This is an optimization exercise on Yosys and OpenROAD, whose aim is small area, a short achievable clock period and few clock cycles per item, not a production implementation.
At most, simulation tests tie the RTL to the original design; equivalence was not proved.
The series may have gaps, and a smaller design here may also do less where the tests do not look.
Function not checked in runs 2 to 6 and 10: the RTL went through the layout flow alone.
Power and IR drop assume default switching activity.

--- design/flow/config.mk ---
export PLATFORM = sky130hd
export DESIGN_NAME = CRC
export DESIGN_NICKNAME = CRC
export VERILOG_FILES = /design/flow/design.v
export SDC_FILE = /design/flow/constraint.sdc
export NUM_CORES = 4
export LEC_CHECK = 0
export CAP_MARGIN = 20
export CORE_MARGIN = 2
export CORE_UTILIZATION = 40
export SLEW_MARGIN = 20
--- design/flow/run.sh ---
#!/bin/bash
# synth_recipe.tcl (not shown) runs the flow's synth.tcl, then flattens the netlist and writes it again
# the make line also repeats each setting of config.mk as NAME=value (left out here)
make -C /OpenROAD-flow-scripts/flow DESIGN_CONFIG=/design/flow/config.mk WORK_HOME=/design/flow/orfs CLKGATE_MAP_FILE= SYNTH_SCRIPT=/design/flow/synth_recipe.tcl finish
--- design/flow/constraint.sdc ---
create_clock -name core_clock -period 5.5 [get_ports {clk}]
set_input_delay 1.1000 -clock core_clock [delete_from_list [all_inputs] [get_ports {clk}]]
set_output_delay 1.1000 -clock core_clock [all_outputs]
set_load 0.01 [all_outputs]
--- design/flow/design.v ---
module CRC(
input           clk,
input           rst_n,
input  [23:0]   Din,
input           valid,
input  [15:0]   size,
output [14:0]   checksum,
output          done
);
reg busy;
wire [23:0] m;
wire [14:0] c;
always @(posedge clk or negedge rst_n)
 if (~rst_n) busy <= 1'b0;
 else busy <= ~busy & valid;
assign m = {Din[23:16] & {8{~(size[1] & ~size[0])}}, Din[15:0]};
assign c[0] = m[0] ^ m[1] ^ m[2] ^ m[3] ^ m[4] ^ m[6] ^ m[7] ^ m[9] ^ m[10] ^ m[11] ^ m[12] ^ m[14] ^ m[17] ^ m[19] ^ m[20] ^ m[21];
assign c[1] = m[1] ^ m[2] ^ m[3] ^ m[4] ^ m[5] ^ m[7] ^ m[8] ^ m[10] ^ m[11] ^ m[12] ^ m[13] ^ m[15] ^ m[18] ^ m[20] ^ m[21] ^ m[22];
assign c[2] = m[2] ^ m[3] ^ m[4] ^ m[5] ^ m[6] ^ m[8] ^ m[9] ^ m[11] ^ m[12] ^ m[13] ^ m[14] ^ m[16] ^ m[19] ^ m[21] ^ m[22] ^ m[23];
assign c[3] = m[0] ^ m[1] ^ m[2] ^ m[5] ^ m[11] ^ m[13] ^ m[15] ^ m[19] ^ m[21] ^ m[22] ^ m[23];
assign c[4] = m[0] ^ m[4] ^ m[7] ^ m[9] ^ m[10] ^ m[11] ^ m[16] ^ m[17] ^ m[19] ^ m[21] ^ m[22] ^ m[23];
assign c[5] = m[1] ^ m[5] ^ m[8] ^ m[10] ^ m[11] ^ m[12] ^ m[17] ^ m[18] ^ m[20] ^ m[22] ^ m[23];
assign c[6] = m[2] ^ m[6] ^ m[9] ^ m[11] ^ m[12] ^ m[13] ^ m[18] ^ m[19] ^ m[21] ^ m[23];
assign c[7] = m[0] ^ m[1] ^ m[2] ^ m[4] ^ m[6] ^ m[9] ^ m[11] ^ m[13] ^ m[17] ^ m[21] ^ m[22];
assign c[8] = m[0] ^ m[4] ^ m[5] ^ m[6] ^ m[9] ^ m[11] ^ m[17] ^ m[18] ^ m[19] ^ m[20] ^ m[21] ^ m[22] ^ m[23];
assign c[9] = m[1] ^ m[5] ^ m[6] ^ m[7] ^ m[10] ^ m[12] ^ m[18] ^ m[19] ^ m[20] ^ m[21] ^ m[22] ^ m[23];
assign c[10] = m[0] ^ m[1] ^ m[3] ^ m[4] ^ m[8] ^ m[9] ^ m[10] ^ m[12] ^ m[13] ^ m[14] ^ m[17] ^ m[22] ^ m[23];
assign c[11] = m[1] ^ m[2] ^ m[4] ^ m[5] ^ m[9] ^ m[10] ^ m[11] ^ m[13] ^ m[14] ^ m[15] ^ m[18] ^ m[23];
assign c[12] = m[2] ^ m[3] ^ m[5] ^ m[6] ^ m[10] ^ m[11] ^ m[12] ^ m[14] ^ m[15] ^ m[16] ^ m[19];
assign c[13] = m[3] ^ m[4] ^ m[6] ^ m[7] ^ m[11] ^ m[12] ^ m[13] ^ m[15] ^ m[16] ^ m[17] ^ m[20];
assign c[14] = m[0] ^ m[1] ^ m[2] ^ m[3] ^ m[5] ^ m[6] ^ m[8] ^ m[9] ^ m[10] ^ m[11] ^ m[13] ^ m[16] ^ m[18] ^ m[19] ^ m[20];
reg [14:0] crc;
always @(posedge clk) crc <= c;
assign checksum = crc;
assign done = busy;
endmodule
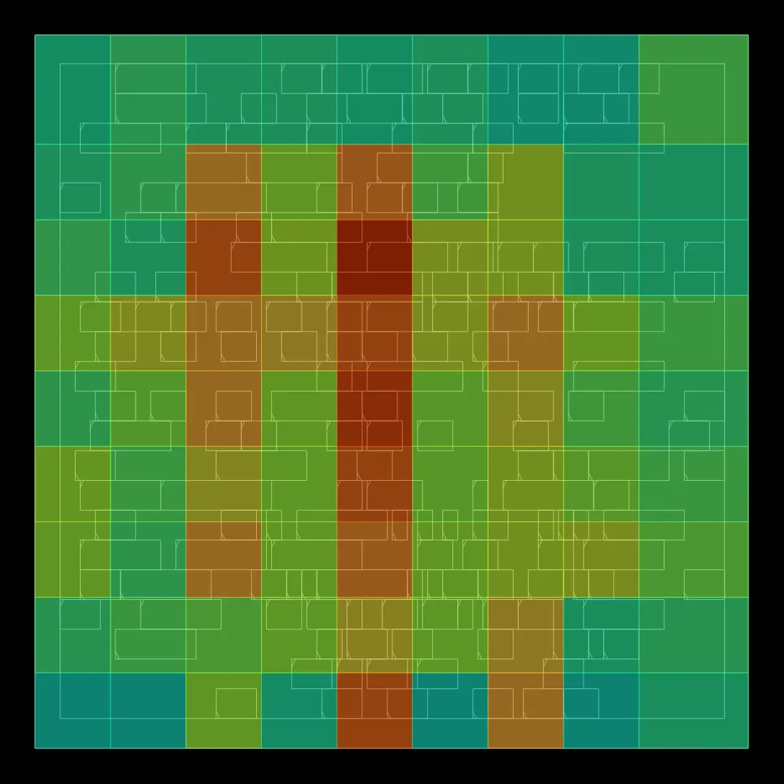
*Congestion heat map, run 1*
Global Route met1 Usage: 21.1%
Total GRT Usage: 16.5%
fin util: 56.0%
per-cell routed wire length: 14.2 um
grt peak-use layer: met2

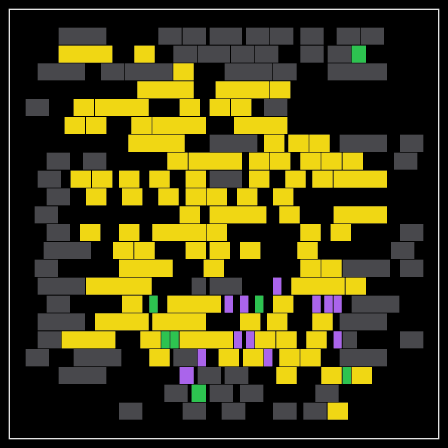
*Gate families picked out, run 1*
| family | colour | cells | most used |
|---|---|---|---|
| NOR gates | green | 7 | nor2_1 |
| XOR/XNOR gates | yellow | 89 | xnor2_1 |
| NAND gates | purple | 12 | nand2_1 |

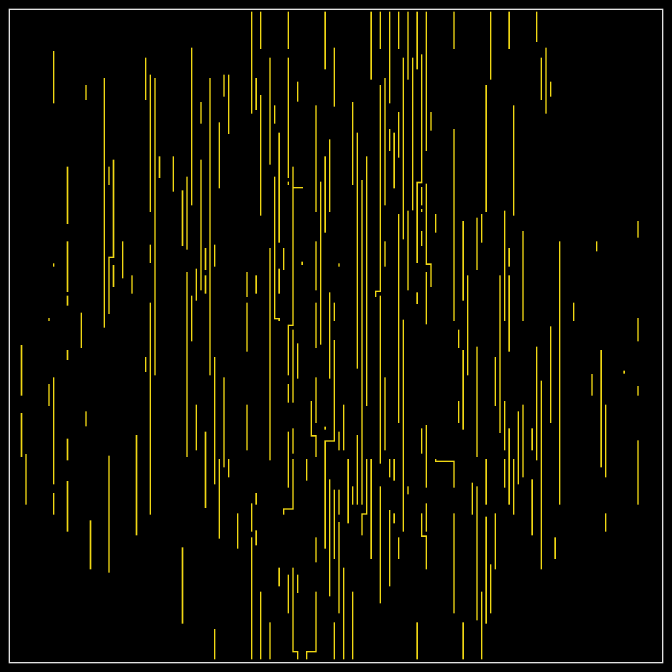
*Signal wires on met2, run 1*
wire length on this layer: 1570 um
nets with wire on the layer: 174
main direction: vertical

[run 1: final cells by class]
| type | instances | area [sq um] | share of cell area (%) |
|---|---|---|---|
| Timing Repair Buffer | 44 | 440 | 21.6 |
| Tap cell | 48 | 60.1 | 2.95 |
| Multi-Input combinational cell | 110 | 1150 | 56.7 |
| Sequential cell | 16 | 325 | 16.0 |
| Clock buffer | 4 | 55.1 | 2.70 |
[run 1: power breakdown]
part           switching [W]  leakage (nW)  internal [W]  total [W]
logic               0.000152         0.723      0.000278   0.000430
registers          0.0000157         0.139      0.000177   0.000193
clock network      0.0000434        0.0288     0.0000636   0.000107
[run 1: per-layer routing]
| metal | global-route usage (%) | share of wire (%) | up-vias | routed length, um |
|---|---|---|---|---|
| met3 | 2.23 | 3.8 | 5 | 118 |
| met5 | 0 | 0 | - | 0 |
| met1 | 21.1 | 45 | 455 | 1410 |
| met4 | 6.25 | 1.5 | 0 | 48 |
| met2 | 28.2 | 50 | 29 | 1570 |
| li1 | - | - | 497 | - |
[run 1: cells by family (layout without fill, tap and decap cells)]
logic type	after synthesis	after routing	synth area share, %
simple gates	21	21	6.10
xor+xnor	89	89	71.0
flops	16	16	21.7
buf+inv	4	48	1.17
[run 1: sequential cells by signal, indices dropped and copies added (netlist names)]
name and count:
busy 1, crc 15
[run 1: worst paths after layout]
kind	startpoint	end	slack, ns
worst max register to register	busy	busy	4.95
max in group asynchronous	rst_n	busy	4.42
min in group asynchronous	rst_n	busy	0.98
worst max-delay path	Din[11]	crc[14]	2.61
worst min-delay path	busy	busy	0.43
worst min register to register	busy	busy	0.43
[run 1: critical path: stages]
cell	delay (ns)
clkdlybuf4s50_1	0.53
xnor2_1	0.37
xor2_1	0.28
xor2_1	0.31
xnor3_1	0.44
[run 1: synth_stat cells]
library cell | n | area [sq um]
xor3_1 | 3 | 71.3
nand2_1 | 11 | 41.3
buf_2 | 2 | 10.0
xnor3_1 | 16 | 360
dfrtp_1 | 1 | 25.0
dfxtp_1 | 15 | 300
xor3_4 | 1 | 27.5
xor2_1 | 19 | 166
nor2b_1 | 2 | 12.5
and2_1 | 2 | 12.5
xnor2_1 | 50 | 438
nand2b_1 | 1 | 6.26
nor2_1 | 5 | 18.8
clkbuf_1 | 2 | 7.51
==> results.py, run 1 <==
metrics = {
    "status": {
        "outcome": "no timing/DRC/antenna violations",
    },
    "global_route": {
        "grt_max_degree": 14,
        "grt_pass1_vias": 1027,
        "grt_pass1_wl_mm": 5.09,
        "grt-ovfl-total": 0,
    },
    "sta": {
        "relSlewSlack_pct": 63.3,
        "finalWorstSetupSlack_ns": 2.61,
        "setup_tns_ns": 0,
        "rsz0062_at_grt": "false",
        "drv_slew": 0,
        "holdWs_ns": 0.430,
        "period_minus_slack_ns": 2.89,
        "fin_skew_ns": 0,
    },
    "power_and_ir_drop": {
        "max-vdd-ir-drop_v": 0.000189,
        "leakage_nw": 0.891,
        "p_total_w": 0.000730,
    },
    "cells_and_area": {
        "drive_above_1_share_pct": 2.87,
        "fin_area_sq_um": 2040,
        "instances_no_fill": 222,
        "layout_commonest_cell": "xnor2_1",
        "fillers": 338,
        "area_growth_pct": 35.9,
    },
    "yosys": {
        "ys_warn_count": 1,
        "syn_nets": 173,
        "postSynthAreaPerCell_sq_um": 11.5,
        "synth_seq_cells": 16,
        "syn_inst": 130,
    },
    "place": {
        "placed_area_sq_um": 1980,
        "dp_hpwl_mm": 2.70,
        "io_buffers": 44,
        "place_ws_ns": 2.32,
    },
    "detailed_routing": {
        "dr_total_vias": 986,
        "first_pass_iters": 4,
        "drt_iter0_drc": 27,
    },
    "clock_network": {
        "cts_setup_buffers": 0,
        "cts_tree": "built",
        "postCtsResizedCells": 0,
        "cts.path.max_buffers": 2,
        "path_clk_slew_ns": 0.06,
    },
    "die": {
        "die_h_um": 65.2,
        "die_x_um": 65.2,
    },
    "critical_path": {
        "critPathLaunchType": "input pin",
        "critPathKind": "in2reg",
        "critPathCaptureType": "flip-flop",
        "crit_arrival_ns": 3.03,
        "critPathMaxFanout": 4,
    },
    "worst_hold_path": {
        "hold_class": "reg2reg",
    },
}
Testbench counts for the RTL of run 1, summed over its fixed seeds: cycles 24,000, items 12,000.
### Routed metal, one colour a layer, run 1

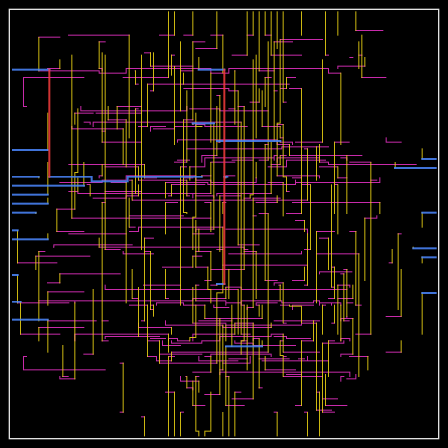

## Run 2: files that changed since run 1, shown whole
removed: design/flow/run.sh
==> design/flow/design.v <==
module CRC_xor2(input a, input b, output y);
assign y = a ^ b;
endmodule
module CRC_xnor2(input a, input b, output y);
assign y = ~(a ^ b);
endmodule
module CRC(
input           clk,
input           rst_n,
input  [23:0]   Din,
input           valid,
input  [15:0]   size,
output [14:0]   checksum,
output          done
);
reg busy;              
wire en;               
wire [17:0] bn;        
reg  [17:0] b;         
always @(posedge clk or negedge rst_n)
 if (~rst_n) busy <= 1'b0;
 else busy <= ~busy & valid;
always @(posedge clk) b <= bn;
assign en = ~(size[1] & ~size[0]);
wire t24, t25, t26, t27, t28, t29, t30, t31, t32, t33, t34, t35, t36, t37, t38, t39, t40, t41, t42, t43, t44, t45, t46, t47, t48, t49, t50, t51, t52, t53, t54, t55, t56, t57, t58, t59, t60, t61, t62, t63, t64, t65, t66, t67, t68, t69, t70, t71, t72, t73, t74, t75, t76, t77, t78, t79, t80, t81, t82, t83, t84, t85, t86, t87, t88, t89, t90, t91, t92, t93, t94, t95, t96;
wire k16, k17, k18, k19, k20, k21, k22, k23, k26, k42, k70;    
assign k16 = ~(Din[16] & en);
assign k17 = ~(Din[17] & en);
assign k18 = ~(Din[18] & en);
assign k19 = ~(Din[19] & en);
assign k20 = ~(Din[20] & en);
assign k21 = ~(Din[21] & en);
assign k22 = ~(Din[22] & en);
assign k23 = ~(Din[23] & en);
assign k26 = ~(t26 & en);
assign k42 = ~(t42 & en);
assign k70 = ~(t70 & en);
CRC_xor2 u24 (.a(Din[2]), .b(Din[11]), .y(t24));
CRC_xor2 u25 (.a(Din[0]), .b(Din[1]), .y(t25));
CRC_xor2 u26 (.a(Din[22]), .b(Din[23]), .y(t26));
CRC_xnor2 u27 (.a(Din[6]), .b(k19), .y(t27));
CRC_xor2 u28 (.a(Din[3]), .b(Din[13]), .y(t28));
CRC_xor2 u29 (.a(Din[4]), .b(Din[9]), .y(t29));
CRC_xor2 u30 (.a(Din[13]), .b(Din[15]), .y(t30));
CRC_xor2 u31 (.a(Din[10]), .b(Din[14]), .y(t31));
CRC_xnor2 u32 (.a(k26), .b(t29), .y(t32));
CRC_xnor2 u33 (.a(Din[12]), .b(k21), .y(t33));
CRC_xor2 u34 (.a(Din[3]), .b(Din[4]), .y(t34));
CRC_xnor2 u35 (.a(Din[7]), .b(k16), .y(t35));
CRC_xor2 u36 (.a(Din[1]), .b(Din[8]), .y(t36));
CRC_xor2 u37 (.a(t25), .b(t27), .y(t37));
CRC_xor2 u38 (.a(Din[5]), .b(Din[10]), .y(t38));
CRC_xnor2 u39 (.a(Din[11]), .b(k17), .y(t39));
CRC_xnor2 u40 (.a(k21), .b(t24), .y(t40));
CRC_xnor2 u41 (.a(Din[6]), .b(k23), .y(t41));
CRC_xor2 u42 (.a(Din[18]), .b(Din[22]), .y(t42));
CRC_xor2 u43 (.a(t38), .b(t36), .y(t43));
CRC_xnor2 u44 (.a(t30), .b(k42), .y(t44));
CRC_xor2 u45 (.a(t43), .b(t44), .y(t45));
CRC_xnor2 u46 (.a(Din[0]), .b(k20), .y(t46));
CRC_xnor2 u47 (.a(k18), .b(t38), .y(t47));
CRC_xor2 u48 (.a(t27), .b(t46), .y(t48));
CRC_xor2 u49 (.a(t47), .b(t48), .y(t49));
CRC_xnor2 u50 (.a(k17), .b(t25), .y(t50));
CRC_xor2 u51 (.a(t50), .b(t32), .y(t51));
CRC_xor2 u52 (.a(Din[12]), .b(Din[8]), .y(t52));
CRC_xor2 u53 (.a(t28), .b(t31), .y(t53));
CRC_xor2 u54 (.a(t52), .b(t53), .y(t54));
CRC_xor2 u55 (.a(Din[13]), .b(t41), .y(t55));
CRC_xor2 u56 (.a(t40), .b(t55), .y(t56));
CRC_xor2 u57 (.a(Din[8]), .b(Din[14]), .y(t57));
CRC_xor2 u58 (.a(t24), .b(t57), .y(t58));
CRC_xor2 u59 (.a(t58), .b(t32), .y(t59));
CRC_xor2 u60 (.a(Din[15]), .b(Din[5]), .y(t60));
CRC_xnor2 u61 (.a(k22), .b(t60), .y(t61));
CRC_xor2 u62 (.a(t61), .b(t37), .y(t62));
CRC_xnor2 u63 (.a(Din[0]), .b(k19), .y(t63));
CRC_xor2 u64 (.a(t35), .b(t63), .y(t64));
CRC_xnor2 u65 (.a(Din[12]), .b(k23), .y(t65));
CRC_xnor2 u66 (.a(k20), .b(t30), .y(t66));
CRC_xor2 u67 (.a(t39), .b(t65), .y(t67));
CRC_xor2 u68 (.a(t66), .b(t67), .y(t68));
CRC_xor2 u69 (.a(Din[12]), .b(Din[9]), .y(t69));
CRC_xor2 u70 (.a(Din[19]), .b(Din[18]), .y(t70));
CRC_xnor2 u71 (.a(t69), .b(k70), .y(t71));
CRC_xnor2 u72 (.a(Din[7]), .b(k20), .y(t72));
CRC_xor2 u73 (.a(t34), .b(t24), .y(t73));
CRC_xor2 u74 (.a(t33), .b(t72), .y(t74));
CRC_xor2 u75 (.a(t73), .b(t74), .y(t75));
CRC_xor2 u76 (.a(t34), .b(t35), .y(t76));
CRC_xor2 u77 (.a(t41), .b(t76), .y(t77));
CRC_xor2 u78 (.a(t31), .b(t30), .y(t78));
CRC_xor2 u79 (.a(t78), .b(t40), .y(t79));
CRC_xnor2 u80 (.a(Din[10]), .b(k21), .y(t80));
CRC_xor2 u81 (.a(t80), .b(t39), .y(t81));
CRC_xor2 u82 (.a(t32), .b(t81), .y(t82));
CRC_xor2 u83 (.a(Din[7]), .b(t25), .y(t83));
CRC_xnor2 u84 (.a(k26), .b(t33), .y(t84));
CRC_xor2 u85 (.a(t83), .b(t84), .y(t85));
CRC_xnor2 u86 (.a(Din[9]), .b(k17), .y(t86));
CRC_xor2 u87 (.a(t31), .b(t86), .y(t87));
CRC_xor2 u88 (.a(t37), .b(t87), .y(t88));
CRC_xnor2 u89 (.a(Din[5]), .b(k16), .y(t89));
CRC_xor2 u90 (.a(t28), .b(t89), .y(t90));
CRC_xor2 u91 (.a(t33), .b(t27), .y(t91));
CRC_xor2 u92 (.a(t90), .b(t91), .y(t92));
CRC_xnor2 u93 (.a(Din[9]), .b(k16), .y(t93));
CRC_xor2 u94 (.a(t28), .b(t36), .y(t94));
CRC_xor2 u95 (.a(t24), .b(t93), .y(t95));
CRC_xor2 u96 (.a(t94), .b(t95), .y(t96));
assign bn[0] = t45;
assign bn[1] = t49;
assign bn[2] = t51;
assign bn[3] = t54;
assign bn[4] = t56;
assign bn[5] = t59;
assign bn[6] = t62;
assign bn[7] = t64;
assign bn[8] = t68;
assign bn[9] = t71;
assign bn[10] = t75;
assign bn[11] = t77;
assign bn[12] = t79;
assign bn[13] = t82;
assign bn[14] = t85;
assign bn[15] = t88;
assign bn[16] = t92;
assign bn[17] = t96;
CRC_xor2 o10 (.a(b[3]), .b(b[2]), .y(checksum[10]));
CRC_xor2 o7 (.a(b[4]), .b(b[2]), .y(checksum[7]));
CRC_xor2 o11 (.a(b[5]), .b(b[0]), .y(checksum[11]));
CRC_xor2 o3 (.a(b[6]), .b(b[4]), .y(checksum[3]));
CRC_xor2 o4 (.a(b[7]), .b(b[13]), .y(checksum[4]));
CRC_xor2 o5 (.a(b[8]), .b(b[0]), .y(checksum[5]));
CRC_xor2 o6 (.a(b[9]), .b(b[4]), .y(checksum[6]));
CRC_xor2 o1 (.a(b[10]), .b(b[0]), .y(checksum[1]));
CRC_xor2 o13 (.a(b[11]), .b(b[8]), .y(checksum[13]));
CRC_xor2 o12 (.a(b[12]), .b(b[16]), .y(checksum[12]));
CRC_xor2 o8 (.a(b[13]), .b(b[1]), .y(checksum[8]));
CRC_xor2 o9 (.a(b[14]), .b(b[1]), .y(checksum[9]));
CRC_xor2 o0 (.a(b[15]), .b(b[10]), .y(checksum[0]));
CRC_xor2 o2 (.a(b[16]), .b(b[5]), .y(checksum[2]));
CRC_xor2 o14 (.a(b[17]), .b(b[1]), .y(checksum[14]));
assign done = busy;
endmodule
==> design/flow/flow/run.sh <==
#!/bin/bash
# The standard layout, with the port buffers made from the smallest plain buffer
# (buf_1) instead of the cell buffer_ports picks by itself (clkdlybuf4s50_1).
set -euo pipefail
bash standard.sh finish 'BUFFER_PORTS_ARGS=-buffer_cell sky130_fd_sc_hd__buf_1' > standard_flow.log 2>&1
==> design/flow/standard.sh <==
#!/bin/bash
# synth_recipe.tcl (not shown) runs the flow's synth.tcl, then flattens the netlist and writes it again
# the make line also repeats each setting of config.mk as NAME=value (left out here)
make -C /OpenROAD-flow-scripts/flow DESIGN_CONFIG=/design/flow/config.mk WORK_HOME=/design/flow/orfs CLKGATE_MAP_FILE= SYNTH_SCRIPT=/design/flow/synth_recipe.tcl "${@:-finish}"
==> design/flow/config.mk <==
export PLATFORM = sky130hd
export DESIGN_NAME = CRC
export DESIGN_NICKNAME = CRC
export VERILOG_FILES = /design/flow/design.v
export SDC_FILE = /design/flow/constraint.sdc
export NUM_CORES = 4
export LEC_CHECK = 0
export CAP_MARGIN = 20
export CORE_AREA = 2.5 2.5 65.5 65.5
export CTS_BUF_LIST = sky130_fd_sc_hd__clkbuf_4
export DIE_AREA = 0 0 68 68
export SLEW_MARGIN = 20
export SYNTH_HIERARCHICAL = 1
export SYNTH_MINIMUM_KEEP_SIZE = 0
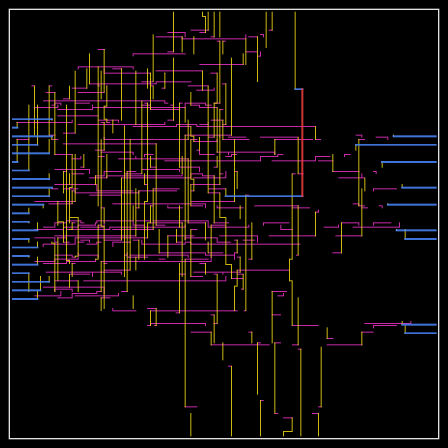
*Routed metal, one colour a layer, run 2*
| layer | colour | wire length |
|---|---|---|
| met3 | blue | 162 um |
| met4 | red | 17.0 um |
| met1 | magenta | 1080 um |
| met2 | yellow | 1030 um |

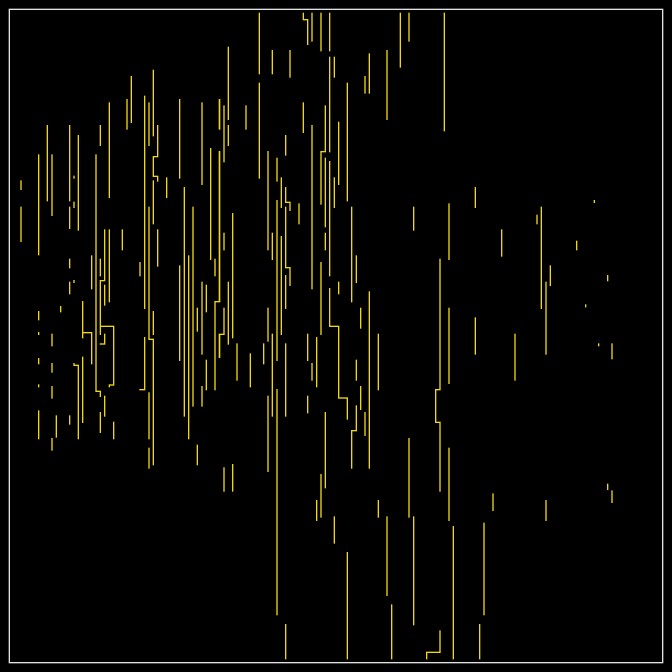
*Signal wires on met2, run 2*
nets with wire on the layer: 152
main direction: vertical
wire length on this layer: 1030 um
share of all routed wire: 45%
longest straight run: 24.6 um

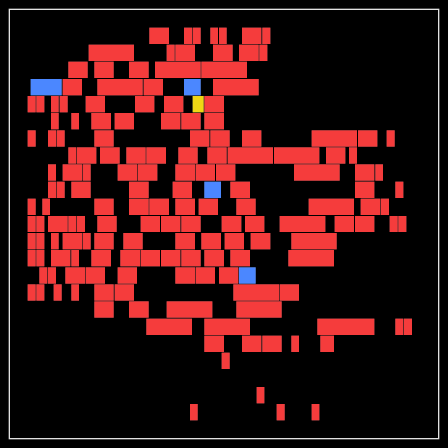
*Cells by drive strength, run 2*
| size | colour | cells | share |
|---|---|---|---|
| drive 1 or less | red | 163 | 97% |
| drive 2 | yellow | 1 | 0.60% |
| drive 3 to 4 | blue | 4 | 2.4% |

==> results.py, run 2 <==
metrics = {
    "sta": {
        "rsz0062_at_grt": "false",
        "holdWs_ns": 0.433,
        "fin_skew_ns": 0,
        "setup_tns_ns": 0,
    },
    "yosys": {
        "synth_compound_area_share_pct": 0,
        "ys.flop_type": "dfxtp_1",
        "synth_async_sr_flop_share_pct": 5.26,
        "synth_top_family_by_area": "XOR/XNOR gates",
        "synth_xor_area_share_pct": 62.7,
        "ys_top_cells_by_area": "xor2_1 47%, dfxtp_1 29%, xnor2_1 16%",
        "synth_seq_cells": 19,
        "synth_most_common_cell": "xor2_1",
        "synthAdderAreaFrac_pct": 0,
        "synth-simple-area-share_pct": 4.99,
    },
    "critical_path": {
        "critPathKind": "in2reg",
        "critPathCaptureType": "flip-flop",
        "path_cells": "buf_1 -> nand2b_4 -> nand2_1 -> xnor2_1 -> xor2_1 -> xor2_1",
        "crit_family": "XOR/XNOR gates",
        "r2r_slack_ns": 4.95,
        "critPathLaunchType": "input pin",
        "crit_arrival_ns": 2.36,
        "cp_num_buf_inv": 1,
    },
    "status": {
        "outcome": "no timing/DRC/antenna violations",
    },
    "worst_hold_path": {
        "hold_path_startpoint": "busy",
        "hold_class": "reg2reg",
    },
    "power_and_ir_drop": {
        "max-vdd-ir-drop_v": 0.000105,
        "leakage_nw": 0.610,
    },
    "detailed_routing": {
        "wl_per_cell_um": 10.5,
        "drt_iter0_drc": 14,
    },
    "clock_network": {
        "postCtsResizedCells": 0,
        "cts_setup_buffers": 0,
        "cts.path.max_buffers": 2,
        "path_clk_slew_ns": 0.10,
    },
    "cells_and_area": {
        "reg_top3": "b: 18 flops, busy: 1 flops",
        "area_growth_pct": 19.9,
        "largest-register": "b",
        "drive_above_1_share_pct": 2.98,
    },
    "die": {
        "die_h_um": 68,
        "die_x_um": 68,
    },
    "global_route": {
        "grt_max_degree": 12,
        "grt-ovfl-total": 0,
    },
    "place": {
        "dp_hpwl_mm": 2.04,
    },
}
==> run 2: metrics by stage <==
step | cells | setup WS, ns | cell area (sq um) | util (%) | power [W]
floorplan | 121 | 3.31 | 1230 | - | 0.000414
global placement | 214 | 3.04 | 1450 | 36.9 | 0.000509
detailed placement | 214 | 3.03 | 1450 | 36.9 | 0.000511
CTS | 218 | 3.34 | 1470 | 37.6 | 0.000579
global route | 218 | 3.21 | 1470 | 37.6 | 0.000619
finish | 218 | 3.35 | 1470 | 37.6 | 0.000567
==> run 2: worst max path at each step <==
stage	from	end	slack [ns]	cells after the start
after floorplan	size[0]	b[15]	3.31	6
after global placement	size[0]	b[15]	3.04	6
after detailed placement	size[0]	b[15]	3.03	6
after CTS	size[0]	b[15]	3.34	6
after global routing	size[0]	b[15]	3.21	6
final	size[0]	b[15]	3.35	6
==> run 2: routing by layer <==
layer	vias up	wire length [um]	track usage, %
met5	-	0	0
met3	2	162	1.64
li1	460	-	-
met2	33	1030	16.3
met4	0	17	6.00
met1	356	1080	13.9
==> run 2: Yosys stat by module, one instance, submodules excluded <==
module	area (sq um)	flip-flops and latches
CRC	458	19
CRC_xor2	8.76	0
CRC_xnor2	8.76	0
==> run 2: cells by family (layout without fill, tap and decap cells) <==
kind of cell | count (synthesis) | count (layout)
buffers and inverters | 1 | 48
AND/OR/NAND/NOR | 13 | 13
XOR/XNOR | 88 | 88
flip-flops | 19 | 19
==> run 2: area by class of cell <==
type | count | area, sq um | area share, %
sequential | 19 | 385 | 26.2
timing repair buffer | 44 | 165 | 11.2
multi-input combinational | 101 | 832 | 56.5
tap | 50 | 62.6 | 4.25
clock inverter | 1 | 5.00 | 0.340
clock buffer | 3 | 22.5 | 1.53
==> run 2: power by group <==
| part | switching, W | internal, W | leakage [nW] |
|---|---|---|---|
| registers | 0.0000348 | 0.000190 | 0.164 |
| clock network | 0.0000411 | 0.0000271 | 0.0177 |
| logic | 0.000156 | 0.000118 | 0.428 |
| total | 0.000232 | 0.000335 | 0.610 |
### Congestion heat map, run 2

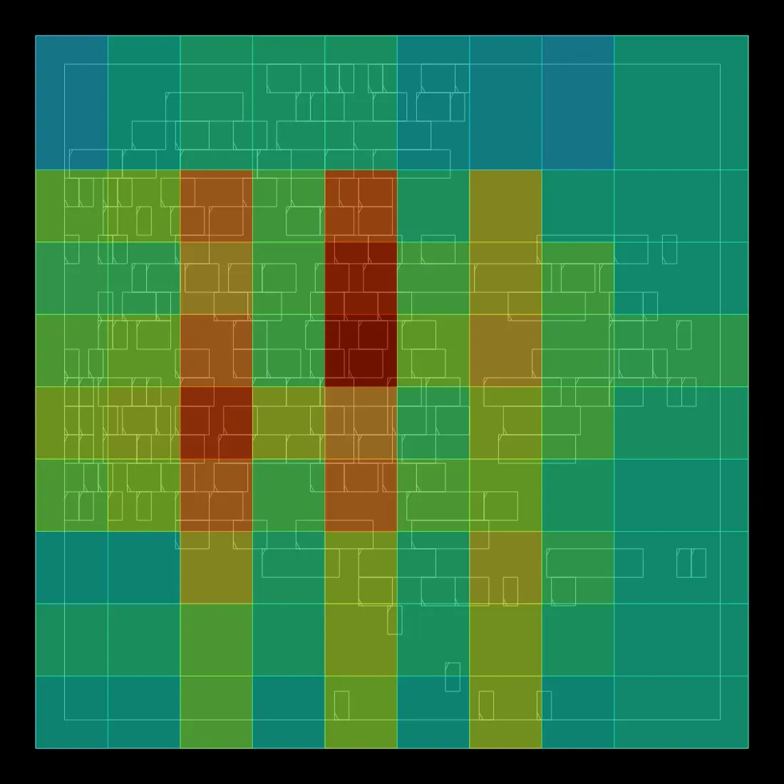

## Run 3: files that changed since run 2, shown whole
==> design/flow/design.v <==
module CRC_xor2(input a, input b, output y);
assign y = a ^ b;
endmodule
module CRC_xnor2(input a, input b, output y);
assign y = ~(a ^ b);
endmodule
module CRC(
input           clk,
input           rst_n,
input  [23:0]   Din,
input           valid,
input  [15:0]   size,
output [14:0]   checksum,
output          done
);
reg busy;              
wire en;               
wire [17:0] bn;        
reg  [17:0] b;         
always @(posedge clk or negedge rst_n)
 if (~rst_n) busy <= 1'b0;
 else busy <= ~busy & valid;
always @(posedge clk) b <= bn;
assign en = ~(size[1] & ~size[0]);
wire t24, t25, t26, t27, t28, t29, t30, t31, t32, t33, t34, t35, t36, t37, t38, t39, t40, t41, t42, t43, t44, t45, t46, t47, t48, t49, t50, t51, t52, t53, t54, t55, t56, t57, t58, t59, t60, t61, t62, t63, t64, t65, t66, t67, t68, t69, t70, t71, t72, t73, t74, t75, t76, t77, t78, t79, t80, t81, t82, t83, t84, t85, t86, t87, t88, t89, t90, t91, t92, t93;
wire k16, k17, k18, k19, k20, k21, k22, k23, k25, k60, k64, k69, k71;    
assign k16 = ~(Din[16] & en);
assign k17 = ~(Din[17] & en);
assign k18 = ~(Din[18] & en);
assign k19 = ~(Din[19] & en);
assign k20 = ~(Din[20] & en);
assign k21 = ~(Din[21] & en);
assign k22 = ~(Din[22] & en);
assign k23 = ~(Din[23] & en);
assign k25 = ~(t25 & en);
assign k60 = ~(t60 & en);
assign k64 = ~(t64 & en);
assign k69 = ~(t69 & en);
assign k71 = ~(t71 & en);
CRC_xor2 u24 (.a(Din[2]), .b(Din[11]), .y(t24));
CRC_xor2 u25 (.a(Din[22]), .b(Din[23]), .y(t25));
CRC_xnor2 u26 (.a(Din[6]), .b(k19), .y(t26));
CRC_xor2 u27 (.a(Din[0]), .b(Din[1]), .y(t27));
CRC_xor2 u28 (.a(Din[8]), .b(Din[13]), .y(t28));
CRC_xor2 u29 (.a(Din[3]), .b(Din[12]), .y(t29));
CRC_xor2 u30 (.a(Din[10]), .b(Din[14]), .y(t30));
CRC_xor2 u31 (.a(Din[5]), .b(t26), .y(t31));
CRC_xnor2 u32 (.a(Din[4]), .b(k25), .y(t32));
CRC_xnor2 u33 (.a(Din[13]), .b(k21), .y(t33));
CRC_xnor2 u34 (.a(Din[9]), .b(k17), .y(t34));
CRC_xor2 u35 (.a(t27), .b(t34), .y(t35));
CRC_xor2 u36 (.a(Din[4]), .b(Din[7]), .y(t36));
CRC_xnor2 u37 (.a(Din[3]), .b(k16), .y(t37));
CRC_xnor2 u38 (.a(Din[15]), .b(k22), .y(t38));
CRC_xnor2 u39 (.a(Din[10]), .b(k18), .y(t39));
CRC_xnor2 u40 (.a(Din[6]), .b(k23), .y(t40));
CRC_xor2 u41 (.a(Din[1]), .b(t28), .y(t41));
CRC_xor2 u42 (.a(Din[9]), .b(t24), .y(t42));
CRC_xor2 u43 (.a(t24), .b(t33), .y(t43));
CRC_xor2 u44 (.a(Din[5]), .b(t39), .y(t44));
CRC_xor2 u45 (.a(t38), .b(t41), .y(t45));
CRC_xor2 u46 (.a(t44), .b(t45), .y(t46));
CRC_xnor2 u47 (.a(Din[0]), .b(k20), .y(t47));
CRC_xor2 u48 (.a(t39), .b(t47), .y(t48));
CRC_xor2 u49 (.a(t31), .b(t48), .y(t49));
CRC_xor2 u50 (.a(t32), .b(t35), .y(t50));
CRC_xor2 u51 (.a(t30), .b(t29), .y(t51));
CRC_xor2 u52 (.a(t28), .b(t51), .y(t52));
CRC_xor2 u53 (.a(t40), .b(t43), .y(t53));
CRC_xor2 u54 (.a(Din[8]), .b(Din[14]), .y(t54));
CRC_xor2 u55 (.a(t54), .b(t42), .y(t55));
CRC_xor2 u56 (.a(t32), .b(t55), .y(t56));
CRC_xor2 u57 (.a(t27), .b(t38), .y(t57));
CRC_xor2 u58 (.a(t57), .b(t31), .y(t58));
CRC_xor2 u59 (.a(Din[7]), .b(Din[0]), .y(t59));
CRC_xor2 u60 (.a(Din[16]), .b(Din[19]), .y(t60));
CRC_xnor2 u61 (.a(t59), .b(k60), .y(t61));
CRC_xor2 u62 (.a(Din[12]), .b(Din[15]), .y(t62));
CRC_xor2 u63 (.a(Din[11]), .b(Din[13]), .y(t63));
CRC_xor2 u64 (.a(Din[23]), .b(Din[17]), .y(t64));
CRC_xnor2 u65 (.a(k20), .b(t63), .y(t65));
CRC_xnor2 u66 (.a(t62), .b(k64), .y(t66));
CRC_xor2 u67 (.a(t65), .b(t66), .y(t67));
CRC_xor2 u68 (.a(Din[9]), .b(Din[12]), .y(t68));
CRC_xor2 u69 (.a(Din[18]), .b(Din[19]), .y(t69));
CRC_xnor2 u70 (.a(t68), .b(k69), .y(t70));
CRC_xor2 u71 (.a(Din[20]), .b(Din[21]), .y(t71));
CRC_xor2 u72 (.a(t36), .b(t24), .y(t72));
CRC_xnor2 u73 (.a(t29), .b(k71), .y(t73));
CRC_xor2 u74 (.a(t72), .b(t73), .y(t74));
CRC_xor2 u75 (.a(t36), .b(t40), .y(t75));
CRC_xor2 u76 (.a(t37), .b(t75), .y(t76));
CRC_xor2 u77 (.a(Din[15]), .b(t30), .y(t77));
CRC_xor2 u78 (.a(t77), .b(t43), .y(t78));
CRC_xor2 u79 (.a(Din[10]), .b(Din[11]), .y(t79));
CRC_xnor2 u80 (.a(k21), .b(t79), .y(t80));
CRC_xor2 u81 (.a(t34), .b(t80), .y(t81));
CRC_xor2 u82 (.a(t32), .b(t81), .y(t82));
CRC_xor2 u83 (.a(Din[12]), .b(Din[7]), .y(t83));
CRC_xnor2 u84 (.a(k21), .b(t83), .y(t84));
CRC_xnor2 u85 (.a(t27), .b(k25), .y(t85));
CRC_xor2 u86 (.a(t84), .b(t85), .y(t86));
CRC_xor2 u87 (.a(t30), .b(t26), .y(t87));
CRC_xor2 u88 (.a(t87), .b(t35), .y(t88));
CRC_xnor2 u89 (.a(k16), .b(t29), .y(t89));
CRC_xor2 u90 (.a(t33), .b(t89), .y(t90));
CRC_xor2 u91 (.a(t31), .b(t90), .y(t91));
CRC_xor2 u92 (.a(t37), .b(t41), .y(t92));
CRC_xor2 u93 (.a(t42), .b(t92), .y(t93));
assign bn[0] = t46;
assign bn[1] = t49;
assign bn[2] = t50;
assign bn[3] = t52;
assign bn[4] = t53;
assign bn[5] = t56;
assign bn[6] = t58;
assign bn[7] = t61;
assign bn[8] = t67;
assign bn[9] = t70;
assign bn[10] = t74;
assign bn[11] = t76;
assign bn[12] = t78;
assign bn[13] = t82;
assign bn[14] = t86;
assign bn[15] = t88;
assign bn[16] = t91;
assign bn[17] = t93;
CRC_xor2 o10 (.a(b[3]), .b(b[2]), .y(checksum[10]));
CRC_xor2 o7 (.a(b[4]), .b(b[2]), .y(checksum[7]));
CRC_xor2 o11 (.a(b[5]), .b(b[0]), .y(checksum[11]));
CRC_xor2 o3 (.a(b[6]), .b(b[4]), .y(checksum[3]));
CRC_xor2 o4 (.a(b[7]), .b(b[13]), .y(checksum[4]));
CRC_xor2 o5 (.a(b[8]), .b(b[0]), .y(checksum[5]));
CRC_xor2 o6 (.a(b[9]), .b(b[4]), .y(checksum[6]));
CRC_xor2 o1 (.a(b[10]), .b(b[0]), .y(checksum[1]));
CRC_xor2 o13 (.a(b[11]), .b(b[8]), .y(checksum[13]));
CRC_xor2 o12 (.a(b[12]), .b(b[16]), .y(checksum[12]));
CRC_xor2 o8 (.a(b[13]), .b(b[1]), .y(checksum[8]));
CRC_xor2 o9 (.a(b[14]), .b(b[1]), .y(checksum[9]));
CRC_xor2 o0 (.a(b[15]), .b(b[10]), .y(checksum[0]));
CRC_xor2 o2 (.a(b[16]), .b(b[5]), .y(checksum[2]));
CRC_xor2 o14 (.a(b[17]), .b(b[1]), .y(checksum[14]));
assign done = busy;
endmodule
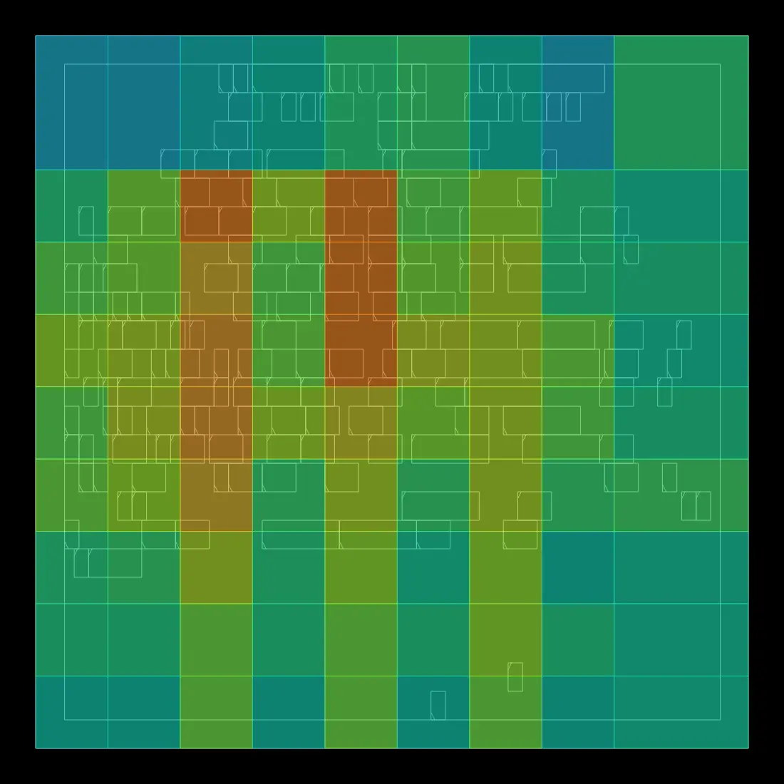
*Congestion heat map, run 3*
fin util: 37.1%
met3 GRT Util: 1.48%
per-cell routed wire length: 9.99 um
Total GRT Usage: 9.77%
Global Route met1 Usage: 13.5%

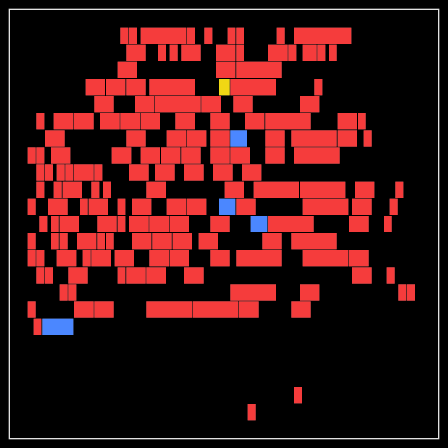
*Cells by drive strength, run 3*
| size | colour | cells | share |
|---|---|---|---|
| drive 2 | yellow | 1 | 0.60% |
| drive 3 to 4 | blue | 4 | 2.4% |
| drive 1 or less | red | 162 | 97% |

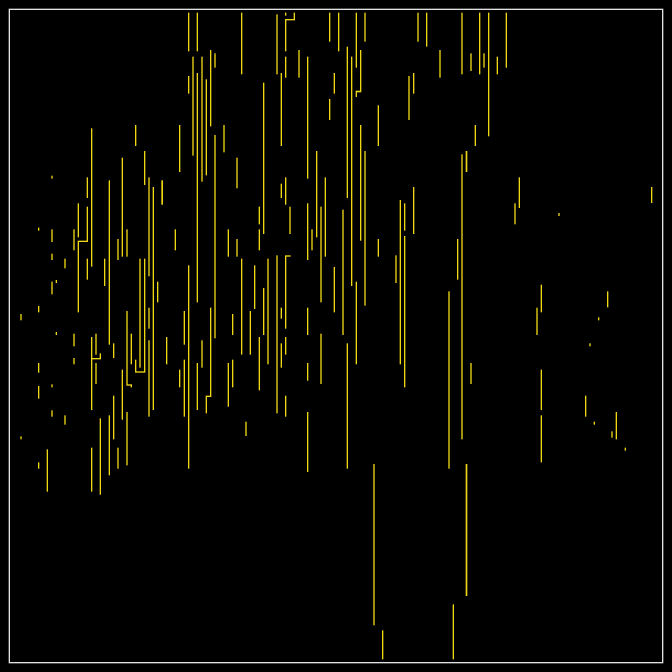
*Signal wires on met2, run 3*
share of all routed wire: 44%
longest straight run: 29.6 um

==> results.py, run 3 <==
metrics = {
    "cells_and_area": {
        "largest-register": "b",
        "layout_commonest_cell": "xor2_1",
        "largest_reg_flops": 18,
        "area_growth_pct": 20.2,
        "multi_input_area_sq_um": 813,
        "fillers": 439,
        "seq_area_sq_um": 385,
        "drive_above_1_share_pct": 2.99,
    },
    "die": {
        "die_x_um": 68,
    },
    "yosys": {
        "yosys.area.top_type": "xor2_1",
        "synth_async_sr_flop_share_pct": 5.26,
        "synth_seq_cells": 19,
        "ys.flop_type": "dfxtp_1",
        "synthTopCellsByCount": "67 x xor2_1, 18 x dfxtp_1, 18 x xnor2_1, 13 x nand2_1",
        "synth_edf_count": 0,
    },
    "power_and_ir_drop": {
        "max-vdd-ir-drop_v": 0.0000886,
    },
    "status": {
        "outcome": "no timing/DRC/antenna violations",
    },
    "detailed_routing": {
        "drt_iter0_drc": 14,
        "dr_total_vias": 837,
    },
    "critical_path": {
        "reg2reg_from": "busy",
        "r2r_slack_ns": 4.95,
        "crit_arrival_ns": 1.05,
        "critPathLaunchType": "flip-flop",
    },
    "clock_network": {
        "cts_setup_buffers": 0,
        "path_clk_slew_ns": 0.10,
    },
    "global_route": {
        "grt_pass1_vias": 765,
        "grt_max_degree": 14,
    },
    "place": {
        "placed_area_sq_um": 1430,
    },
    "worst_hold_path": {
        "hold_path_startpoint": "busy",
        "hold_end": "busy",
    },
    "sta": {
        "drv_slew": 0,
        "relSlewSlack_pct": 71.8,
        "rsz0062_at_grt": "false",
    },
}
==> run 3: cell types whose count changed in the layout (fill, tap and decap cells not counted) <==
| cell | change |
|---|---|
| xnor2_1 | -4 |
| nand2_1 | +2 |
| xor2_1 | +1 |
==> run 3: Yosys stat by module, one instance, submodules excluded <==
module	area (sq um)	copies in the design	flops+latches	cells inside
CRC_xnor2	8.76	18	0	1
CRC	465	1	19	35
CRC_xor2	8.76	67	0	1
==> run 3: where the power goes <==
group          internal [W]  switching [W]  total (W)
registers          0.000190      0.0000355   0.000225
logic              0.000117       0.000154   0.000271
clock network     0.0000270      0.0000401  0.0000670
==> run 3: critical path: stages, from the launching register on <==
cell and delay [ns]:
dfxtp_1 0.43, xor2_1 0.17, buf_1 0.16
==> run 3: metal layers <==
metal | up-vias | track usage (%) | wire length (um)
met4 | 0 | 3.75 | 23
li1 | 456 | - | -
met5 | - | 0 | 0
met1 | 349 | 13.5 | 1070
met2 | 30 | 15.2 | 948
met3 | 2 | 1.48 | 127
==> run 3: cells by family after synthesis <==
family / synth area share [%]
and+or+nand+nor: 5.69
buffers and inverters: 0.931
xor gates and xnor gates: 61.5
DFF: 31.9
==> run 3: area by class of cell <==
type | count | area share [%]
clock buffer | 3 | 1.55
clock inverter | 1 | 0.344
multi-input combinational | 100 | 55.9
sequential | 19 | 26.5
tap | 50 | 4.30
timing repair buffer | 44 | 11.4
==> run 3: how the worst max path moves through the flow <==
stage                 start     endpoint
CTS                    b[0]  checksum[5]
floorplan           size[0]        b[16]
finish                 b[0]  checksum[5]
detailed placement  Din[11]         b[5]
global route           b[4]  checksum[7]
global placement    size[0]        b[12]
==> run 3: stage by stage <==
stage               worst slack (ns)  hold WS [ns]  std cells  power, W  util [%]
floorplan                       3.33         0.468        120  0.000411         -
global placement                3.12         0.413        213  0.000506      36.4
detailed placement              3.09         0.418        213  0.000508      36.4
CTS                             3.31         0.433        217  0.000573      37.1
global route                    3.25         0.470        217  0.000615      37.1
finish                          3.35         0.428        217  0.000563      37.1
### Gate families picked out, run 3

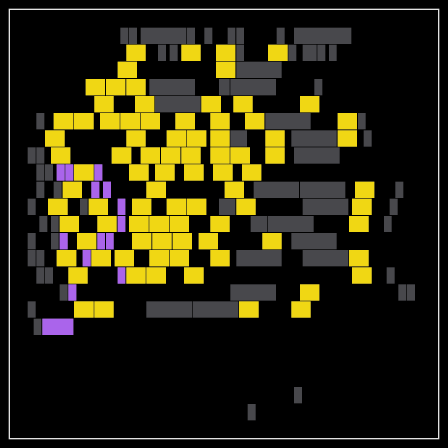

--- run 4 (diff from run 3) ---
--- a/design/flow/config.mk
+++ b/design/flow/config.mk
@@ -10,4 +10,5 @@
 export CTS_BUF_LIST = sky130_fd_sc_hd__clkbuf_4
 export DIE_AREA = 0 0 68 68
+export SETUP_SLACK_MARGIN = 3.45
 export SLEW_MARGIN = 20
 export SYNTH_HIERARCHICAL = 1
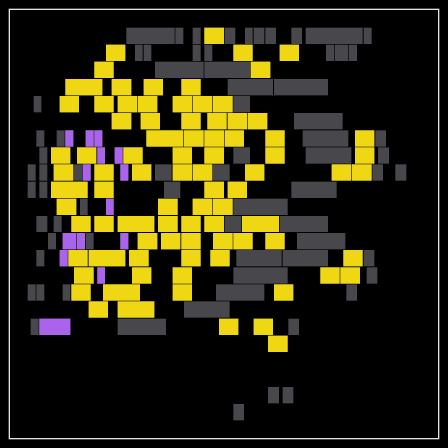
*Gate families picked out, run 4*
| family | colour | cells | most used |
|---|---|---|---|
| XOR/XNOR gates | yellow | 85 | xor2_1 |
| NAND gates | purple | 14 | nand2_1 |

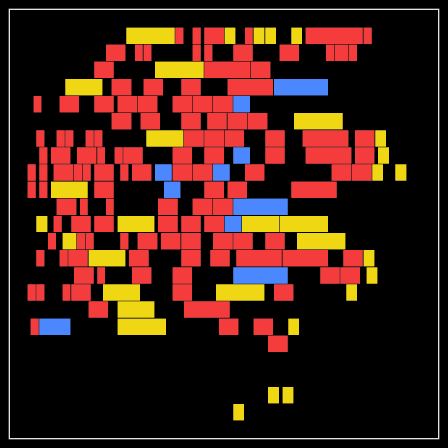
*Cells by drive strength, run 4*
| size | colour | cells | share |
|---|---|---|---|
| drive 3 to 4 | blue | 10 | 5.9% |
| drive 2 | yellow | 32 | 19% |
| drive 1 or less | red | 127 | 75% |

==> results.py, run 4 <==
metrics = {
    "status": {
        "outcome": "no timing/DRC/antenna violations",
    },
    "detailed_routing": {
        "dr_total_vias": 845,
        "first_pass_iters": 5,
        "wl_per_cell_um": 10.4,
        "route.met2.wl_mm": 1.10,
        "drt_iter0_drc": 13,
        "drt-met1-wl_mm": 1.03,
    },
    "yosys": {
        "yosys.area.top_type": "xor2_1",
        "syn_inst": 120,
        "ys.flop_type": "dfxtp_1",
        "postSynthAreaPerCell_sq_um": 10.1,
        "synth_edf_count": 0,
        "ys_warn_count": 7,
        "synth_seq_cells": 19,
        "synthTopCellsByCount": "67 x xor2_1, 18 x dfxtp_1, 18 x xnor2_1, 13 x nand2_1",
        "ys_top_cells_by_area": "xor2_1 49%, dfxtp_1 30%, xnor2_1 13%",
        "synth_async_sr_flop_share_pct": 5.26,
    },
    "global_route": {
        "grt-ovfl-total": 0,
        "grt_max_degree": 14,
        "grt_pass1_vias": 817,
    },
    "critical_path": {
        "crit_arrival_ns": 0.95,
        "critPathCaptureType": "output pin",
        "rr_endpoint": "busy",
        "critPathMaxFanout": 3,
        "reg2reg_from": "busy",
        "cp_num_buf_inv": 1,
        "max_stage_delay_ns": 0.37,
        "crit_family": "flip-flops",
        "critPathLaunchType": "flip-flop",
    },
    "cells_and_area": {
        "drive_above_1_share_pct": 24.9,
        "layout_commonest_cell": "xor2_1",
        "largest-register": "b",
        "largest_reg_flops": 18,
    },
    "worst_hold_path": {
        "hold_end": "busy",
        "hold_class": "reg2reg",
    },
    "power_and_ir_drop": {
        "pwr-share-seq_pct": 38.7,
        "pwr-share-comb_pct": 49.7,
        "clkPwrFrac_pct": 11.6,
        "leakage_nw": 0.696,
        "p_switching_w": 0.000228,
        "max-vdd-ir-drop_v": 0.0000869,
        "power.internal_w": 0.000377,
    },
    "die": {
        "die_h_um": 68,
        "die_x_um": 68,
    },
    "clock_network": {
        "cts.path.max_buffers": 2,
        "path_clk_slew_ns": 0.10,
    },
    "sta": {
        "rsz0062_at_grt": "true",
        "holdWs_ns": 0.428,
        "drv_slew": 0,
        "relSlewSlack_pct": 73.9,
        "period_minus_slack_ns": 2.05,
        "setup_tns_ns": 0,
    },
    "place": {
        "io_buffers": 44,
        "dp_hpwl_mm": 2.06,
    },
}
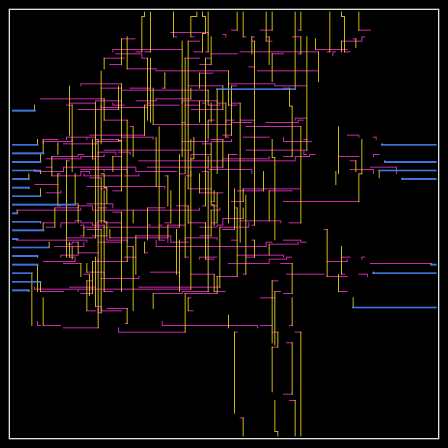
*Routed metal, one colour a layer, run 4*
| layer | colour | wire length |
|---|---|---|
| met1 | magenta | 1030 um |
| met2 | yellow | 1100 um |
| met3 | blue | 141 um |

run 4: how the worst max path moves through the flow:
stage / cells after the start / startpoint / slack (ns) / endpoint
floorplan: 6 / size[0] / 3.43 / b[4]
global placement: 5 / Din[11] / 3.10 / b[5]
detailed placement: 5 / Din[11] / 3.09 / b[5]
CTS: 2 / b[0] / 3.41 / checksum[5]
global route: 2 / b[0] / 3.38 / checksum[5]
finish: 2 / b[0] / 3.45 / checksum[5]
run 4: metal layers:
layer / up-vias / global-route usage, %
met2: 28 / 17.5
met1: 362 / 13.0
li1: 455 / -
met4: 0 / 3.25
met3: 0 / 1.97
met5: - / 0
run 4: power groups by stage:
stage / sequential, W / clock (W) / combinational (W)
4_1_cts: 0.000232 / 0.0000733 / 0.000301
3_3_place_gp: 0.000229 / 0 / 0.000282
5_1_grt: 0.000242 / 0.0000802 / 0.000335
3_5_place_dp: 0.000230 / 0 / 0.000282
2_1_floorplan: 0.000223 / 0 / 0.000191
6_report: 0.000234 / 0.0000703 / 0.000300
run 4: what timing repair did:
item	CTS	global route
setup buffers	0	2
setup endpoints to repair	16	19
pin swaps	0	5
gates resized for setup	22	11
hold endpoints to repair	0	0
run 4: layout make-up:
type	instances	area (sq um)
Multi-Input combinational cell	100	876
Tap cell	50	62.6
Fill cell	431	2340
Clock buffer	4	30.0
Timing Repair Buffer	46	200
Sequential cell	19	405
run 4: logic make-up after synthesis:
logic type / after synthesis / share of synthesized area (%)
xor+xnor: 85 / 61.5
buf+inv: 1 / 0.931
flops: 19 / 31.9
simple gates: 15 / 5.69
run 4: modules after synthesis (local to each module, per instance):
module | flip-flops and latches | area (sq um) | times used
CRC_xor2 | 0 | 8.76 | 67
CRC | 19 | 465 | 1
CRC_xnor2 | 0 | 8.76 | 18
run 4: metrics by stage:
stage	worst slack, ns	instance area [sq um]	total power [W]	std cells
final	3.45	1570	0.000605	219
after global routing	3.38	1570	0.000657	219
after CTS	3.41	1530	0.000606	217
after detailed placement	3.09	1470	0.000512	213
after global placement	3.10	1470	0.000510	213
after floorplan	3.43	1250	0.000414	120
### Congestion heat map, run 4

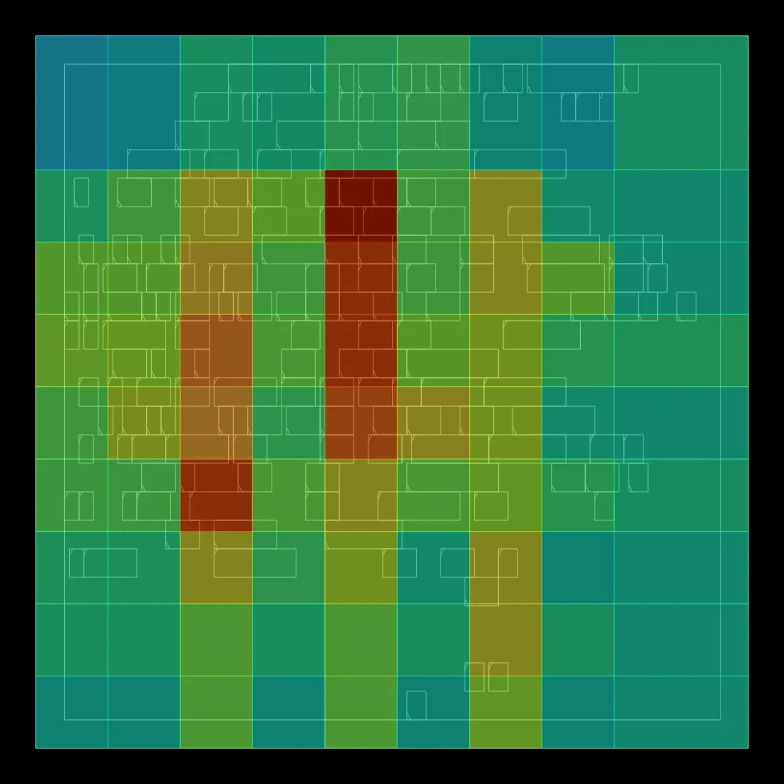

--- run 5 (diff from run 4) ---
--- a/design/flow/config.mk
+++ b/design/flow/config.mk
@@ -10,5 +10,5 @@
 export CTS_BUF_LIST = sky130_fd_sc_hd__clkbuf_4
 export DIE_AREA = 0 0 68 68
-export SETUP_SLACK_MARGIN = 3.45
+export SETUP_SLACK_MARGIN = 3.6
 export SLEW_MARGIN = 20
 export SYNTH_HIERARCHICAL = 1
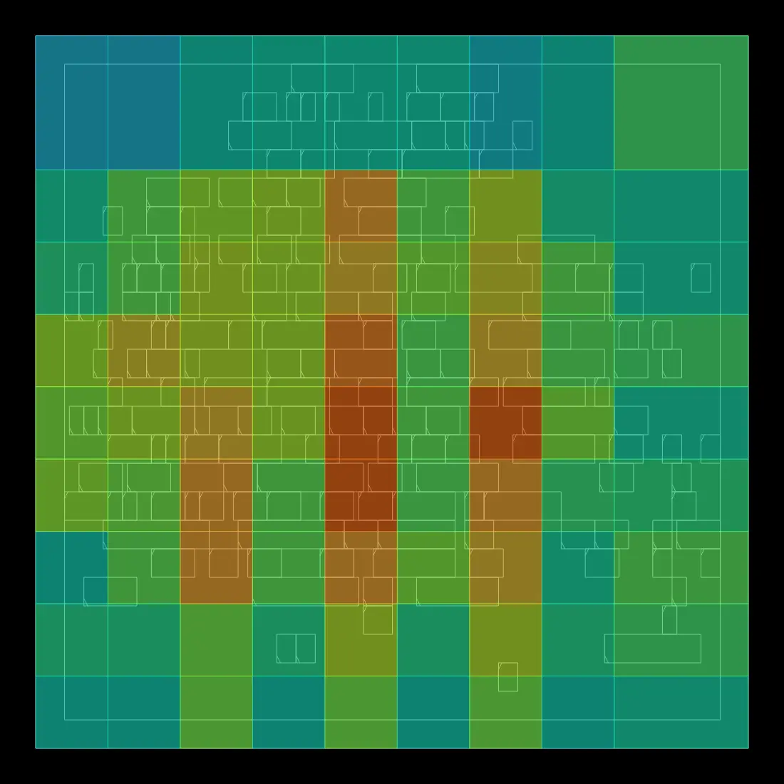
*Congestion heat map, run 5*
fin util: 45.4%
met3 GRT Util: 2.47%
Total GRT Usage: 11.5%

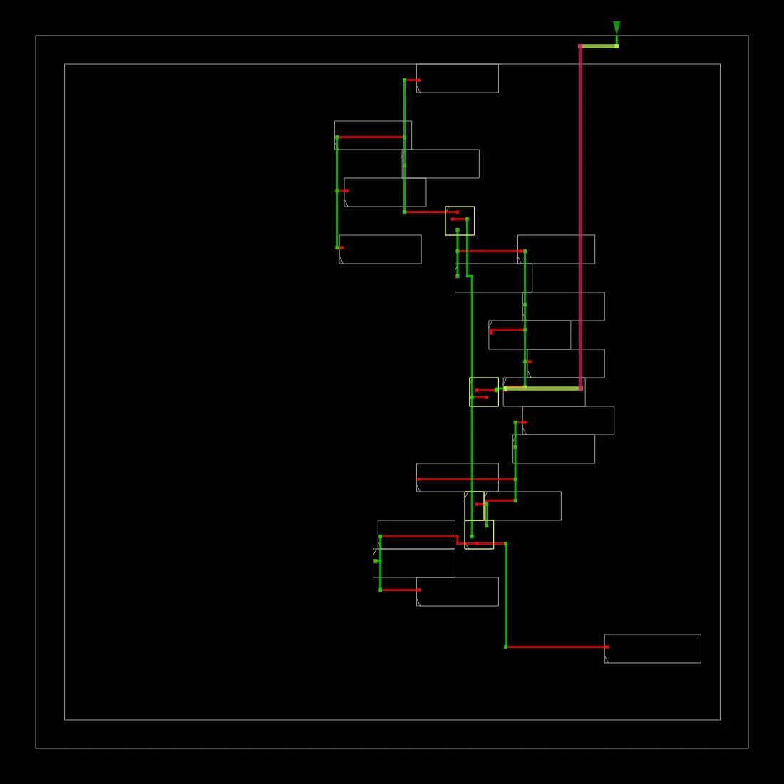
*Clock nets, run 5*
clock latency on the worst-skew pair: 0.28 ns
total CTS buffers: 3
Sink Count: 19

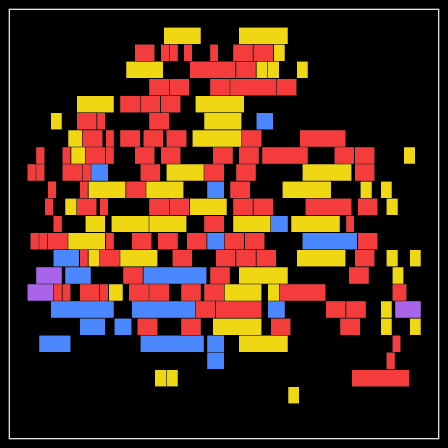
*Cells by drive strength, run 5*
| size | colour | cells | share |
|---|---|---|---|
| drive 6 and up | purple | 3 | 1.7% |
| drive 1 or less | red | 103 | 60% |
| drive 2 | yellow | 49 | 28% |
| drive 3 to 4 | blue | 18 | 10% |

==> results.py, run 5 <==
metrics = {
    "yosys": {
        "ys_top_cells_by_area": "xor2_1 49%, dfxtp_1 30%, xnor2_1 13%",
        "ys_warn_count": 7,
        "synth_top_area_share_pct": 48.5,
        "postSynthAreaPerCell_sq_um": 10.1,
        "syn_inst": 120,
        "synth_seq_cells": 19,
    },
    "cells_and_area": {
        "largest-register": "b",
        "largest_reg_flops": 18,
        "fillers": 400,
        "drive_above_1_share_pct": 40.5,
        "layout_commonest_cell": "xor2_1",
    },
    "power_and_ir_drop": {
        "pwr-share-comb_pct": 52.0,
        "p_comb_w": 0.000324,
        "pwr-share-seq_pct": 37.4,
        "clkPwrFrac_pct": 10.7,
        "leakage_nw": 0.788,
        "powerSeq_w": 0.000233,
        "power.group.top": "combinational cells",
        "power.internal_w": 0.000383,
        "switching_share_pct": 38.5,
    },
    "place": {
        "io_buffers": 44,
        "place_ws_ns": 3.18,
        "dp_hpwl_mm": 2.21,
    },
    "clock_network": {
        "cts_tree": "built",
        "path_clk_slew_ns": 0.10,
    },
    "critical_path": {
        "r2r_slack_ns": 4.89,
        "crit_arrival_ns": 0.95,
        "critPathKind": "reg2out",
    },
    "sta": {
        "finalWorstSetupSlack_ns": 3.45,
        "setup_tns_ns": 0,
        "drv_slew": 0,
        "period_minus_slack_ns": 2.05,
        "fin_skew_ns": 0,
    },
    "detailed_routing": {
        "drt_iter0_drc": 10,
    },
    "die": {
        "die_x_um": 68,
        "die_h_um": 68,
    },
    "status": {
        "outcome": "no timing/DRC/antenna violations",
    },
    "global_route": {
        "grt_max_degree": 12,
    },
}
==> run 5: cell counts after synthesis <==
Identical to the previous run, type by type.
==> run 5: what timing repair did <==
item | CTS | global route
pin swaps | 5 | 10
setup endpoints to repair | 23 | 27
gates cloned | 1 | 0
setup buffers | 1 | 4
resized for setup | 34 | 20
==> run 5: logic make-up (layout without fill, tap and decap cells) <==
| kind of cell | Yosys count | count (layout) | share of synthesized area [%] |
|---|---|---|---|
| flip-flops | 19 | 19 | 31.9 |
| buffers and inverters | 1 | 53 | 0.931 |
| AND/OR/NAND/NOR | 15 | 16 | 5.69 |
| XOR/XNOR | 85 | 85 | 61.5 |
==> run 5: per-module statistics from Yosys (local to each module, per instance) <==
module | cells | area (sq um) | flip-flops and latches | times used
CRC | 35 | 465 | 19 | 1
CRC_xnor2 | 1 | 8.76 | 0 | 18
CRC_xor2 | 1 | 8.76 | 0 | 67
==> run 5: through the flow <==
| stage | instance area [sq um] | cells | hold WS, ns | power (W) |
|---|---|---|---|---|
| 6_report | 1780 | 223 | 0.470 | 0.000623 |
| 3_5_place_dp | 1550 | 213 | 0.436 | 0.000521 |
| 5_1_grt | 1780 | 223 | 0.502 | 0.000673 |
| 2_1_floorplan | 1340 | 120 | 0.468 | 0.000421 |
| 4_1_cts | 1680 | 219 | 0.450 | 0.000622 |
| 3_3_place_gp | 1550 | 213 | 0.414 | 0.000516 |
==> run 5: critical path, stage by stage, from the launching register on <==
cell	delay, ns
dfxtp_4	0.37
xor2_1	0.15
buf_2	0.15
==> run 5: area by class of cell <==
type                    instances  area [sq um]  area share [%]
clock buffers                   3          22.5            1.27
flip-flops and latches         19           402            22.6
clock inverters                 1          5.00           0.281
well taps                      50          62.6            3.52
repair buffers                 49           254            14.3
multi-input cells             101          1030            58.1
==> run 5: routing by layer <==
| layer | track usage, % | up-vias | wire [um] |
|---|---|---|---|
| met3 | 2.47 | 2 | 201 |
| met2 | 20.4 | 35 | 1320 |
| li1 | - | 462 | - |
| met4 | 6.75 | 0 | 32 |
| met1 | 12.6 | 386 | 1040 |
| met5 | 0 | - | 0 |
==> run 5: final timing paths <==
| check | start | endpoint | cells past startpoint |
|---|---|---|---|
| worst max-delay path | b[0] | checksum[1] | 2 |
| worst min-delay path | busy | busy | 1 |
| worst max register to register | busy | busy | 1 |
| worst min register to register | busy | busy | 1 |
| max in group asynchronous | rst_n | busy | 1 |
| min in group asynchronous | rst_n | busy | 1 |
### Gate families picked out, run 5

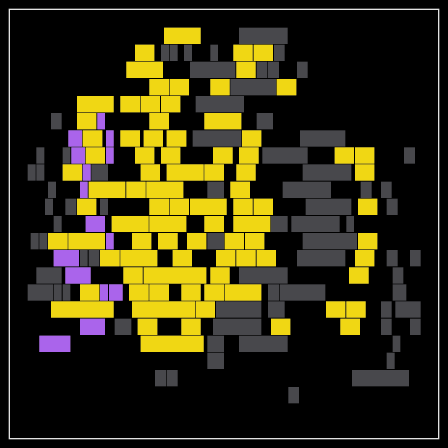

--- run 6 (changed files replaced; the others as in run 5) ---
==> design/flow/design.v <==
module CRC_xor2(input a, input b, output y);
assign y = a ^ b;
endmodule
module CRC_xnor2(input a, input b, output y);
assign y = ~(a ^ b);
endmodule
module CRC(
input           clk,
input           rst_n,
input  [23:0]   Din,
input           valid,
input  [15:0]   size,
output [14:0]   checksum,
output          done
);
reg busy;              
wire en;               
wire [16:0] bn;        
reg  [16:0] b;         
always @(posedge clk or negedge rst_n)
 if (~rst_n) busy <= 1'b0;
 else busy <= ~busy & valid;
always @(posedge clk) b <= bn;
assign en = ~(size[1] & ~size[0]);
wire t24, t25, t26, t27, t28, t29, t30, t31, t32, t33, t34, t35, t36, t37, t38, t39, t40, t41, t42, t43, t44, t45, t46, t47, t48, t49, t50, t51, t52, t53, t54, t55, t56, t57, t58, t59, t60, t61, t62, t63, t64, t65, t66, t67, t68, t69, t70, t71, t72, t73, t74, t75, t76, t77, t78, t79, t80, t81, t82, t83, t84, t85, t86, t87, t88, t89, t90, t91, t92, t93;
wire k16, k17, k19, k20, k21, k22, k29, k36, k69, k80, k86, k89, k91;    
assign k16 = ~(Din[16] & en);
assign k17 = ~(Din[17] & en);
assign k19 = ~(Din[19] & en);
assign k20 = ~(Din[20] & en);
assign k21 = ~(Din[21] & en);
assign k22 = ~(Din[22] & en);
assign k29 = ~(t29 & en);
assign k36 = ~(t36 & en);
assign k69 = ~(t69 & en);
assign k80 = ~(t80 & en);
assign k86 = ~(t86 & en);
assign k89 = ~(t89 & en);
assign k91 = ~(t91 & en);
CRC_xor2 u24 (.a(Din[1]), .b(Din[12]), .y(t24));
CRC_xor2 u25 (.a(Din[2]), .b(Din[11]), .y(t25));
CRC_xor2 u26 (.a(Din[3]), .b(Din[8]), .y(t26));
CRC_xor2 u27 (.a(Din[4]), .b(Din[13]), .y(t27));
CRC_xnor2 u28 (.a(Din[9]), .b(k21), .y(t28));
CRC_xor2 u29 (.a(Din[22]), .b(Din[23]), .y(t29));
CRC_xor2 u30 (.a(Din[6]), .b(Din[10]), .y(t30));
CRC_xnor2 u31 (.a(Din[11]), .b(k17), .y(t31));
CRC_xor2 u32 (.a(Din[5]), .b(t25), .y(t32));
CRC_xor2 u33 (.a(Din[0]), .b(Din[1]), .y(t33));
CRC_xor2 u34 (.a(Din[8]), .b(Din[12]), .y(t34));
CRC_xor2 u35 (.a(Din[7]), .b(t24), .y(t35));
CRC_xor2 u36 (.a(Din[18]), .b(Din[20]), .y(t36));
CRC_xnor2 u37 (.a(k16), .b(t30), .y(t37));
CRC_xor2 u38 (.a(Din[10]), .b(t27), .y(t38));
CRC_xor2 u39 (.a(Din[0]), .b(t28), .y(t39));
CRC_xor2 u40 (.a(Din[15]), .b(t34), .y(t40));
CRC_xor2 u41 (.a(Din[13]), .b(Din[9]), .y(t41));
CRC_xor2 u42 (.a(t33), .b(t41), .y(t42));
CRC_xnor2 u43 (.a(k36), .b(t42), .y(t43));
CRC_xor2 u44 (.a(Din[4]), .b(Din[10]), .y(t44));
CRC_xnor2 u45 (.a(k19), .b(t44), .y(t45));
CRC_xor2 u46 (.a(t31), .b(t45), .y(t46));
CRC_xor2 u47 (.a(t39), .b(t46), .y(t47));
CRC_xor2 u48 (.a(t31), .b(t37), .y(t48));
CRC_xor2 u49 (.a(t40), .b(t48), .y(t49));
CRC_xnor2 u50 (.a(k19), .b(t26), .y(t50));
CRC_xor2 u51 (.a(t50), .b(t37), .y(t51));
CRC_xor2 u52 (.a(t32), .b(t51), .y(t52));
CRC_xnor2 u53 (.a(Din[7]), .b(k20), .y(t53));
CRC_xor2 u54 (.a(t26), .b(t53), .y(t54));
CRC_xor2 u55 (.a(t38), .b(t54), .y(t55));
CRC_xor2 u56 (.a(Din[12]), .b(Din[14]), .y(t56));
CRC_xnor2 u57 (.a(t56), .b(k29), .y(t57));
CRC_xor2 u58 (.a(t28), .b(t38), .y(t58));
CRC_xor2 u59 (.a(t57), .b(t58), .y(t59));
CRC_xnor2 u60 (.a(Din[7]), .b(k16), .y(t60));
CRC_xnor2 u61 (.a(k29), .b(t60), .y(t61));
CRC_xor2 u62 (.a(Din[8]), .b(Din[6]), .y(t62));
CRC_xor2 u63 (.a(t62), .b(t24), .y(t63));
CRC_xor2 u64 (.a(t31), .b(t63), .y(t64));
CRC_xnor2 u65 (.a(Din[1]), .b(k17), .y(t65));
CRC_xnor2 u66 (.a(k22), .b(t27), .y(t66));
CRC_xor2 u67 (.a(t65), .b(t66), .y(t67));
CRC_xnor2 u68 (.a(Din[15]), .b(k22), .y(t68));
CRC_xor2 u69 (.a(Din[21]), .b(Din[18]), .y(t69));
CRC_xnor2 u70 (.a(t24), .b(k69), .y(t70));
CRC_xor2 u71 (.a(t68), .b(t32), .y(t71));
CRC_xor2 u72 (.a(t70), .b(t71), .y(t72));
CRC_xor2 u73 (.a(Din[2]), .b(Din[3]), .y(t73));
CRC_xor2 u74 (.a(Din[14]), .b(Din[6]), .y(t74));
CRC_xnor2 u75 (.a(k20), .b(t73), .y(t75));
CRC_xor2 u76 (.a(t74), .b(t75), .y(t76));
CRC_xor2 u77 (.a(t35), .b(t76), .y(t77));
CRC_xor2 u78 (.a(Din[14]), .b(t40), .y(t78));
CRC_xor2 u79 (.a(Din[5]), .b(t30), .y(t79));
CRC_xor2 u80 (.a(t36), .b(t29), .y(t80));
CRC_xnor2 u81 (.a(t79), .b(k80), .y(t81));
CRC_xor2 u82 (.a(Din[6]), .b(t25), .y(t82));
CRC_xor2 u83 (.a(t82), .b(t39), .y(t83));
CRC_xor2 u84 (.a(Din[12]), .b(Din[13]), .y(t84));
CRC_xnor2 u85 (.a(Din[0]), .b(k19), .y(t85));
CRC_xor2 u86 (.a(Din[23]), .b(Din[18]), .y(t86));
CRC_xnor2 u87 (.a(t84), .b(k86), .y(t87));
CRC_xor2 u88 (.a(t85), .b(t87), .y(t88));
CRC_xor2 u89 (.a(Din[21]), .b(Din[19]), .y(t89));
CRC_xnor2 u90 (.a(k89), .b(t35), .y(t90));
CRC_xor2 u91 (.a(Din[17]), .b(Din[21]), .y(t91));
CRC_xor2 u92 (.a(t26), .b(t33), .y(t92));
CRC_xnor2 u93 (.a(k91), .b(t92), .y(t93));
assign bn[0] = t43;
assign bn[1] = t47;
assign bn[2] = t49;
assign bn[3] = t52;
assign bn[4] = t55;
assign bn[5] = t59;
assign bn[6] = t61;
assign bn[7] = t64;
assign bn[8] = t67;
assign bn[9] = t72;
assign bn[10] = t77;
assign bn[11] = t78;
assign bn[12] = t81;
assign bn[13] = t83;
assign bn[14] = t88;
assign bn[15] = t90;
assign bn[16] = t93;
CRC_xor2 o13 (.a(b[2]), .b(b[4]), .y(checksum[13]));
CRC_xor2 o14 (.a(b[3]), .b(b[0]), .y(checksum[14]));
CRC_xor2 o1 (.a(b[4]), .b(b[9]), .y(checksum[1]));
CRC_xor2 o2 (.a(b[5]), .b(b[3]), .y(checksum[2]));
CRC_xor2 o4 (.a(b[6]), .b(b[1]), .y(checksum[4]));
CRC_xor2 o5 (.a(b[7]), .b(b[12]), .y(checksum[5]));
CRC_xor2 o7 (.a(b[8]), .b(b[13]), .y(checksum[7]));
CRC_xor2 o11 (.a(b[9]), .b(b[5]), .y(checksum[11]));
CRC_xor2 o0 (.a(b[10]), .b(b[1]), .y(checksum[0]));
CRC_xor2 o12 (.a(b[11]), .b(b[3]), .y(checksum[12]));
CRC_xor2 o8 (.a(b[12]), .b(b[1]), .y(checksum[8]));
CRC_xor2 o6 (.a(b[13]), .b(b[14]), .y(checksum[6]));
CRC_xor2 o3 (.a(b[14]), .b(b[9]), .y(checksum[3]));
CRC_xor2 o9 (.a(b[15]), .b(b[12]), .y(checksum[9]));
CRC_xor2 o10 (.a(b[16]), .b(b[5]), .y(checksum[10]));
assign done = busy;
endmodule
==> design/flow/config.mk <==
export PLATFORM = sky130hd
export DESIGN_NAME = CRC
export DESIGN_NICKNAME = CRC
export VERILOG_FILES = /design/flow/design.v
export SDC_FILE = /design/flow/constraint.sdc
export NUM_CORES = 4
export LEC_CHECK = 0
export CAP_MARGIN = 20
export CORE_AREA = 2.5 2.5 65.5 65.5
export CTS_BUF_LIST = sky130_fd_sc_hd__clkbuf_4
export DIE_AREA = 0 0 68 68
export SLEW_MARGIN = 20
export SYNTH_HIERARCHICAL = 1
export SYNTH_MINIMUM_KEEP_SIZE = 0
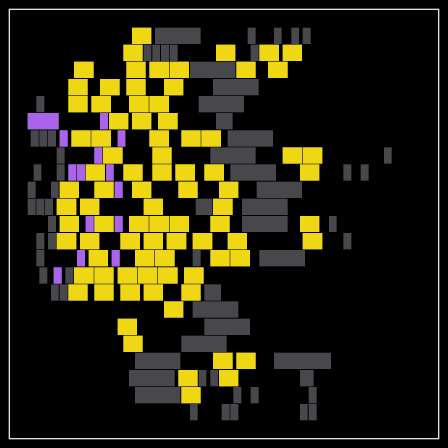
*Gate families picked out, run 6*
| family | colour | cells | most used |
|---|---|---|---|
| NAND gates | purple | 14 | nand2_1 |
| XOR/XNOR gates | yellow | 85 | xor2_1 |

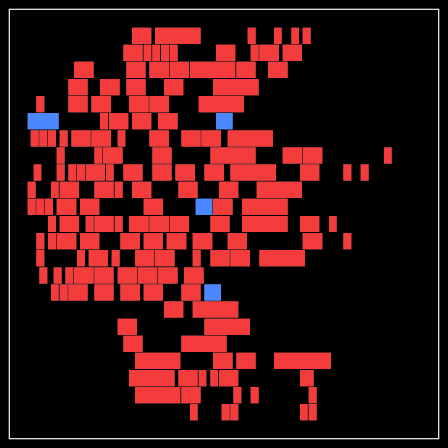
*Cells by drive strength, run 6*
| size | colour | cells | share |
|---|---|---|---|
| drive 1 or less | red | 162 | 98% |
| drive 3 to 4 | blue | 4 | 2.4% |

==> results.py, run 6 <==
metrics = {
    "yosys": {
        "syn_inst": 119,
        "synth_most_common_cell": "xor2_1",
        "ys_warn_count": 7,
        "synth_top_area_share_pct": 47.8,
        "yosys.area.top_type": "xor2_1",
        "synth_async_sr_flop_share_pct": 5.56,
    },
    "cells_and_area": {
        "multi_input_area_sq_um": 813,
        "area_growth_pct": 20.4,
        "largest_reg_flops": 17,
        "seq_area_sq_um": 365,
        "fillers": 448,
        "layout_commonest_cell": "xor2_1",
        "drive_above_1_share_pct": 2.41,
    },
    "clock_network": {
        "cts_setup_buffers": 0,
        "path_clk_slew_ns": 0.09,
        "numCtsBuffers": 3,
        "postCtsResizedCells": 0,
    },
    "critical_path": {
        "critPathCaptureType": "output pin",
        "max_stage_delay_ns": 0.40,
        "critPathMaxFanout": 3,
    },
    "global_route": {
        "grt_usage_pct": 9.81,
        "grt_max_degree": 14,
        "grt_pass1_wl_mm": 3.33,
    },
    "detailed_routing": {
        "drt_iter0_drc": 14,
        "wl_per_cell_um": 10.1,
        "dr_total_vias": 846,
    },
    "status": {
        "outcome": "no timing/DRC/antenna violations",
    },
    "die": {
        "die_x_um": 68,
    },
}
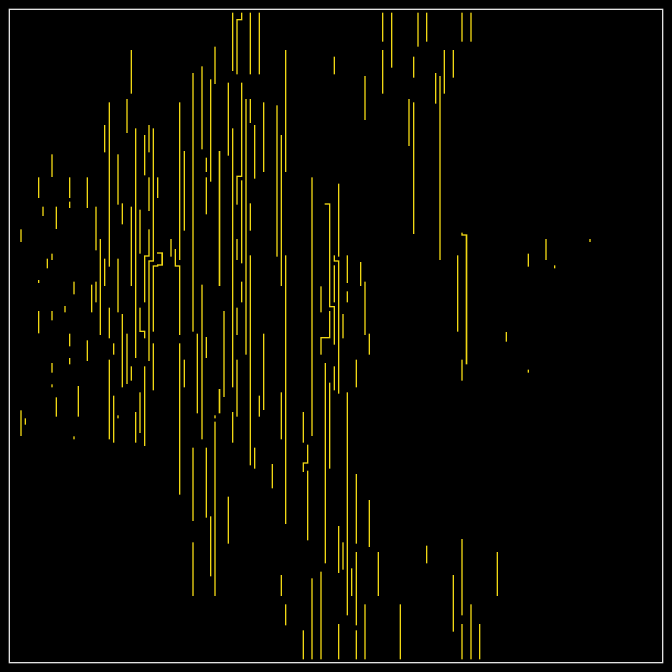
*Signal wires on met2, run 6*
longest straight run: 27.9 um
wire length on this layer: 1080 um
main direction: vertical
nets with wire on the layer: 156
share of all routed wire: 50%

## run 6: per-layer routing
| layer | GRT usage, % | part of all wire [%] | up-vias |
|---|---|---|---|
| li1 | - | - | 452 |
| met1 | 11.5 | 42 | 363 |
| met2 | 17.1 | 49 | 29 |
| met3 | 1.48 | 7.6 | 2 |
| met4 | 5.25 | 1.1 | 0 |
| met5 | 0 | 0 | - |
## run 6: how the worst min path moves through the flow
stage	from	endpoint	slack, ns	depth (start not counted)
detailed placement	busy	busy	0.42	1
CTS	busy	busy	0.43	1
global route	busy	busy	0.45	1
global placement	busy	busy	0.41	1
floorplan	busy	busy	0.47	1
finish	busy	busy	0.43	1
## run 6: cells by family (layout without fill, tap and decap cells)
family	after synthesis	in the layout	synth area share, %
buffers and inverters	1	48	0.946
flip-flops	18	18	30.7
AND/OR/NAND/NOR	15	15	5.78
XOR/XNOR	85	85	62.6
## run 6: stage by stage
stage                     hold WS (ns)  utilization [%]  worst slack, ns  std cells  total power, W
after floorplan                  0.468                -             3.35        119        0.000396
after global placement           0.413             35.9             3.11        212        0.000490
after detailed placement         0.421             35.9             3.12        212        0.000493
after CTS                        0.435             36.6             3.34        216        0.000556
after global routing             0.454             36.6             3.28        216        0.000593
final                            0.430             36.6             3.38        216        0.000543
## run 6: area by class of cell
type                    count  area share, %
clock buffers               3           1.57
clock inverters             1          0.262
multi-input cells         100           56.8
flip-flops and latches     18           25.5
well taps                  50           4.37
repair buffers             44           11.5
## run 6: where the power goes
| part | internal, W | switching (W) |
|---|---|---|
| clock network | 0.0000263 | 0.0000358 |
| logic | 0.000117 | 0.000152 |
| registers | 0.000177 | 0.0000351 |
## run 6: Yosys stat by module, one instance, submodules excluded
module / flip-flops and latches / cells inside / cell area [sq um]
CRC_xnor2: 0 / 1 / 8.76
CRC: 18 / 34 / 445
CRC_xor2: 0 / 1 / 8.76
### Routed metal, one colour a layer, run 6

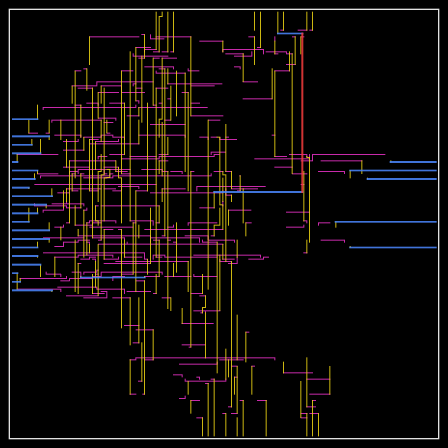

--- run 7 (changed files replaced; the others as in run 6) ---
==> design/flow/design.v <==
module CRC_xor2(input a, input b, output y);
assign y = a ^ b;
endmodule
module CRC_xnor2(input a, input b, output y);
assign y = ~(a ^ b);
endmodule
module CRC(
input           clk,
input           rst_n,
input  [23:0]   Din,
input           valid,
input  [15:0]   size,
output [14:0]   checksum,
output          done
);
reg busy;          
wire en;           
wire [7:0] mn;     
wire [14:0] c;     
always @(posedge clk or negedge rst_n)
 if (~rst_n) busy <= 1'b0;
 else busy <= ~busy & valid;
assign en = ~(size[1] & ~size[0]);
assign mn = ~(Din[23:16] & {8{en}});
wire t24, t25, t26, t27, t28, t29, t30, t31, t32, t33, t34, t35, t36, t37, t38, t39, t40, t41, t42, t43, t44, t45, t46, t47, t48, t49, t50, t51, t52, t53, t54, t55, t56, t57, t58, t59, t60, t61, t62, t63, t64, t65, t66, t67, t68, t69, t70, t71, t72, t73, t74, t75, t76, t77, t78, t79, t80, t81, t82, t83, t84, t85, t86, t87, t88, t89, t90, t91, t92, t93, t94, t95, t96, t97, t98, t99, t100, t101, t102, t103, t104, t105, t106, t107, t108, t109, t110, t111;
CRC_xor2 u24 (.a(Din[2]), .b(Din[11]), .y(t24));
CRC_xor2 u25 (.a(mn[3]), .b(mn[5]), .y(t25));
CRC_xor2 u26 (.a(Din[4]), .b(Din[9]), .y(t26));
CRC_xor2 u27 (.a(Din[1]), .b(Din[10]), .y(t27));
CRC_xor2 u28 (.a(mn[6]), .b(mn[7]), .y(t28));
CRC_xnor2 u29 (.a(Din[5]), .b(mn[2]), .y(t29));
CRC_xor2 u30 (.a(Din[6]), .b(Din[12]), .y(t30));
CRC_xor2 u31 (.a(Din[3]), .b(Din[13]), .y(t31));
CRC_xnor2 u32 (.a(Din[0]), .b(mn[1]), .y(t32));
CRC_xor2 u33 (.a(t25), .b(t28), .y(t33));
CRC_xor2 u34 (.a(t26), .b(t32), .y(t34));
CRC_xor2 u35 (.a(t27), .b(t29), .y(t35));
CRC_xnor2 u36 (.a(Din[7]), .b(mn[4]), .y(t36));
CRC_xor2 u37 (.a(Din[13]), .b(t24), .y(t37));
CRC_xor2 u38 (.a(Din[8]), .b(Din[12]), .y(t38));
CRC_xor2 u39 (.a(t24), .b(t31), .y(t39));
CRC_xor2 u40 (.a(t30), .b(t36), .y(t40));
CRC_xnor2 u41 (.a(Din[11]), .b(mn[1]), .y(t41));
CRC_xor2 u42 (.a(Din[5]), .b(Din[14]), .y(t42));
CRC_xnor2 u43 (.a(Din[8]), .b(mn[0]), .y(t43));
CRC_xor2 u44 (.a(mn[5]), .b(mn[6]), .y(t44));
CRC_xnor2 u45 (.a(Din[10]), .b(mn[0]), .y(t45));
CRC_xor2 u46 (.a(Din[4]), .b(Din[15]), .y(t46));
CRC_xnor2 u47 (.a(Din[6]), .b(mn[4]), .y(t47));
CRC_xor2 u48 (.a(t28), .b(t38), .y(t48));
CRC_xor2 u49 (.a(t30), .b(t42), .y(t49));
CRC_xor2 u50 (.a(t33), .b(t34), .y(t50));
CRC_xnor2 u51 (.a(mn[7]), .b(t37), .y(t51));
CRC_xor2 u52 (.a(t35), .b(t39), .y(t52));
CRC_xor2 u53 (.a(Din[1]), .b(t37), .y(t53));
CRC_xor2 u54 (.a(Din[14]), .b(Din[3]), .y(t54));
CRC_xor2 u55 (.a(t27), .b(t25), .y(t55));
CRC_xor2 u56 (.a(t54), .b(t24), .y(t56));
CRC_xor2 u57 (.a(t34), .b(t40), .y(t57));
CRC_xor2 u58 (.a(t56), .b(t55), .y(t58));
CRC_xor2 u59 (.a(t57), .b(t58), .y(t59));
CRC_xor2 u60 (.a(t38), .b(t46), .y(t60));
CRC_xor2 u61 (.a(t36), .b(t44), .y(t61));
CRC_xor2 u62 (.a(t60), .b(t61), .y(t62));
CRC_xor2 u63 (.a(t52), .b(t62), .y(t63));
CRC_xor2 u64 (.a(t43), .b(t26), .y(t64));
CRC_xor2 u65 (.a(t39), .b(t64), .y(t65));
CRC_xor2 u66 (.a(t33), .b(t49), .y(t66));
CRC_xor2 u67 (.a(t65), .b(t66), .y(t67));
CRC_xor2 u68 (.a(Din[15]), .b(Din[0]), .y(t68));
CRC_xor2 u69 (.a(Din[5]), .b(t68), .y(t69));
CRC_xor2 u70 (.a(t69), .b(t33), .y(t70));
CRC_xor2 u71 (.a(t70), .b(t53), .y(t71));
CRC_xor2 u72 (.a(Din[11]), .b(Din[7]), .y(t72));
CRC_xor2 u73 (.a(t72), .b(t45), .y(t73));
CRC_xor2 u74 (.a(t73), .b(t50), .y(t74));
CRC_xnor2 u75 (.a(mn[4]), .b(t41), .y(t75));
CRC_xor2 u76 (.a(t75), .b(t35), .y(t76));
CRC_xor2 u77 (.a(t48), .b(t76), .y(t77));
CRC_xnor2 u78 (.a(Din[9]), .b(mn[2]), .y(t78));
CRC_xor2 u79 (.a(t78), .b(t25), .y(t79));
CRC_xor2 u80 (.a(t30), .b(t79), .y(t80));
CRC_xor2 u81 (.a(t51), .b(t80), .y(t81));
CRC_xor2 u82 (.a(Din[6]), .b(t44), .y(t82));
CRC_xor2 u83 (.a(t82), .b(t34), .y(t83));
CRC_xor2 u84 (.a(t53), .b(t83), .y(t84));
CRC_xor2 u85 (.a(Din[11]), .b(t29), .y(t85));
CRC_xor2 u86 (.a(t47), .b(t85), .y(t86));
CRC_xor2 u87 (.a(t86), .b(t50), .y(t87));
CRC_xor2 u88 (.a(t40), .b(t35), .y(t88));
CRC_xor2 u89 (.a(t33), .b(t88), .y(t89));
CRC_xor2 u90 (.a(Din[14]), .b(t27), .y(t90));
CRC_xor2 u91 (.a(t31), .b(t48), .y(t91));
CRC_xor2 u92 (.a(t34), .b(t90), .y(t92));
CRC_xor2 u93 (.a(t92), .b(t91), .y(t93));
CRC_xor2 u94 (.a(Din[15]), .b(Din[14]), .y(t94));
CRC_xor2 u95 (.a(t26), .b(t94), .y(t95));
CRC_xor2 u96 (.a(t35), .b(t95), .y(t96));
CRC_xor2 u97 (.a(t51), .b(t96), .y(t97));
CRC_xnor2 u98 (.a(Din[15]), .b(mn[3]), .y(t98));
CRC_xor2 u99 (.a(Din[3]), .b(t98), .y(t99));
CRC_xor2 u100 (.a(t45), .b(t24), .y(t100));
CRC_xor2 u101 (.a(t49), .b(t99), .y(t101));
CRC_xor2 u102 (.a(t100), .b(t101), .y(t102));
CRC_xnor2 u103 (.a(mn[0]), .b(t41), .y(t103));
CRC_xor2 u104 (.a(t46), .b(t31), .y(t104));
CRC_xor2 u105 (.a(t40), .b(t104), .y(t105));
CRC_xor2 u106 (.a(t103), .b(t105), .y(t106));
CRC_xnor2 u107 (.a(mn[3]), .b(Din[0]), .y(t107));
CRC_xor2 u108 (.a(Din[9]), .b(t47), .y(t108));
CRC_xor2 u109 (.a(t43), .b(t107), .y(t109));
CRC_xor2 u110 (.a(t109), .b(t108), .y(t110));
CRC_xor2 u111 (.a(t52), .b(t110), .y(t111));
assign c[0] = t59;
assign c[1] = t63;
assign c[2] = t67;
assign c[3] = t71;
assign c[4] = t74;
assign c[5] = t77;
assign c[6] = t81;
assign c[7] = t84;
assign c[8] = t87;
assign c[9] = t89;
assign c[10] = t93;
assign c[11] = t97;
assign c[12] = t102;
assign c[13] = t106;
assign c[14] = t111;
reg [14:0] crc;
always @(posedge clk) crc <= c;
assign checksum = crc;
assign done = busy;
endmodule
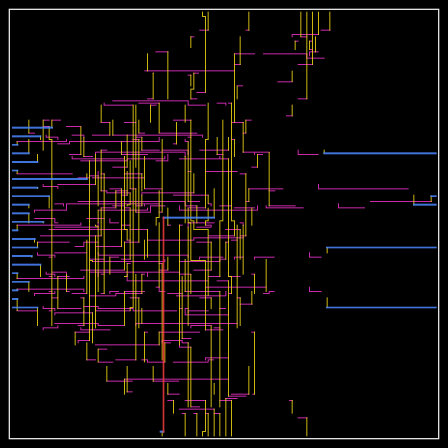
*Routed metal, one colour a layer, run 7*
| layer | colour | wire length |
|---|---|---|
| met2 | yellow | 1020 um |
| met4 | red | 34.0 um |
| met1 | magenta | 949 um |
| met3 | blue | 138 um |

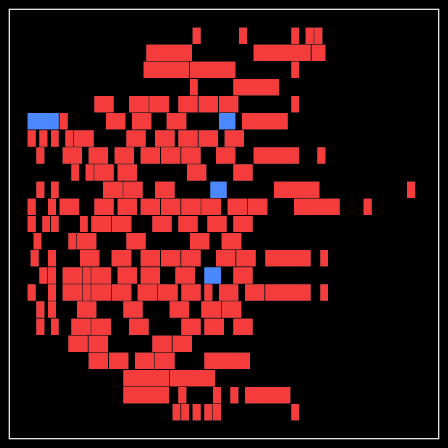
*Cells by drive strength, run 7*
| size | colour | cells | share |
|---|---|---|---|
| drive 3 to 4 | blue | 4 | 2.5% |
| drive 1 or less | red | 158 | 98% |

==> results.py, run 7 <==
metrics = {
    "clock_network": {
        "numCtsBuffers": 3,
        "clk_latency_ns": 0.27,
    },
    "sta": {
        "period_minus_slack_ns": 2.51,
        "rsz0062_at_grt": "false",
        "setup_tns_ns": 0,
        "fin_skew_ns": 0,
    },
    "yosys": {
        "synth_top_area_share_pct": 56.8,
        "postSynthAreaPerCell_sq_um": 10.1,
        "synth_top_family_by_area": "XOR/XNOR gates",
        "ys_warn_count": 7,
        "ys.flop_type": "dfxtp_1",
        "ys_top_cells_by_area": "xor2_1 57%, dfxtp_1 26%, xnor2_1 9.8%",
        "synth_compound_area_share_pct": 0,
        "synth_xor_area_share_pct": 66.6,
        "synthTopCellsByCount": "75 x xor2_1, 15 x dfxtp_1, 13 x xnor2_1, 8 x nand2_1",
        "synth_seq_cells": 16,
    },
    "worst_hold_path": {
        "hold_class": "reg2reg",
        "hold_path_startpoint": "busy",
    },
    "critical_path": {
        "path_cells": "buf_1 -> nand2b_4 -> nand2_1 -> xor2_1 -> xor2_1 -> xor2_1 -> xor2_1",
        "max_stage_delay_ns": 0.45,
    },
    "detailed_routing": {
        "wl_per_cell_um": 10.1,
        "dr_total_vias": 821,
        "first_pass_iters": 2,
    },
    "cells_and_area": {
        "layout_commonest_cell": "xor2_1",
        "largest-register": "crc",
        "largest_reg_flops": 15,
    },
    "place": {
        "io_buffers": 44,
    },
    "power_and_ir_drop": {
        "clkPwrFrac_pct": 11.7,
        "max-vdd-ir-drop_v": 0.0000929,
        "p_switching_w": 0.000201,
    },
    "status": {
        "outcome": "no timing/DRC/antenna violations",
    },
    "global_route": {
        "grt-ovfl-total": 0,
    },
}
Testbench counts for the RTL of run 7, summed over its fixed seeds: cycles 24,000, items 12,000.
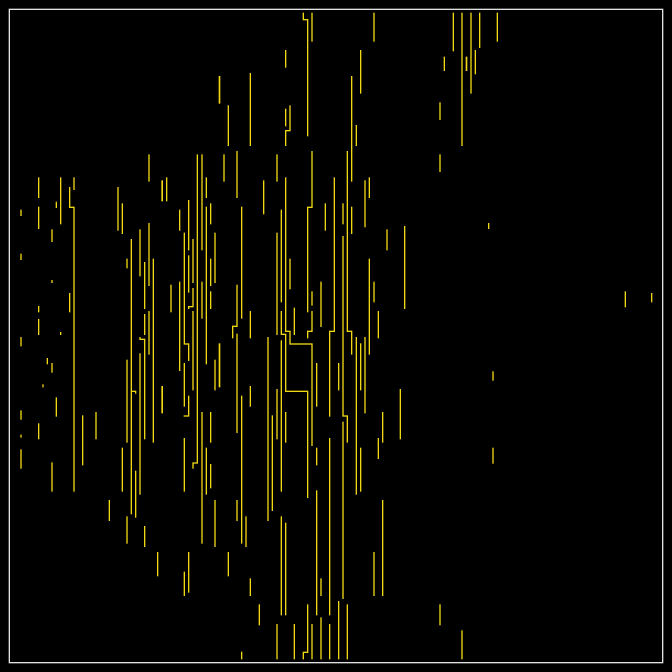
*Signal wires on met2, run 7*
share of all routed wire: 48%
nets with wire on the layer: 157

==> run 7: cell count changes in the layout (fill, tap and decap cells not counted), sizes merged <==
cell	delta
nand2	-5
xnor2	-7
xor2	+10
dfxtp	-2
==> run 7: worst max-delay path, delay by kind of cell <==
kind,cells,cell delay (ns)
xor gates and xnor gates,4,1.24
buffers and inverters,1,0.07
and+or+nand+nor,2,0.31
==> run 7: kinds of logic after synthesis <==
logic type	after synthesis
buf+inv	1
xor+xnor	88
flops	16
simple gates	10
==> run 7: metrics by stage <==
stage / hold slack, ns / total power (W) / setup WS, ns / util (%) / std cells
final: 0.424 / 0.000510 / 2.99 / 35.8 / 212
after global routing: 0.477 / 0.000555 / 2.83 / 35.8 / 212
after CTS: 0.427 / 0.000522 / 2.96 / 35.8 / 212
after detailed placement: 0.414 / 0.000461 / 2.66 / 35.1 / 208
after global placement: 0.412 / 0.000459 / 2.67 / 35.1 / 208
after floorplan: 0.468 / 0.000382 / 2.88 / - / 115
==> run 7: worst max-delay path by stage <==
stage / startpoint / to / slack, ns / cells past startpoint
finish: size[0] / crc[4] / 2.99 / 7
floorplan: size[0] / crc[4] / 2.88 / 7
CTS: size[0] / crc[4] / 2.96 / 7
detailed placement: size[0] / crc[4] / 2.66 / 7
global placement: size[0] / crc[8] / 2.67 / 7
global route: size[0] / crc[8] / 2.83 / 7
==> run 7: layer usage <==
| layer | up-vias | wire length (um) |
|---|---|---|
| met5 | - | 0 |
| met4 | 0 | 34 |
| met3 | 2 | 138 |
| met2 | 29 | 1020 |
| met1 | 352 | 948 |
| li1 | 438 | - |
==> run 7: power by group through the flow <==
stage | combinational (W) | sequential [W] | clock, W
finish | 0.000261 | 0.000189 | 0.0000595
CTS | 0.000268 | 0.000191 | 0.0000634
detailed placement | 0.000267 | 0.000194 | 0
floorplan | 0.000155 | 0.000227 | 0
global route | 0.000291 | 0.000195 | 0.0000685
global placement | 0.000264 | 0.000195 | 0
==> run 7: cell type report <==
type | count | area [sq um] | area share, %
flip-flops and latches | 16 | 325 | 23.2
clock inverters | 1 | 3.75 | 0.268
repair buffers | 44 | 165 | 11.8
multi-input cells | 98 | 821 | 58.6
clock buffers | 3 | 22.5 | 1.61
well taps | 50 | 62.6 | 4.47
==> run 7: per-module statistics from Yosys (local to each module, per instance) <==
module	area [sq um]	cells inside	flops+latches
CRC	387	27	16
CRC_xor2	8.76	1	0
CRC_xnor2	8.76	1	0
### Gate families picked out, run 7

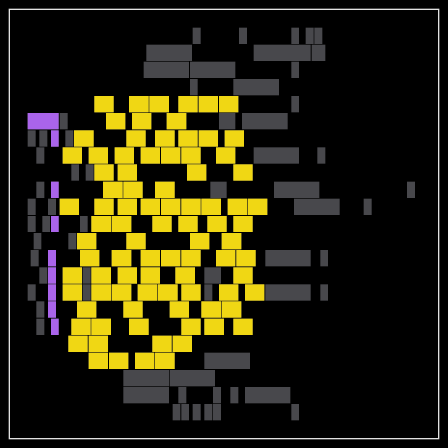

--- run 8 (diff from run 7) ---
--- a/design/flow/config.mk
+++ b/design/flow/config.mk
@@ -10,4 +10,5 @@
 export CTS_BUF_LIST = sky130_fd_sc_hd__clkbuf_4
 export DIE_AREA = 0 0 68 68
+export SETUP_SLACK_MARGIN = 3.3
 export SLEW_MARGIN = 20
 export SYNTH_HIERARCHICAL = 1
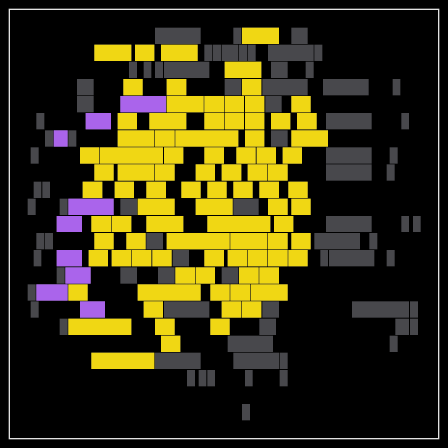
*Gate families picked out, run 8*
| family | colour | cells | most used |
|---|---|---|---|
| NAND gates | purple | 9 | nand2_4 |
| XOR/XNOR gates | yellow | 88 | xor2_1 |

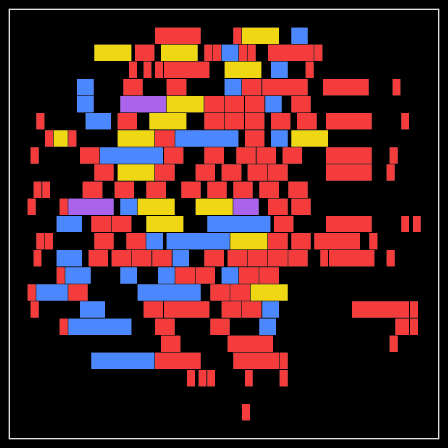
*Cells by drive strength, run 8*
| size | colour | cells | share |
|---|---|---|---|
| drive 3 to 4 | blue | 29 | 17% |
| drive 1 or less | red | 128 | 73% |
| drive 6 and up | purple | 3 | 1.7% |
| drive 2 | yellow | 15 | 8.6% |

==> results.py, run 8 <==
metrics = {
    "power_and_ir_drop": {
        "pwr-share-seq_pct": 32.5,
        "power.internal_w": 0.000351,
        "clkPwrFrac_pct": 11.9,
        "max-vdd-ir-drop_v": 0.0000833,
        "p_switching_w": 0.000231,
        "pwr-share-comb_pct": 55.6,
        "switching_share_pct": 39.7,
    },
    "critical_path": {
        "r2r_slack_ns": 4.95,
        "cp_num_buf_inv": 2,
        "critPathKind": "in2reg",
        "path_cells": "buf_1 -> nand2b_4 -> nand2_2 -> xnor2_2 -> xor2_2 -> buf_4 -> xor2_2 -> xor2_1",
        "crit_family": "XOR/XNOR gates",
        "critPathCaptureType": "flip-flop",
        "crit_path_frequent_cell": "xor2_2",
        "max_stage_delay_ns": 0.24,
    },
    "worst_hold_path": {
        "hold_class": "reg2reg",
    },
    "global_route": {
        "grt_pass1_wl_mm": 3.95,
        "grt-ovfl-total": 0,
    },
    "clock_network": {
        "cts.path.max_buffers": 2,
        "cts_tree": "built",
        "clock-sinks": 16,
    },
    "die": {
        "die_x_um": 68,
    },
    "yosys": {
        "synth_seq_cells": 16,
        "synth_edf_count": 0,
        "synthTopCellsByCount": "75 x xor2_1, 15 x dfxtp_1, 13 x xnor2_1, 8 x nand2_1",
        "synth_top_area_share_pct": 56.8,
        "synth_async_sr_flop_share_pct": 6.25,
        "ys_warn_count": 7,
    },
    "sta": {
        "holdWs_ns": 0.424,
        "fin_skew_ns": 0,
        "rsz0062_at_grt": "true",
        "drv_slew": 0,
    },
    "status": {
        "outcome": "no timing/DRC/antenna violations",
    },
    "place": {
        "dp_hpwl_mm": 2.15,
    },
    "cells_and_area": {
        "fin_area_sq_um": 1810,
        "layout_commonest_cell": "xor2_1",
        "reg_top3": "crc: 15 flops, busy: 1 flops",
    },
}
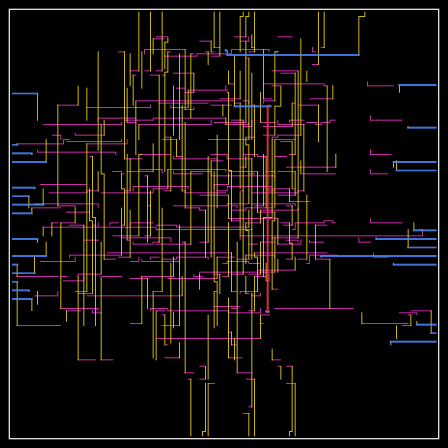
*Routed metal, one colour a layer, run 8*
| layer | colour | wire length |
|---|---|---|
| met3 | blue | 150 um |
| met4 | red | 32.6 um |
| met1 | magenta | 1050 um |
| met2 | yellow | 1410 um |

## run 8: area by class of cell
type	instances	area [sq um]	area share [%]
Sequential cell	16	325	17.9
Tap cell	50	62.6	3.45
Multi-Input combinational cell	98	1130	62.3
Timing Repair Buffer	57	267	14.7
Clock buffer	4	30.0	1.66
## run 8: power groups by stage
stage	registers [W]	clock network (W)	logic [W]
after floorplan	0.000227	0	0.000168
after global placement	0.000192	0	0.000278
after detailed placement	0.000193	0	0.000282
after CTS	0.000190	0.0000725	0.000309
after global routing	0.000195	0.0000774	0.000357
final	0.000189	0.0000691	0.000324
## run 8: timing repair
| item | in CTS | in global routing |
|---|---|---|
| endpoints found under the setup margin | 13 | 15 |
| endpoints found under the hold margin | 0 | 0 |
| buffers inserted | 8 | 5 |
| pin swaps | 7 | 14 |
| gates resized for setup | 12 | 12 |
## run 8: kinds of logic (layout without fill, tap and decap cells)
logic type	Yosys count	in the layout	share of synthesized area [%]
xor gates and xnor gates	88	88	66.6
and+or+nand+nor	10	10	4.32
buffers and inverters	1	61	0.973
DFF	16	16	28.1
## run 8: path summary, 6_finish.rpt
| check | endpoint | from | cells after the start |
|---|---|---|---|
| worst max register to register | busy | busy | 1 |
| max in group asynchronous | busy | rst_n | 1 |
| min in group asynchronous | busy | rst_n | 1 |
| worst min-delay path | busy | busy | 1 |
| worst max-delay path | crc[8] | size[0] | 8 |
| worst min register to register | busy | busy | 1 |
## run 8: stage by stage
step	util, %	setup slack [ns]	power [W]	std cells
6_report	46.4	3.26	0.000582	225
3_5_place_dp	38.5	2.82	0.000475	208
4_1_cts	43.0	3.27	0.000572	220
2_1_floorplan	-	3.11	0.000395	115
5_1_grt	46.4	3.16	0.000630	225
3_3_place_gp	38.5	2.85	0.000471	208
## run 8: per-layer routing
layer	up-vias	share of wire (%)	global-route usage (%)
met3	2	5.6	1.64
met5	-	0	0
met2	32	53	21.8
met1	403	40	13.6
li1	455	-	-
met4	0	1.2	5.25
## run 8: Yosys stat by module (local to each module, per instance)
| module | flops+latches | times used | cells | cell area, sq um |
|---|---|---|---|---|
| CRC_xor2 | 0 | 75 | 1 | 8.76 |
| CRC | 16 | 1 | 27 | 387 |
| CRC_xnor2 | 0 | 13 | 1 | 8.76 |
### Clock nets, run 8

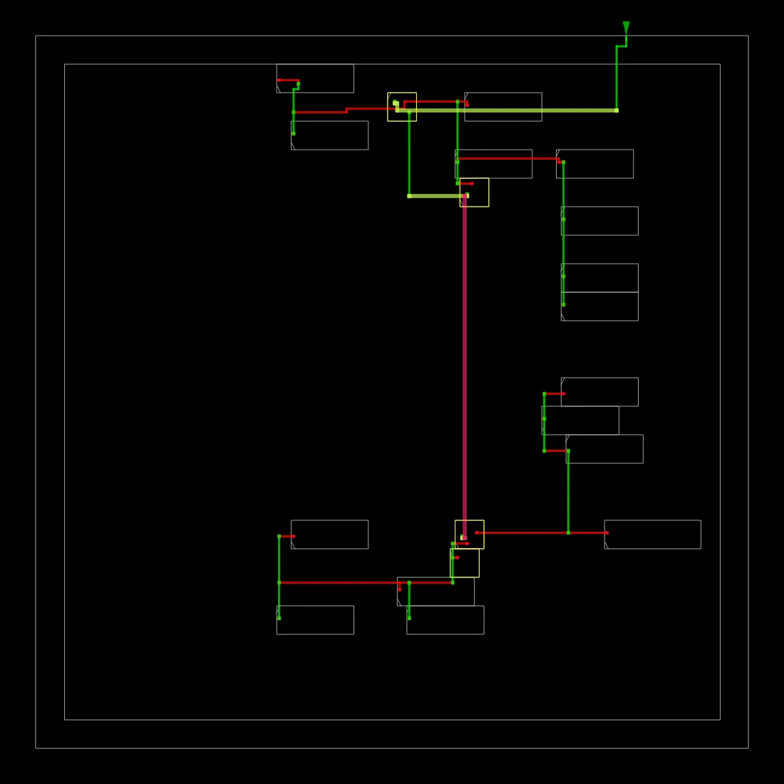

--- run 9 (diff from run 8) ---
--- a/design/flow/config.mk
+++ b/design/flow/config.mk
@@ -8,7 +8,5 @@
 export CAP_MARGIN = 20
 export CORE_AREA = 2.5 2.5 65.5 65.5
-export CTS_BUF_LIST = sky130_fd_sc_hd__clkbuf_4
 export DIE_AREA = 0 0 68 68
-export SETUP_SLACK_MARGIN = 3.3
 export SLEW_MARGIN = 20
 export SYNTH_HIERARCHICAL = 1
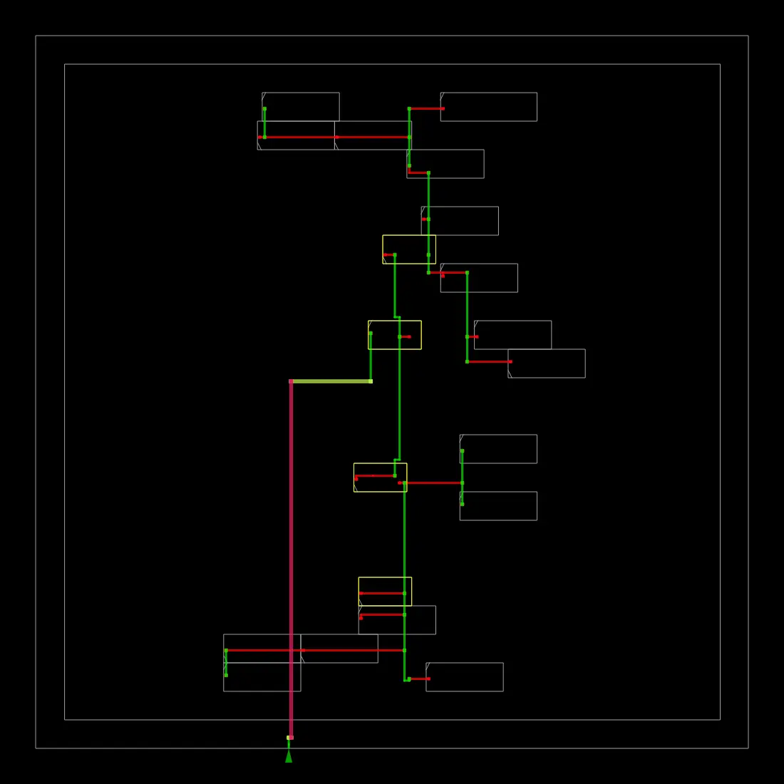
*Clock nets, run 9*
# clk buffers: 4
final clock skew: 0 ns

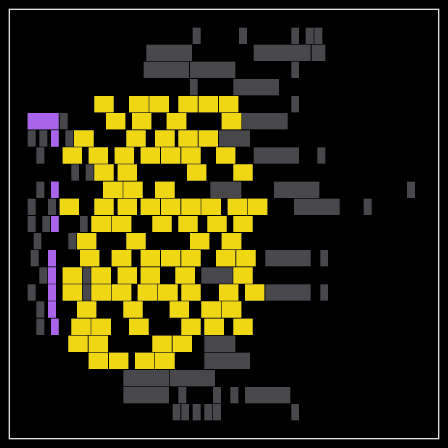
*Gate families picked out, run 9*
| family | colour | cells | most used |
|---|---|---|---|
| XOR/XNOR gates | yellow | 88 | xor2_1 |
| NAND gates | purple | 9 | nand2_1 |

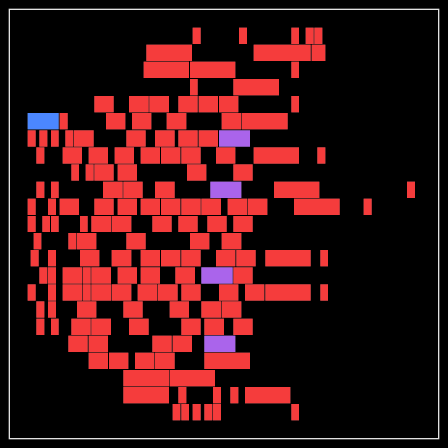
*Cells by drive strength, run 9*
| size | colour | cells | share |
|---|---|---|---|
| drive 1 or less | red | 157 | 97% |
| drive 3 to 4 | blue | 1 | 0.62% |
| drive 6 and up | purple | 4 | 2.5% |

==> results.py, run 9 <==
metrics = {
    "status": {
        "outcome": "no timing/DRC/antenna violations",
    },
    "die": {
        "die_h_um": 68,
    },
    "yosys": {
        "ys_top_cells_by_area": "xor2_1 57%, dfxtp_1 26%, xnor2_1 9.8%",
        "synthTopCellsByCount": "75 x xor2_1, 15 x dfxtp_1, 13 x xnor2_1, 8 x nand2_1",
        "synth_most_common_cell": "xor2_1",
        "synth_edf_count": 0,
    },
    "critical_path": {
        "crit_path_end": "crc[4]",
        "startpoint": "size[0]",
        "crit_arrival_ns": 2.73,
        "crit_path_frequent_cell": "xor2_1",
        "cp_num_buf_inv": 1,
        "critPathCaptureType": "flip-flop",
    },
    "global_route": {
        "grt_pass1_wl_mm": 3.49,
        "grt_usage_pct": 10.3,
        "grt_max_degree": 10,
    },
    "clock_network": {
        "path_clk_slew_ns": 0.06,
        "clock-sinks": 16,
    },
    "power_and_ir_drop": {
        "p_total_w": 0.000550,
    },
    "cells_and_area": {
        "fin_util_pct": 36.5,
        "fillers": 437,
    },
    "sta": {
        "finalWorstSetupSlack_ns": 2.94,
        "rsz0062_at_grt": "false",
        "relSlewSlack_pct": 63.3,
    },
    "place": {
        "place_ws_ns": 2.66,
    },
    "detailed_routing": {
        "first_pass_iters": 2,
        "dr_total_vias": 820,
        "drt_iter0_drc": 13,
    },
}
run 9: changes by cell type in the layout (fill, tap and decap cells not counted), sizes merged:
cell | before | now
buf | 57 | 44
run 9: area by class of cell:
type	count	area [sq um]	share of cell area (%)
Sequential cell	16	325	22.8
Multi-Input combinational cell	98	821	57.4
Clock buffer	4	55.1	3.85
Timing Repair Buffer	44	165	11.6
Tap cell	50	62.6	4.38
run 9: cells by family after synthesis:
group,Yosys count,share of synthesized area [%]
simple gates,10,4.32
buf+inv,1,0.973
flops,16,28.1
xor+xnor,88,66.6
run 9: through the flow:
step	hold WS [ns]	area [sq um]	cells
2_1_floorplan	0.468	1160	115
6_report	0.420	1430	212
4_1_cts	0.422	1430	212
3_3_place_gp	0.412	1370	208
3_5_place_dp	0.414	1370	208
5_1_grt	0.471	1430	212
run 9: Yosys stat by module (local to each module, per instance):
| module | cell area, sq um | flops+latches | copies in the design |
|---|---|---|---|
| CRC | 387 | 16 | 1 |
| CRC_xnor2 | 8.76 | 0 | 13 |
| CRC_xor2 | 8.76 | 0 | 75 |
run 9: report_power, final:
part | switching [W] | total (W) | internal [W]
Clock | 0.0000357 | 0.0000990 | 0.0000633
Combinational | 0.000156 | 0.000261 | 0.000106
Sequential | 0.0000122 | 0.000190 | 0.000178
Total | 0.000203 | 0.000550 | 0.000346
run 9: how the worst min path moves through the flow:
stage,startpoint,endpoint,slack [ns],cells past startpoint
after floorplan,busy,busy,0.47,1
after global placement,busy,busy,0.41,1
after detailed placement,busy,busy,0.41,1
after CTS,busy,busy,0.42,1
after global routing,busy,busy,0.47,1
final,busy,busy,0.42,1
run 9: routing by layer:
layer / global-route usage [%] / share of wire (%) / vias to the layer above
met5: 0 / 0 / -
met4: 6.00 / 1.6 / 0
met3: 1.64 / 6.4 / 2
met2: 16.5 / 47 / 29
met1: 13.0 / 45 / 351
li1: - / - / 438
### Routed metal, one colour a layer, run 9

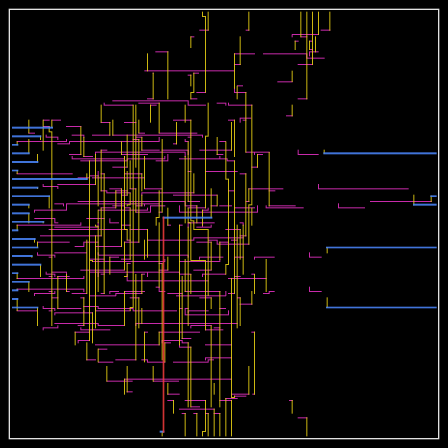

==> run 10: a larger rewrite; changed files in full <==
==> design/flow/design.v <==
module CRC_xor2(input a, input b, output y);
assign y = a ^ b;
endmodule
module CRC_xnor2(input a, input b, output y);
assign y = ~(a ^ b);
endmodule
module CRC(
input           clk,
input           rst_n,
input  [23:0]   Din,
input           valid,
input  [15:0]   size,
output [14:0]   checksum,
output          done
);
reg busy;          
wire en;           
wire [14:0] c;     
always @(posedge clk or negedge rst_n)
 if (~rst_n) busy <= 1'b0;
 else busy <= ~busy & valid;
assign en = ~(size[1] & ~size[0]);
wire t24, t25, t26, t27, t28, t29, t30, t31, t32, t33, t34, t35, t36, t37, t38, t39, t40, t41, t42, t43, t44, t45, t46, t47, t48, t49, t50, t51, t52, t53, t54, t55, t56, t57, t58, t59, t60, t61, t62, t63, t64, t65, t66, t67, t68, t69, t70, t71, t72, t73, t74, t75, t76, t77, t78, t79, t80, t81, t82, t83, t84, t85, t86, t87, t88, t89, t90, t91, t92, t93, t94, t95, t96, t97, t98, t99, t100, t101, t102, t103, t104, t105, t106, t107, t108, t109, t110, t111;
wire k16, k17, k18, k19, k20, k23, k25, k28, k33, k44;    
assign k16 = ~(Din[16] & en);
assign k17 = ~(Din[17] & en);
assign k18 = ~(Din[18] & en);
assign k19 = ~(Din[19] & en);
assign k20 = ~(Din[20] & en);
assign k23 = ~(Din[23] & en);
assign k25 = ~(t25 & en);
assign k28 = ~(t28 & en);
assign k33 = ~(t33 & en);
assign k44 = ~(t44 & en);
CRC_xor2 u24 (.a(Din[2]), .b(Din[11]), .y(t24));
CRC_xor2 u25 (.a(Din[19]), .b(Din[21]), .y(t25));
CRC_xor2 u26 (.a(Din[4]), .b(Din[9]), .y(t26));
CRC_xor2 u27 (.a(Din[1]), .b(Din[10]), .y(t27));
CRC_xor2 u28 (.a(Din[22]), .b(Din[23]), .y(t28));
CRC_xnor2 u29 (.a(Din[5]), .b(k18), .y(t29));
CRC_xor2 u30 (.a(Din[6]), .b(Din[12]), .y(t30));
CRC_xor2 u31 (.a(Din[3]), .b(Din[13]), .y(t31));
CRC_xnor2 u32 (.a(Din[0]), .b(k17), .y(t32));
CRC_xor2 u33 (.a(t25), .b(t28), .y(t33));
CRC_xor2 u34 (.a(t26), .b(t32), .y(t34));
CRC_xor2 u35 (.a(t27), .b(t29), .y(t35));
CRC_xnor2 u36 (.a(Din[7]), .b(k20), .y(t36));
CRC_xor2 u37 (.a(Din[13]), .b(t24), .y(t37));
CRC_xor2 u38 (.a(Din[8]), .b(Din[12]), .y(t38));
CRC_xor2 u39 (.a(t24), .b(t31), .y(t39));
CRC_xor2 u40 (.a(t30), .b(t36), .y(t40));
CRC_xnor2 u41 (.a(Din[11]), .b(k17), .y(t41));
CRC_xor2 u42 (.a(Din[5]), .b(Din[14]), .y(t42));
CRC_xnor2 u43 (.a(Din[8]), .b(k16), .y(t43));
CRC_xor2 u44 (.a(Din[21]), .b(Din[22]), .y(t44));
CRC_xnor2 u45 (.a(Din[10]), .b(k16), .y(t45));
CRC_xor2 u46 (.a(Din[4]), .b(Din[15]), .y(t46));
CRC_xnor2 u47 (.a(Din[6]), .b(k20), .y(t47));
CRC_xnor2 u48 (.a(k28), .b(t38), .y(t48));
CRC_xor2 u49 (.a(t30), .b(t42), .y(t49));
CRC_xnor2 u50 (.a(k33), .b(t34), .y(t50));
CRC_xnor2 u51 (.a(k23), .b(t37), .y(t51));
CRC_xor2 u52 (.a(t35), .b(t39), .y(t52));
CRC_xor2 u53 (.a(Din[1]), .b(t37), .y(t53));
CRC_xor2 u54 (.a(Din[14]), .b(Din[3]), .y(t54));
CRC_xnor2 u55 (.a(t27), .b(k25), .y(t55));
CRC_xor2 u56 (.a(t54), .b(t24), .y(t56));
CRC_xor2 u57 (.a(t34), .b(t40), .y(t57));
CRC_xor2 u58 (.a(t56), .b(t55), .y(t58));
CRC_xor2 u59 (.a(t57), .b(t58), .y(t59));
CRC_xor2 u60 (.a(t38), .b(t46), .y(t60));
CRC_xnor2 u61 (.a(t36), .b(k44), .y(t61));
CRC_xor2 u62 (.a(t60), .b(t61), .y(t62));
CRC_xor2 u63 (.a(t52), .b(t62), .y(t63));
CRC_xor2 u64 (.a(t43), .b(t26), .y(t64));
CRC_xor2 u65 (.a(t39), .b(t64), .y(t65));
CRC_xnor2 u66 (.a(k33), .b(t49), .y(t66));
CRC_xor2 u67 (.a(t65), .b(t66), .y(t67));
CRC_xor2 u68 (.a(Din[15]), .b(Din[0]), .y(t68));
CRC_xor2 u69 (.a(Din[5]), .b(t68), .y(t69));
CRC_xnor2 u70 (.a(t69), .b(k33), .y(t70));
CRC_xor2 u71 (.a(t70), .b(t53), .y(t71));
CRC_xor2 u72 (.a(Din[11]), .b(Din[7]), .y(t72));
CRC_xor2 u73 (.a(t72), .b(t45), .y(t73));
CRC_xor2 u74 (.a(t73), .b(t50), .y(t74));
CRC_xnor2 u75 (.a(k20), .b(t41), .y(t75));
CRC_xor2 u76 (.a(t75), .b(t35), .y(t76));
CRC_xor2 u77 (.a(t48), .b(t76), .y(t77));
CRC_xnor2 u78 (.a(Din[9]), .b(k18), .y(t78));
CRC_xnor2 u79 (.a(t78), .b(k25), .y(t79));
CRC_xor2 u80 (.a(t30), .b(t79), .y(t80));
CRC_xor2 u81 (.a(t51), .b(t80), .y(t81));
CRC_xnor2 u82 (.a(Din[6]), .b(k44), .y(t82));
CRC_xor2 u83 (.a(t82), .b(t34), .y(t83));
CRC_xor2 u84 (.a(t53), .b(t83), .y(t84));
CRC_xor2 u85 (.a(Din[11]), .b(t29), .y(t85));
CRC_xor2 u86 (.a(t47), .b(t85), .y(t86));
CRC_xor2 u87 (.a(t86), .b(t50), .y(t87));
CRC_xor2 u88 (.a(t40), .b(t35), .y(t88));
CRC_xnor2 u89 (.a(k33), .b(t88), .y(t89));
CRC_xor2 u90 (.a(Din[14]), .b(t27), .y(t90));
CRC_xor2 u91 (.a(t31), .b(t48), .y(t91));
CRC_xor2 u92 (.a(t34), .b(t90), .y(t92));
CRC_xor2 u93 (.a(t92), .b(t91), .y(t93));
CRC_xor2 u94 (.a(Din[15]), .b(Din[14]), .y(t94));
CRC_xor2 u95 (.a(t26), .b(t94), .y(t95));
CRC_xor2 u96 (.a(t35), .b(t95), .y(t96));
CRC_xor2 u97 (.a(t51), .b(t96), .y(t97));
CRC_xnor2 u98 (.a(Din[15]), .b(k19), .y(t98));
CRC_xor2 u99 (.a(Din[3]), .b(t98), .y(t99));
CRC_xor2 u100 (.a(t45), .b(t24), .y(t100));
CRC_xor2 u101 (.a(t49), .b(t99), .y(t101));
CRC_xor2 u102 (.a(t100), .b(t101), .y(t102));
CRC_xnor2 u103 (.a(k16), .b(t41), .y(t103));
CRC_xor2 u104 (.a(t46), .b(t31), .y(t104));
CRC_xor2 u105 (.a(t40), .b(t104), .y(t105));
CRC_xor2 u106 (.a(t103), .b(t105), .y(t106));
CRC_xnor2 u107 (.a(k19), .b(Din[0]), .y(t107));
CRC_xor2 u108 (.a(Din[9]), .b(t47), .y(t108));
CRC_xor2 u109 (.a(t43), .b(t107), .y(t109));
CRC_xor2 u110 (.a(t109), .b(t108), .y(t110));
CRC_xor2 u111 (.a(t52), .b(t110), .y(t111));
assign c[0] = t59;
assign c[1] = t63;
assign c[2] = t67;
assign c[3] = t71;
assign c[4] = t74;
assign c[5] = t77;
assign c[6] = t81;
assign c[7] = t84;
assign c[8] = t87;
assign c[9] = t89;
assign c[10] = t93;
assign c[11] = t97;
assign c[12] = t102;
assign c[13] = t106;
assign c[14] = t111;
reg [14:0] crc;
always @(posedge clk) crc <= c;
assign checksum = crc;
assign done = busy;
endmodule
==> design/flow/config.mk <==
export PLATFORM = sky130hd
export DESIGN_NAME = CRC
export DESIGN_NICKNAME = CRC
export VERILOG_FILES = /design/flow/design.v
export SDC_FILE = /design/flow/constraint.sdc
export NUM_CORES = 4
export LEC_CHECK = 0
export CAP_MARGIN = 20
export CORE_AREA = 2.5 2.5 65.5 65.5
export CTS_BUF_LIST = sky130_fd_sc_hd__clkbuf_4
export DIE_AREA = 0 0 68 68
export SLEW_MARGIN = 20
export SYNTH_HIERARCHICAL = 1
export SYNTH_MINIMUM_KEEP_SIZE = 0
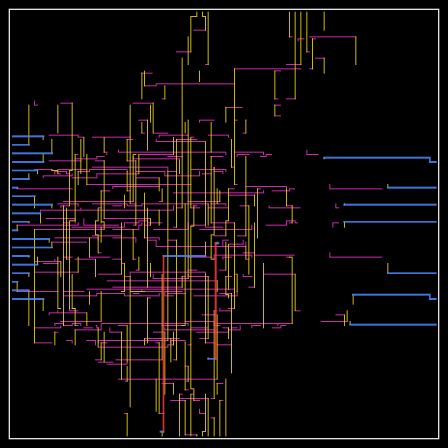
*Routed metal, one colour a layer, run 10*
| layer | colour | wire length |
|---|---|---|
| met2 | yellow | 1020 um |
| met4 | red | 46.2 um |
| met1 | magenta | 946 um |
| met3 | blue | 170 um |

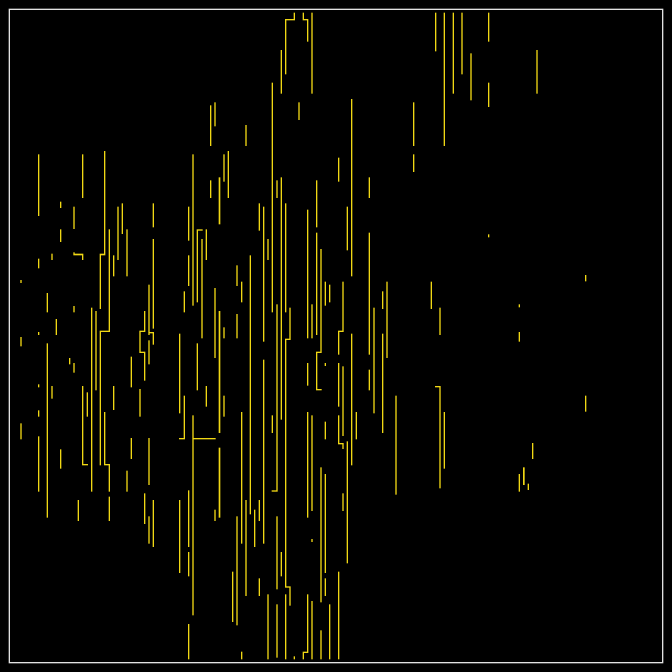
*Signal wires on met2, run 10*
share of all routed wire: 47%
nets with wire on the layer: 152
main direction: vertical
wire length on this layer: 1020 um

==> results.py, run 10 <==
metrics = {
    "yosys": {
        "yosys.area.top_type": "xor2_1",
        "ys_warn_count": 7,
        "synth_async_sr_flop_share_pct": 6.25,
        "synthTopCellsByCount": "66 x xor2_1, 22 x xnor2_1, 15 x dfxtp_1, 10 x nand2_1",
        "synth_edf_count": 0,
        "synth_most_common_cell": "xor2_1",
        "synth_seq_cells": 16,
        "ys.flop_type": "dfxtp_1",
    },
    "detailed_routing": {
        "drt_iter0_drc": 8,
        "first_pass_iters": 3,
        "dr_total_vias": 825,
    },
    "global_route": {
        "grt_pass1_wl_mm": 3.42,
        "grt_pass1_vias": 799,
        "grt-ovfl-total": 0,
        "grt_max_degree": 11,
    },
    "clock_network": {
        "numCtsBuffers": 3,
        "cts_tree": "built",
        "cts.path.max_buffers": 2,
        "clk_latency_ns": 0.28,
        "cts_setup_buffers": 0,
    },
    "cells_and_area": {
        "fillers": 441,
        "area_growth_pct": 20.8,
        "multi_input_area_sq_um": 828,
        "seq_area_sq_um": 325,
        "largest_reg_flops": 15,
        "reg_top3": "crc: 15 flops, busy: 1 flops",
        "fin_area_sq_um": 1410,
        "fin_util_pct": 36.0,
    },
    "place": {
        "placed_area_sq_um": 1380,
        "placed_cells": 210,
        "dp_hpwl_mm": 1.98,
    },
    "die": {
        "die_h_um": 68,
    },
    "critical_path": {
        "critPathKind": "in2reg",
        "crit_family": "XOR/XNOR gates",
        "path_cells": "buf_1 -> nand2b_4 -> nand2_1 -> xnor2_1 -> xor2_1 -> xor2_1 -> xor2_1",
        "cp_num_buf_inv": 1,
        "crit_path_frequent_cell": "xor2_1",
        "crit_arrival_ns": 2.70,
        "critPathCaptureType": "flip-flop",
        "critPathLaunchType": "input pin",
    },
    "status": {
        "outcome": "no timing/DRC/antenna violations",
    },
    "sta": {
        "setup_tns_ns": 0,
        "period_minus_slack_ns": 2.48,
        "relSlewSlack_pct": 63.1,
        "drv_slew": 0,
        "holdWs_ns": 0.427,
    },
    "power_and_ir_drop": {
        "leakage_nw": 0.579,
    },
    "worst_hold_path": {
        "hold_depth": 1,
        "hold_class": "reg2reg",
    },
}
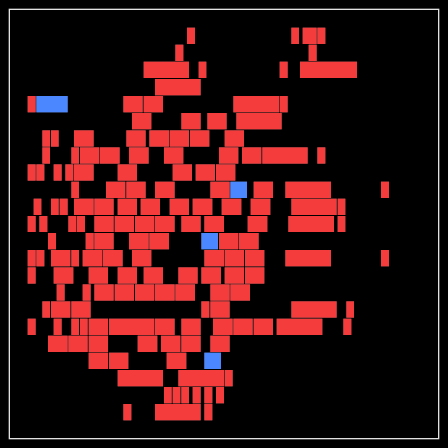
*Cells by drive strength, run 10*
| size | colour | cells | share |
|---|---|---|---|
| drive 3 to 4 | blue | 4 | 2.4% |
| drive 1 or less | red | 160 | 98% |

-- run 10: area by class of cell --
type	count	share of cell area (%)
Multi-Input combinational cell	100	58.8
Sequential cell	16	23.1
Tap cell	50	4.44
Timing Repair Buffer	44	11.7
Clock inverter	1	0.267
Clock buffer	3	1.60
-- run 10: kinds of logic after synthesis --
logic type,Yosys count,share of synthesized area [%]
xor+xnor,88,66.2
buf+inv,1,0.967
flops,16,27.9
simple gates,12,4.94
-- run 10: layer usage --
metal | wire (um) | vias up | track usage, %
li1 | - | 446 | -
met1 | 945 | 344 | 12.1
met2 | 1020 | 31 | 17.0
met3 | 169 | 4 | 1.81
met4 | 46 | 0 | 6.00
met5 | 0 | - | 0
-- run 10: power breakdown --
part	total (W)	leakage, nW	switching (W)	internal, W
sequential	0.000189	0.139	0.0000125	0.000177
combinational	0.000259	0.425	0.000152	0.000108
clock	0.0000616	0.0154	0.0000353	0.0000263
total	0.000510	0.579	0.000199	0.000311
-- run 10: final timing paths --
check	startpoint	to	slack (ns)
hold reg to reg	busy	busy	0.43
hold / removal	busy	busy	0.43
setup reg to reg	busy	busy	4.95
min in group asynchronous	rst_n	busy	0.56
setup / recovery	size[0]	crc[14]	3.02
max in group asynchronous	rst_n	busy	4.84
-- run 10: per-stage QoR --
step	worst slack [ns]	power (W)
floorplan	3.01	0.000380
global placement	2.74	0.000457
detailed placement	2.72	0.000459
CTS	3.02	0.000522
global route	2.89	0.000551
finish	3.02	0.000510
-- run 10: modules after synthesis (local to each module, per instance) --
module     cell area [sq um]  flip-flops and latches  cells  times used
CRC_xor2                8.76                       0      1          66
CRC                      394                      16     29           1
CRC_xnor2               8.76                       0      1          22

-- afterwards: timing with drivers on the ports --
How much do the figures lean on ideal ports? The routed layouts below were timed once more, with nothing changed but the port constraints. Step 1 assumes that a clkbuf_16 drives the clock port and a buf_2 every other input. Step 2 adds t to the input delays and takes it off the output delays; t is the mean of the earliest and latest rising clock arrival at the registers after step 1. Input paths then give back, and output paths get back, about the clock's delay inside the block. a / b / c = no drivers / after step 1 / after step 2; a / b = the first two.
| run | t, ns | setup slack, ns | worst setup path after step 2 | pins driven straight from the clock port |
|---|---|---|---|---|
| run 1 | 0.278 | 2.608 / 2.612 / 2.334 | input to register | 1 |
| run 2 | 0.312 | 3.352 / 3.350 / 3.037 | input to register | 1 |
| run 3 | 0.304 | 3.352 / 3.330 / 3.105 | input to register | 1 |
| run 4 | 0.296 | 3.451 / 3.432 / 3.222 | input to register | 1 |
| run 5 | 0.306 | 3.453 / 3.432 / 3.304 | input to register | 1 |
| run 6 | 0.300 | 3.376 / 3.354 / 3.163 | input to register | 1 |
| run 7 | 0.295 | 2.985 / 2.987 / 2.692 | input to register | 1 |
| run 8 | 0.305 | 3.262 / 3.257 / 2.951 | input to register | 1 |
| run 9 | 0.265 | 2.943 / 2.947 / 2.683 | input to register | 1 |
| run 10 | 0.301 | 3.020 / 3.017 / 2.715 | input to register | 1 |
After both steps every run listed still meets setup and hold. For run 2, which loses most, drivers alone change the setup slack by -0.002 ns; drivers and shift together by -0.315 ns.
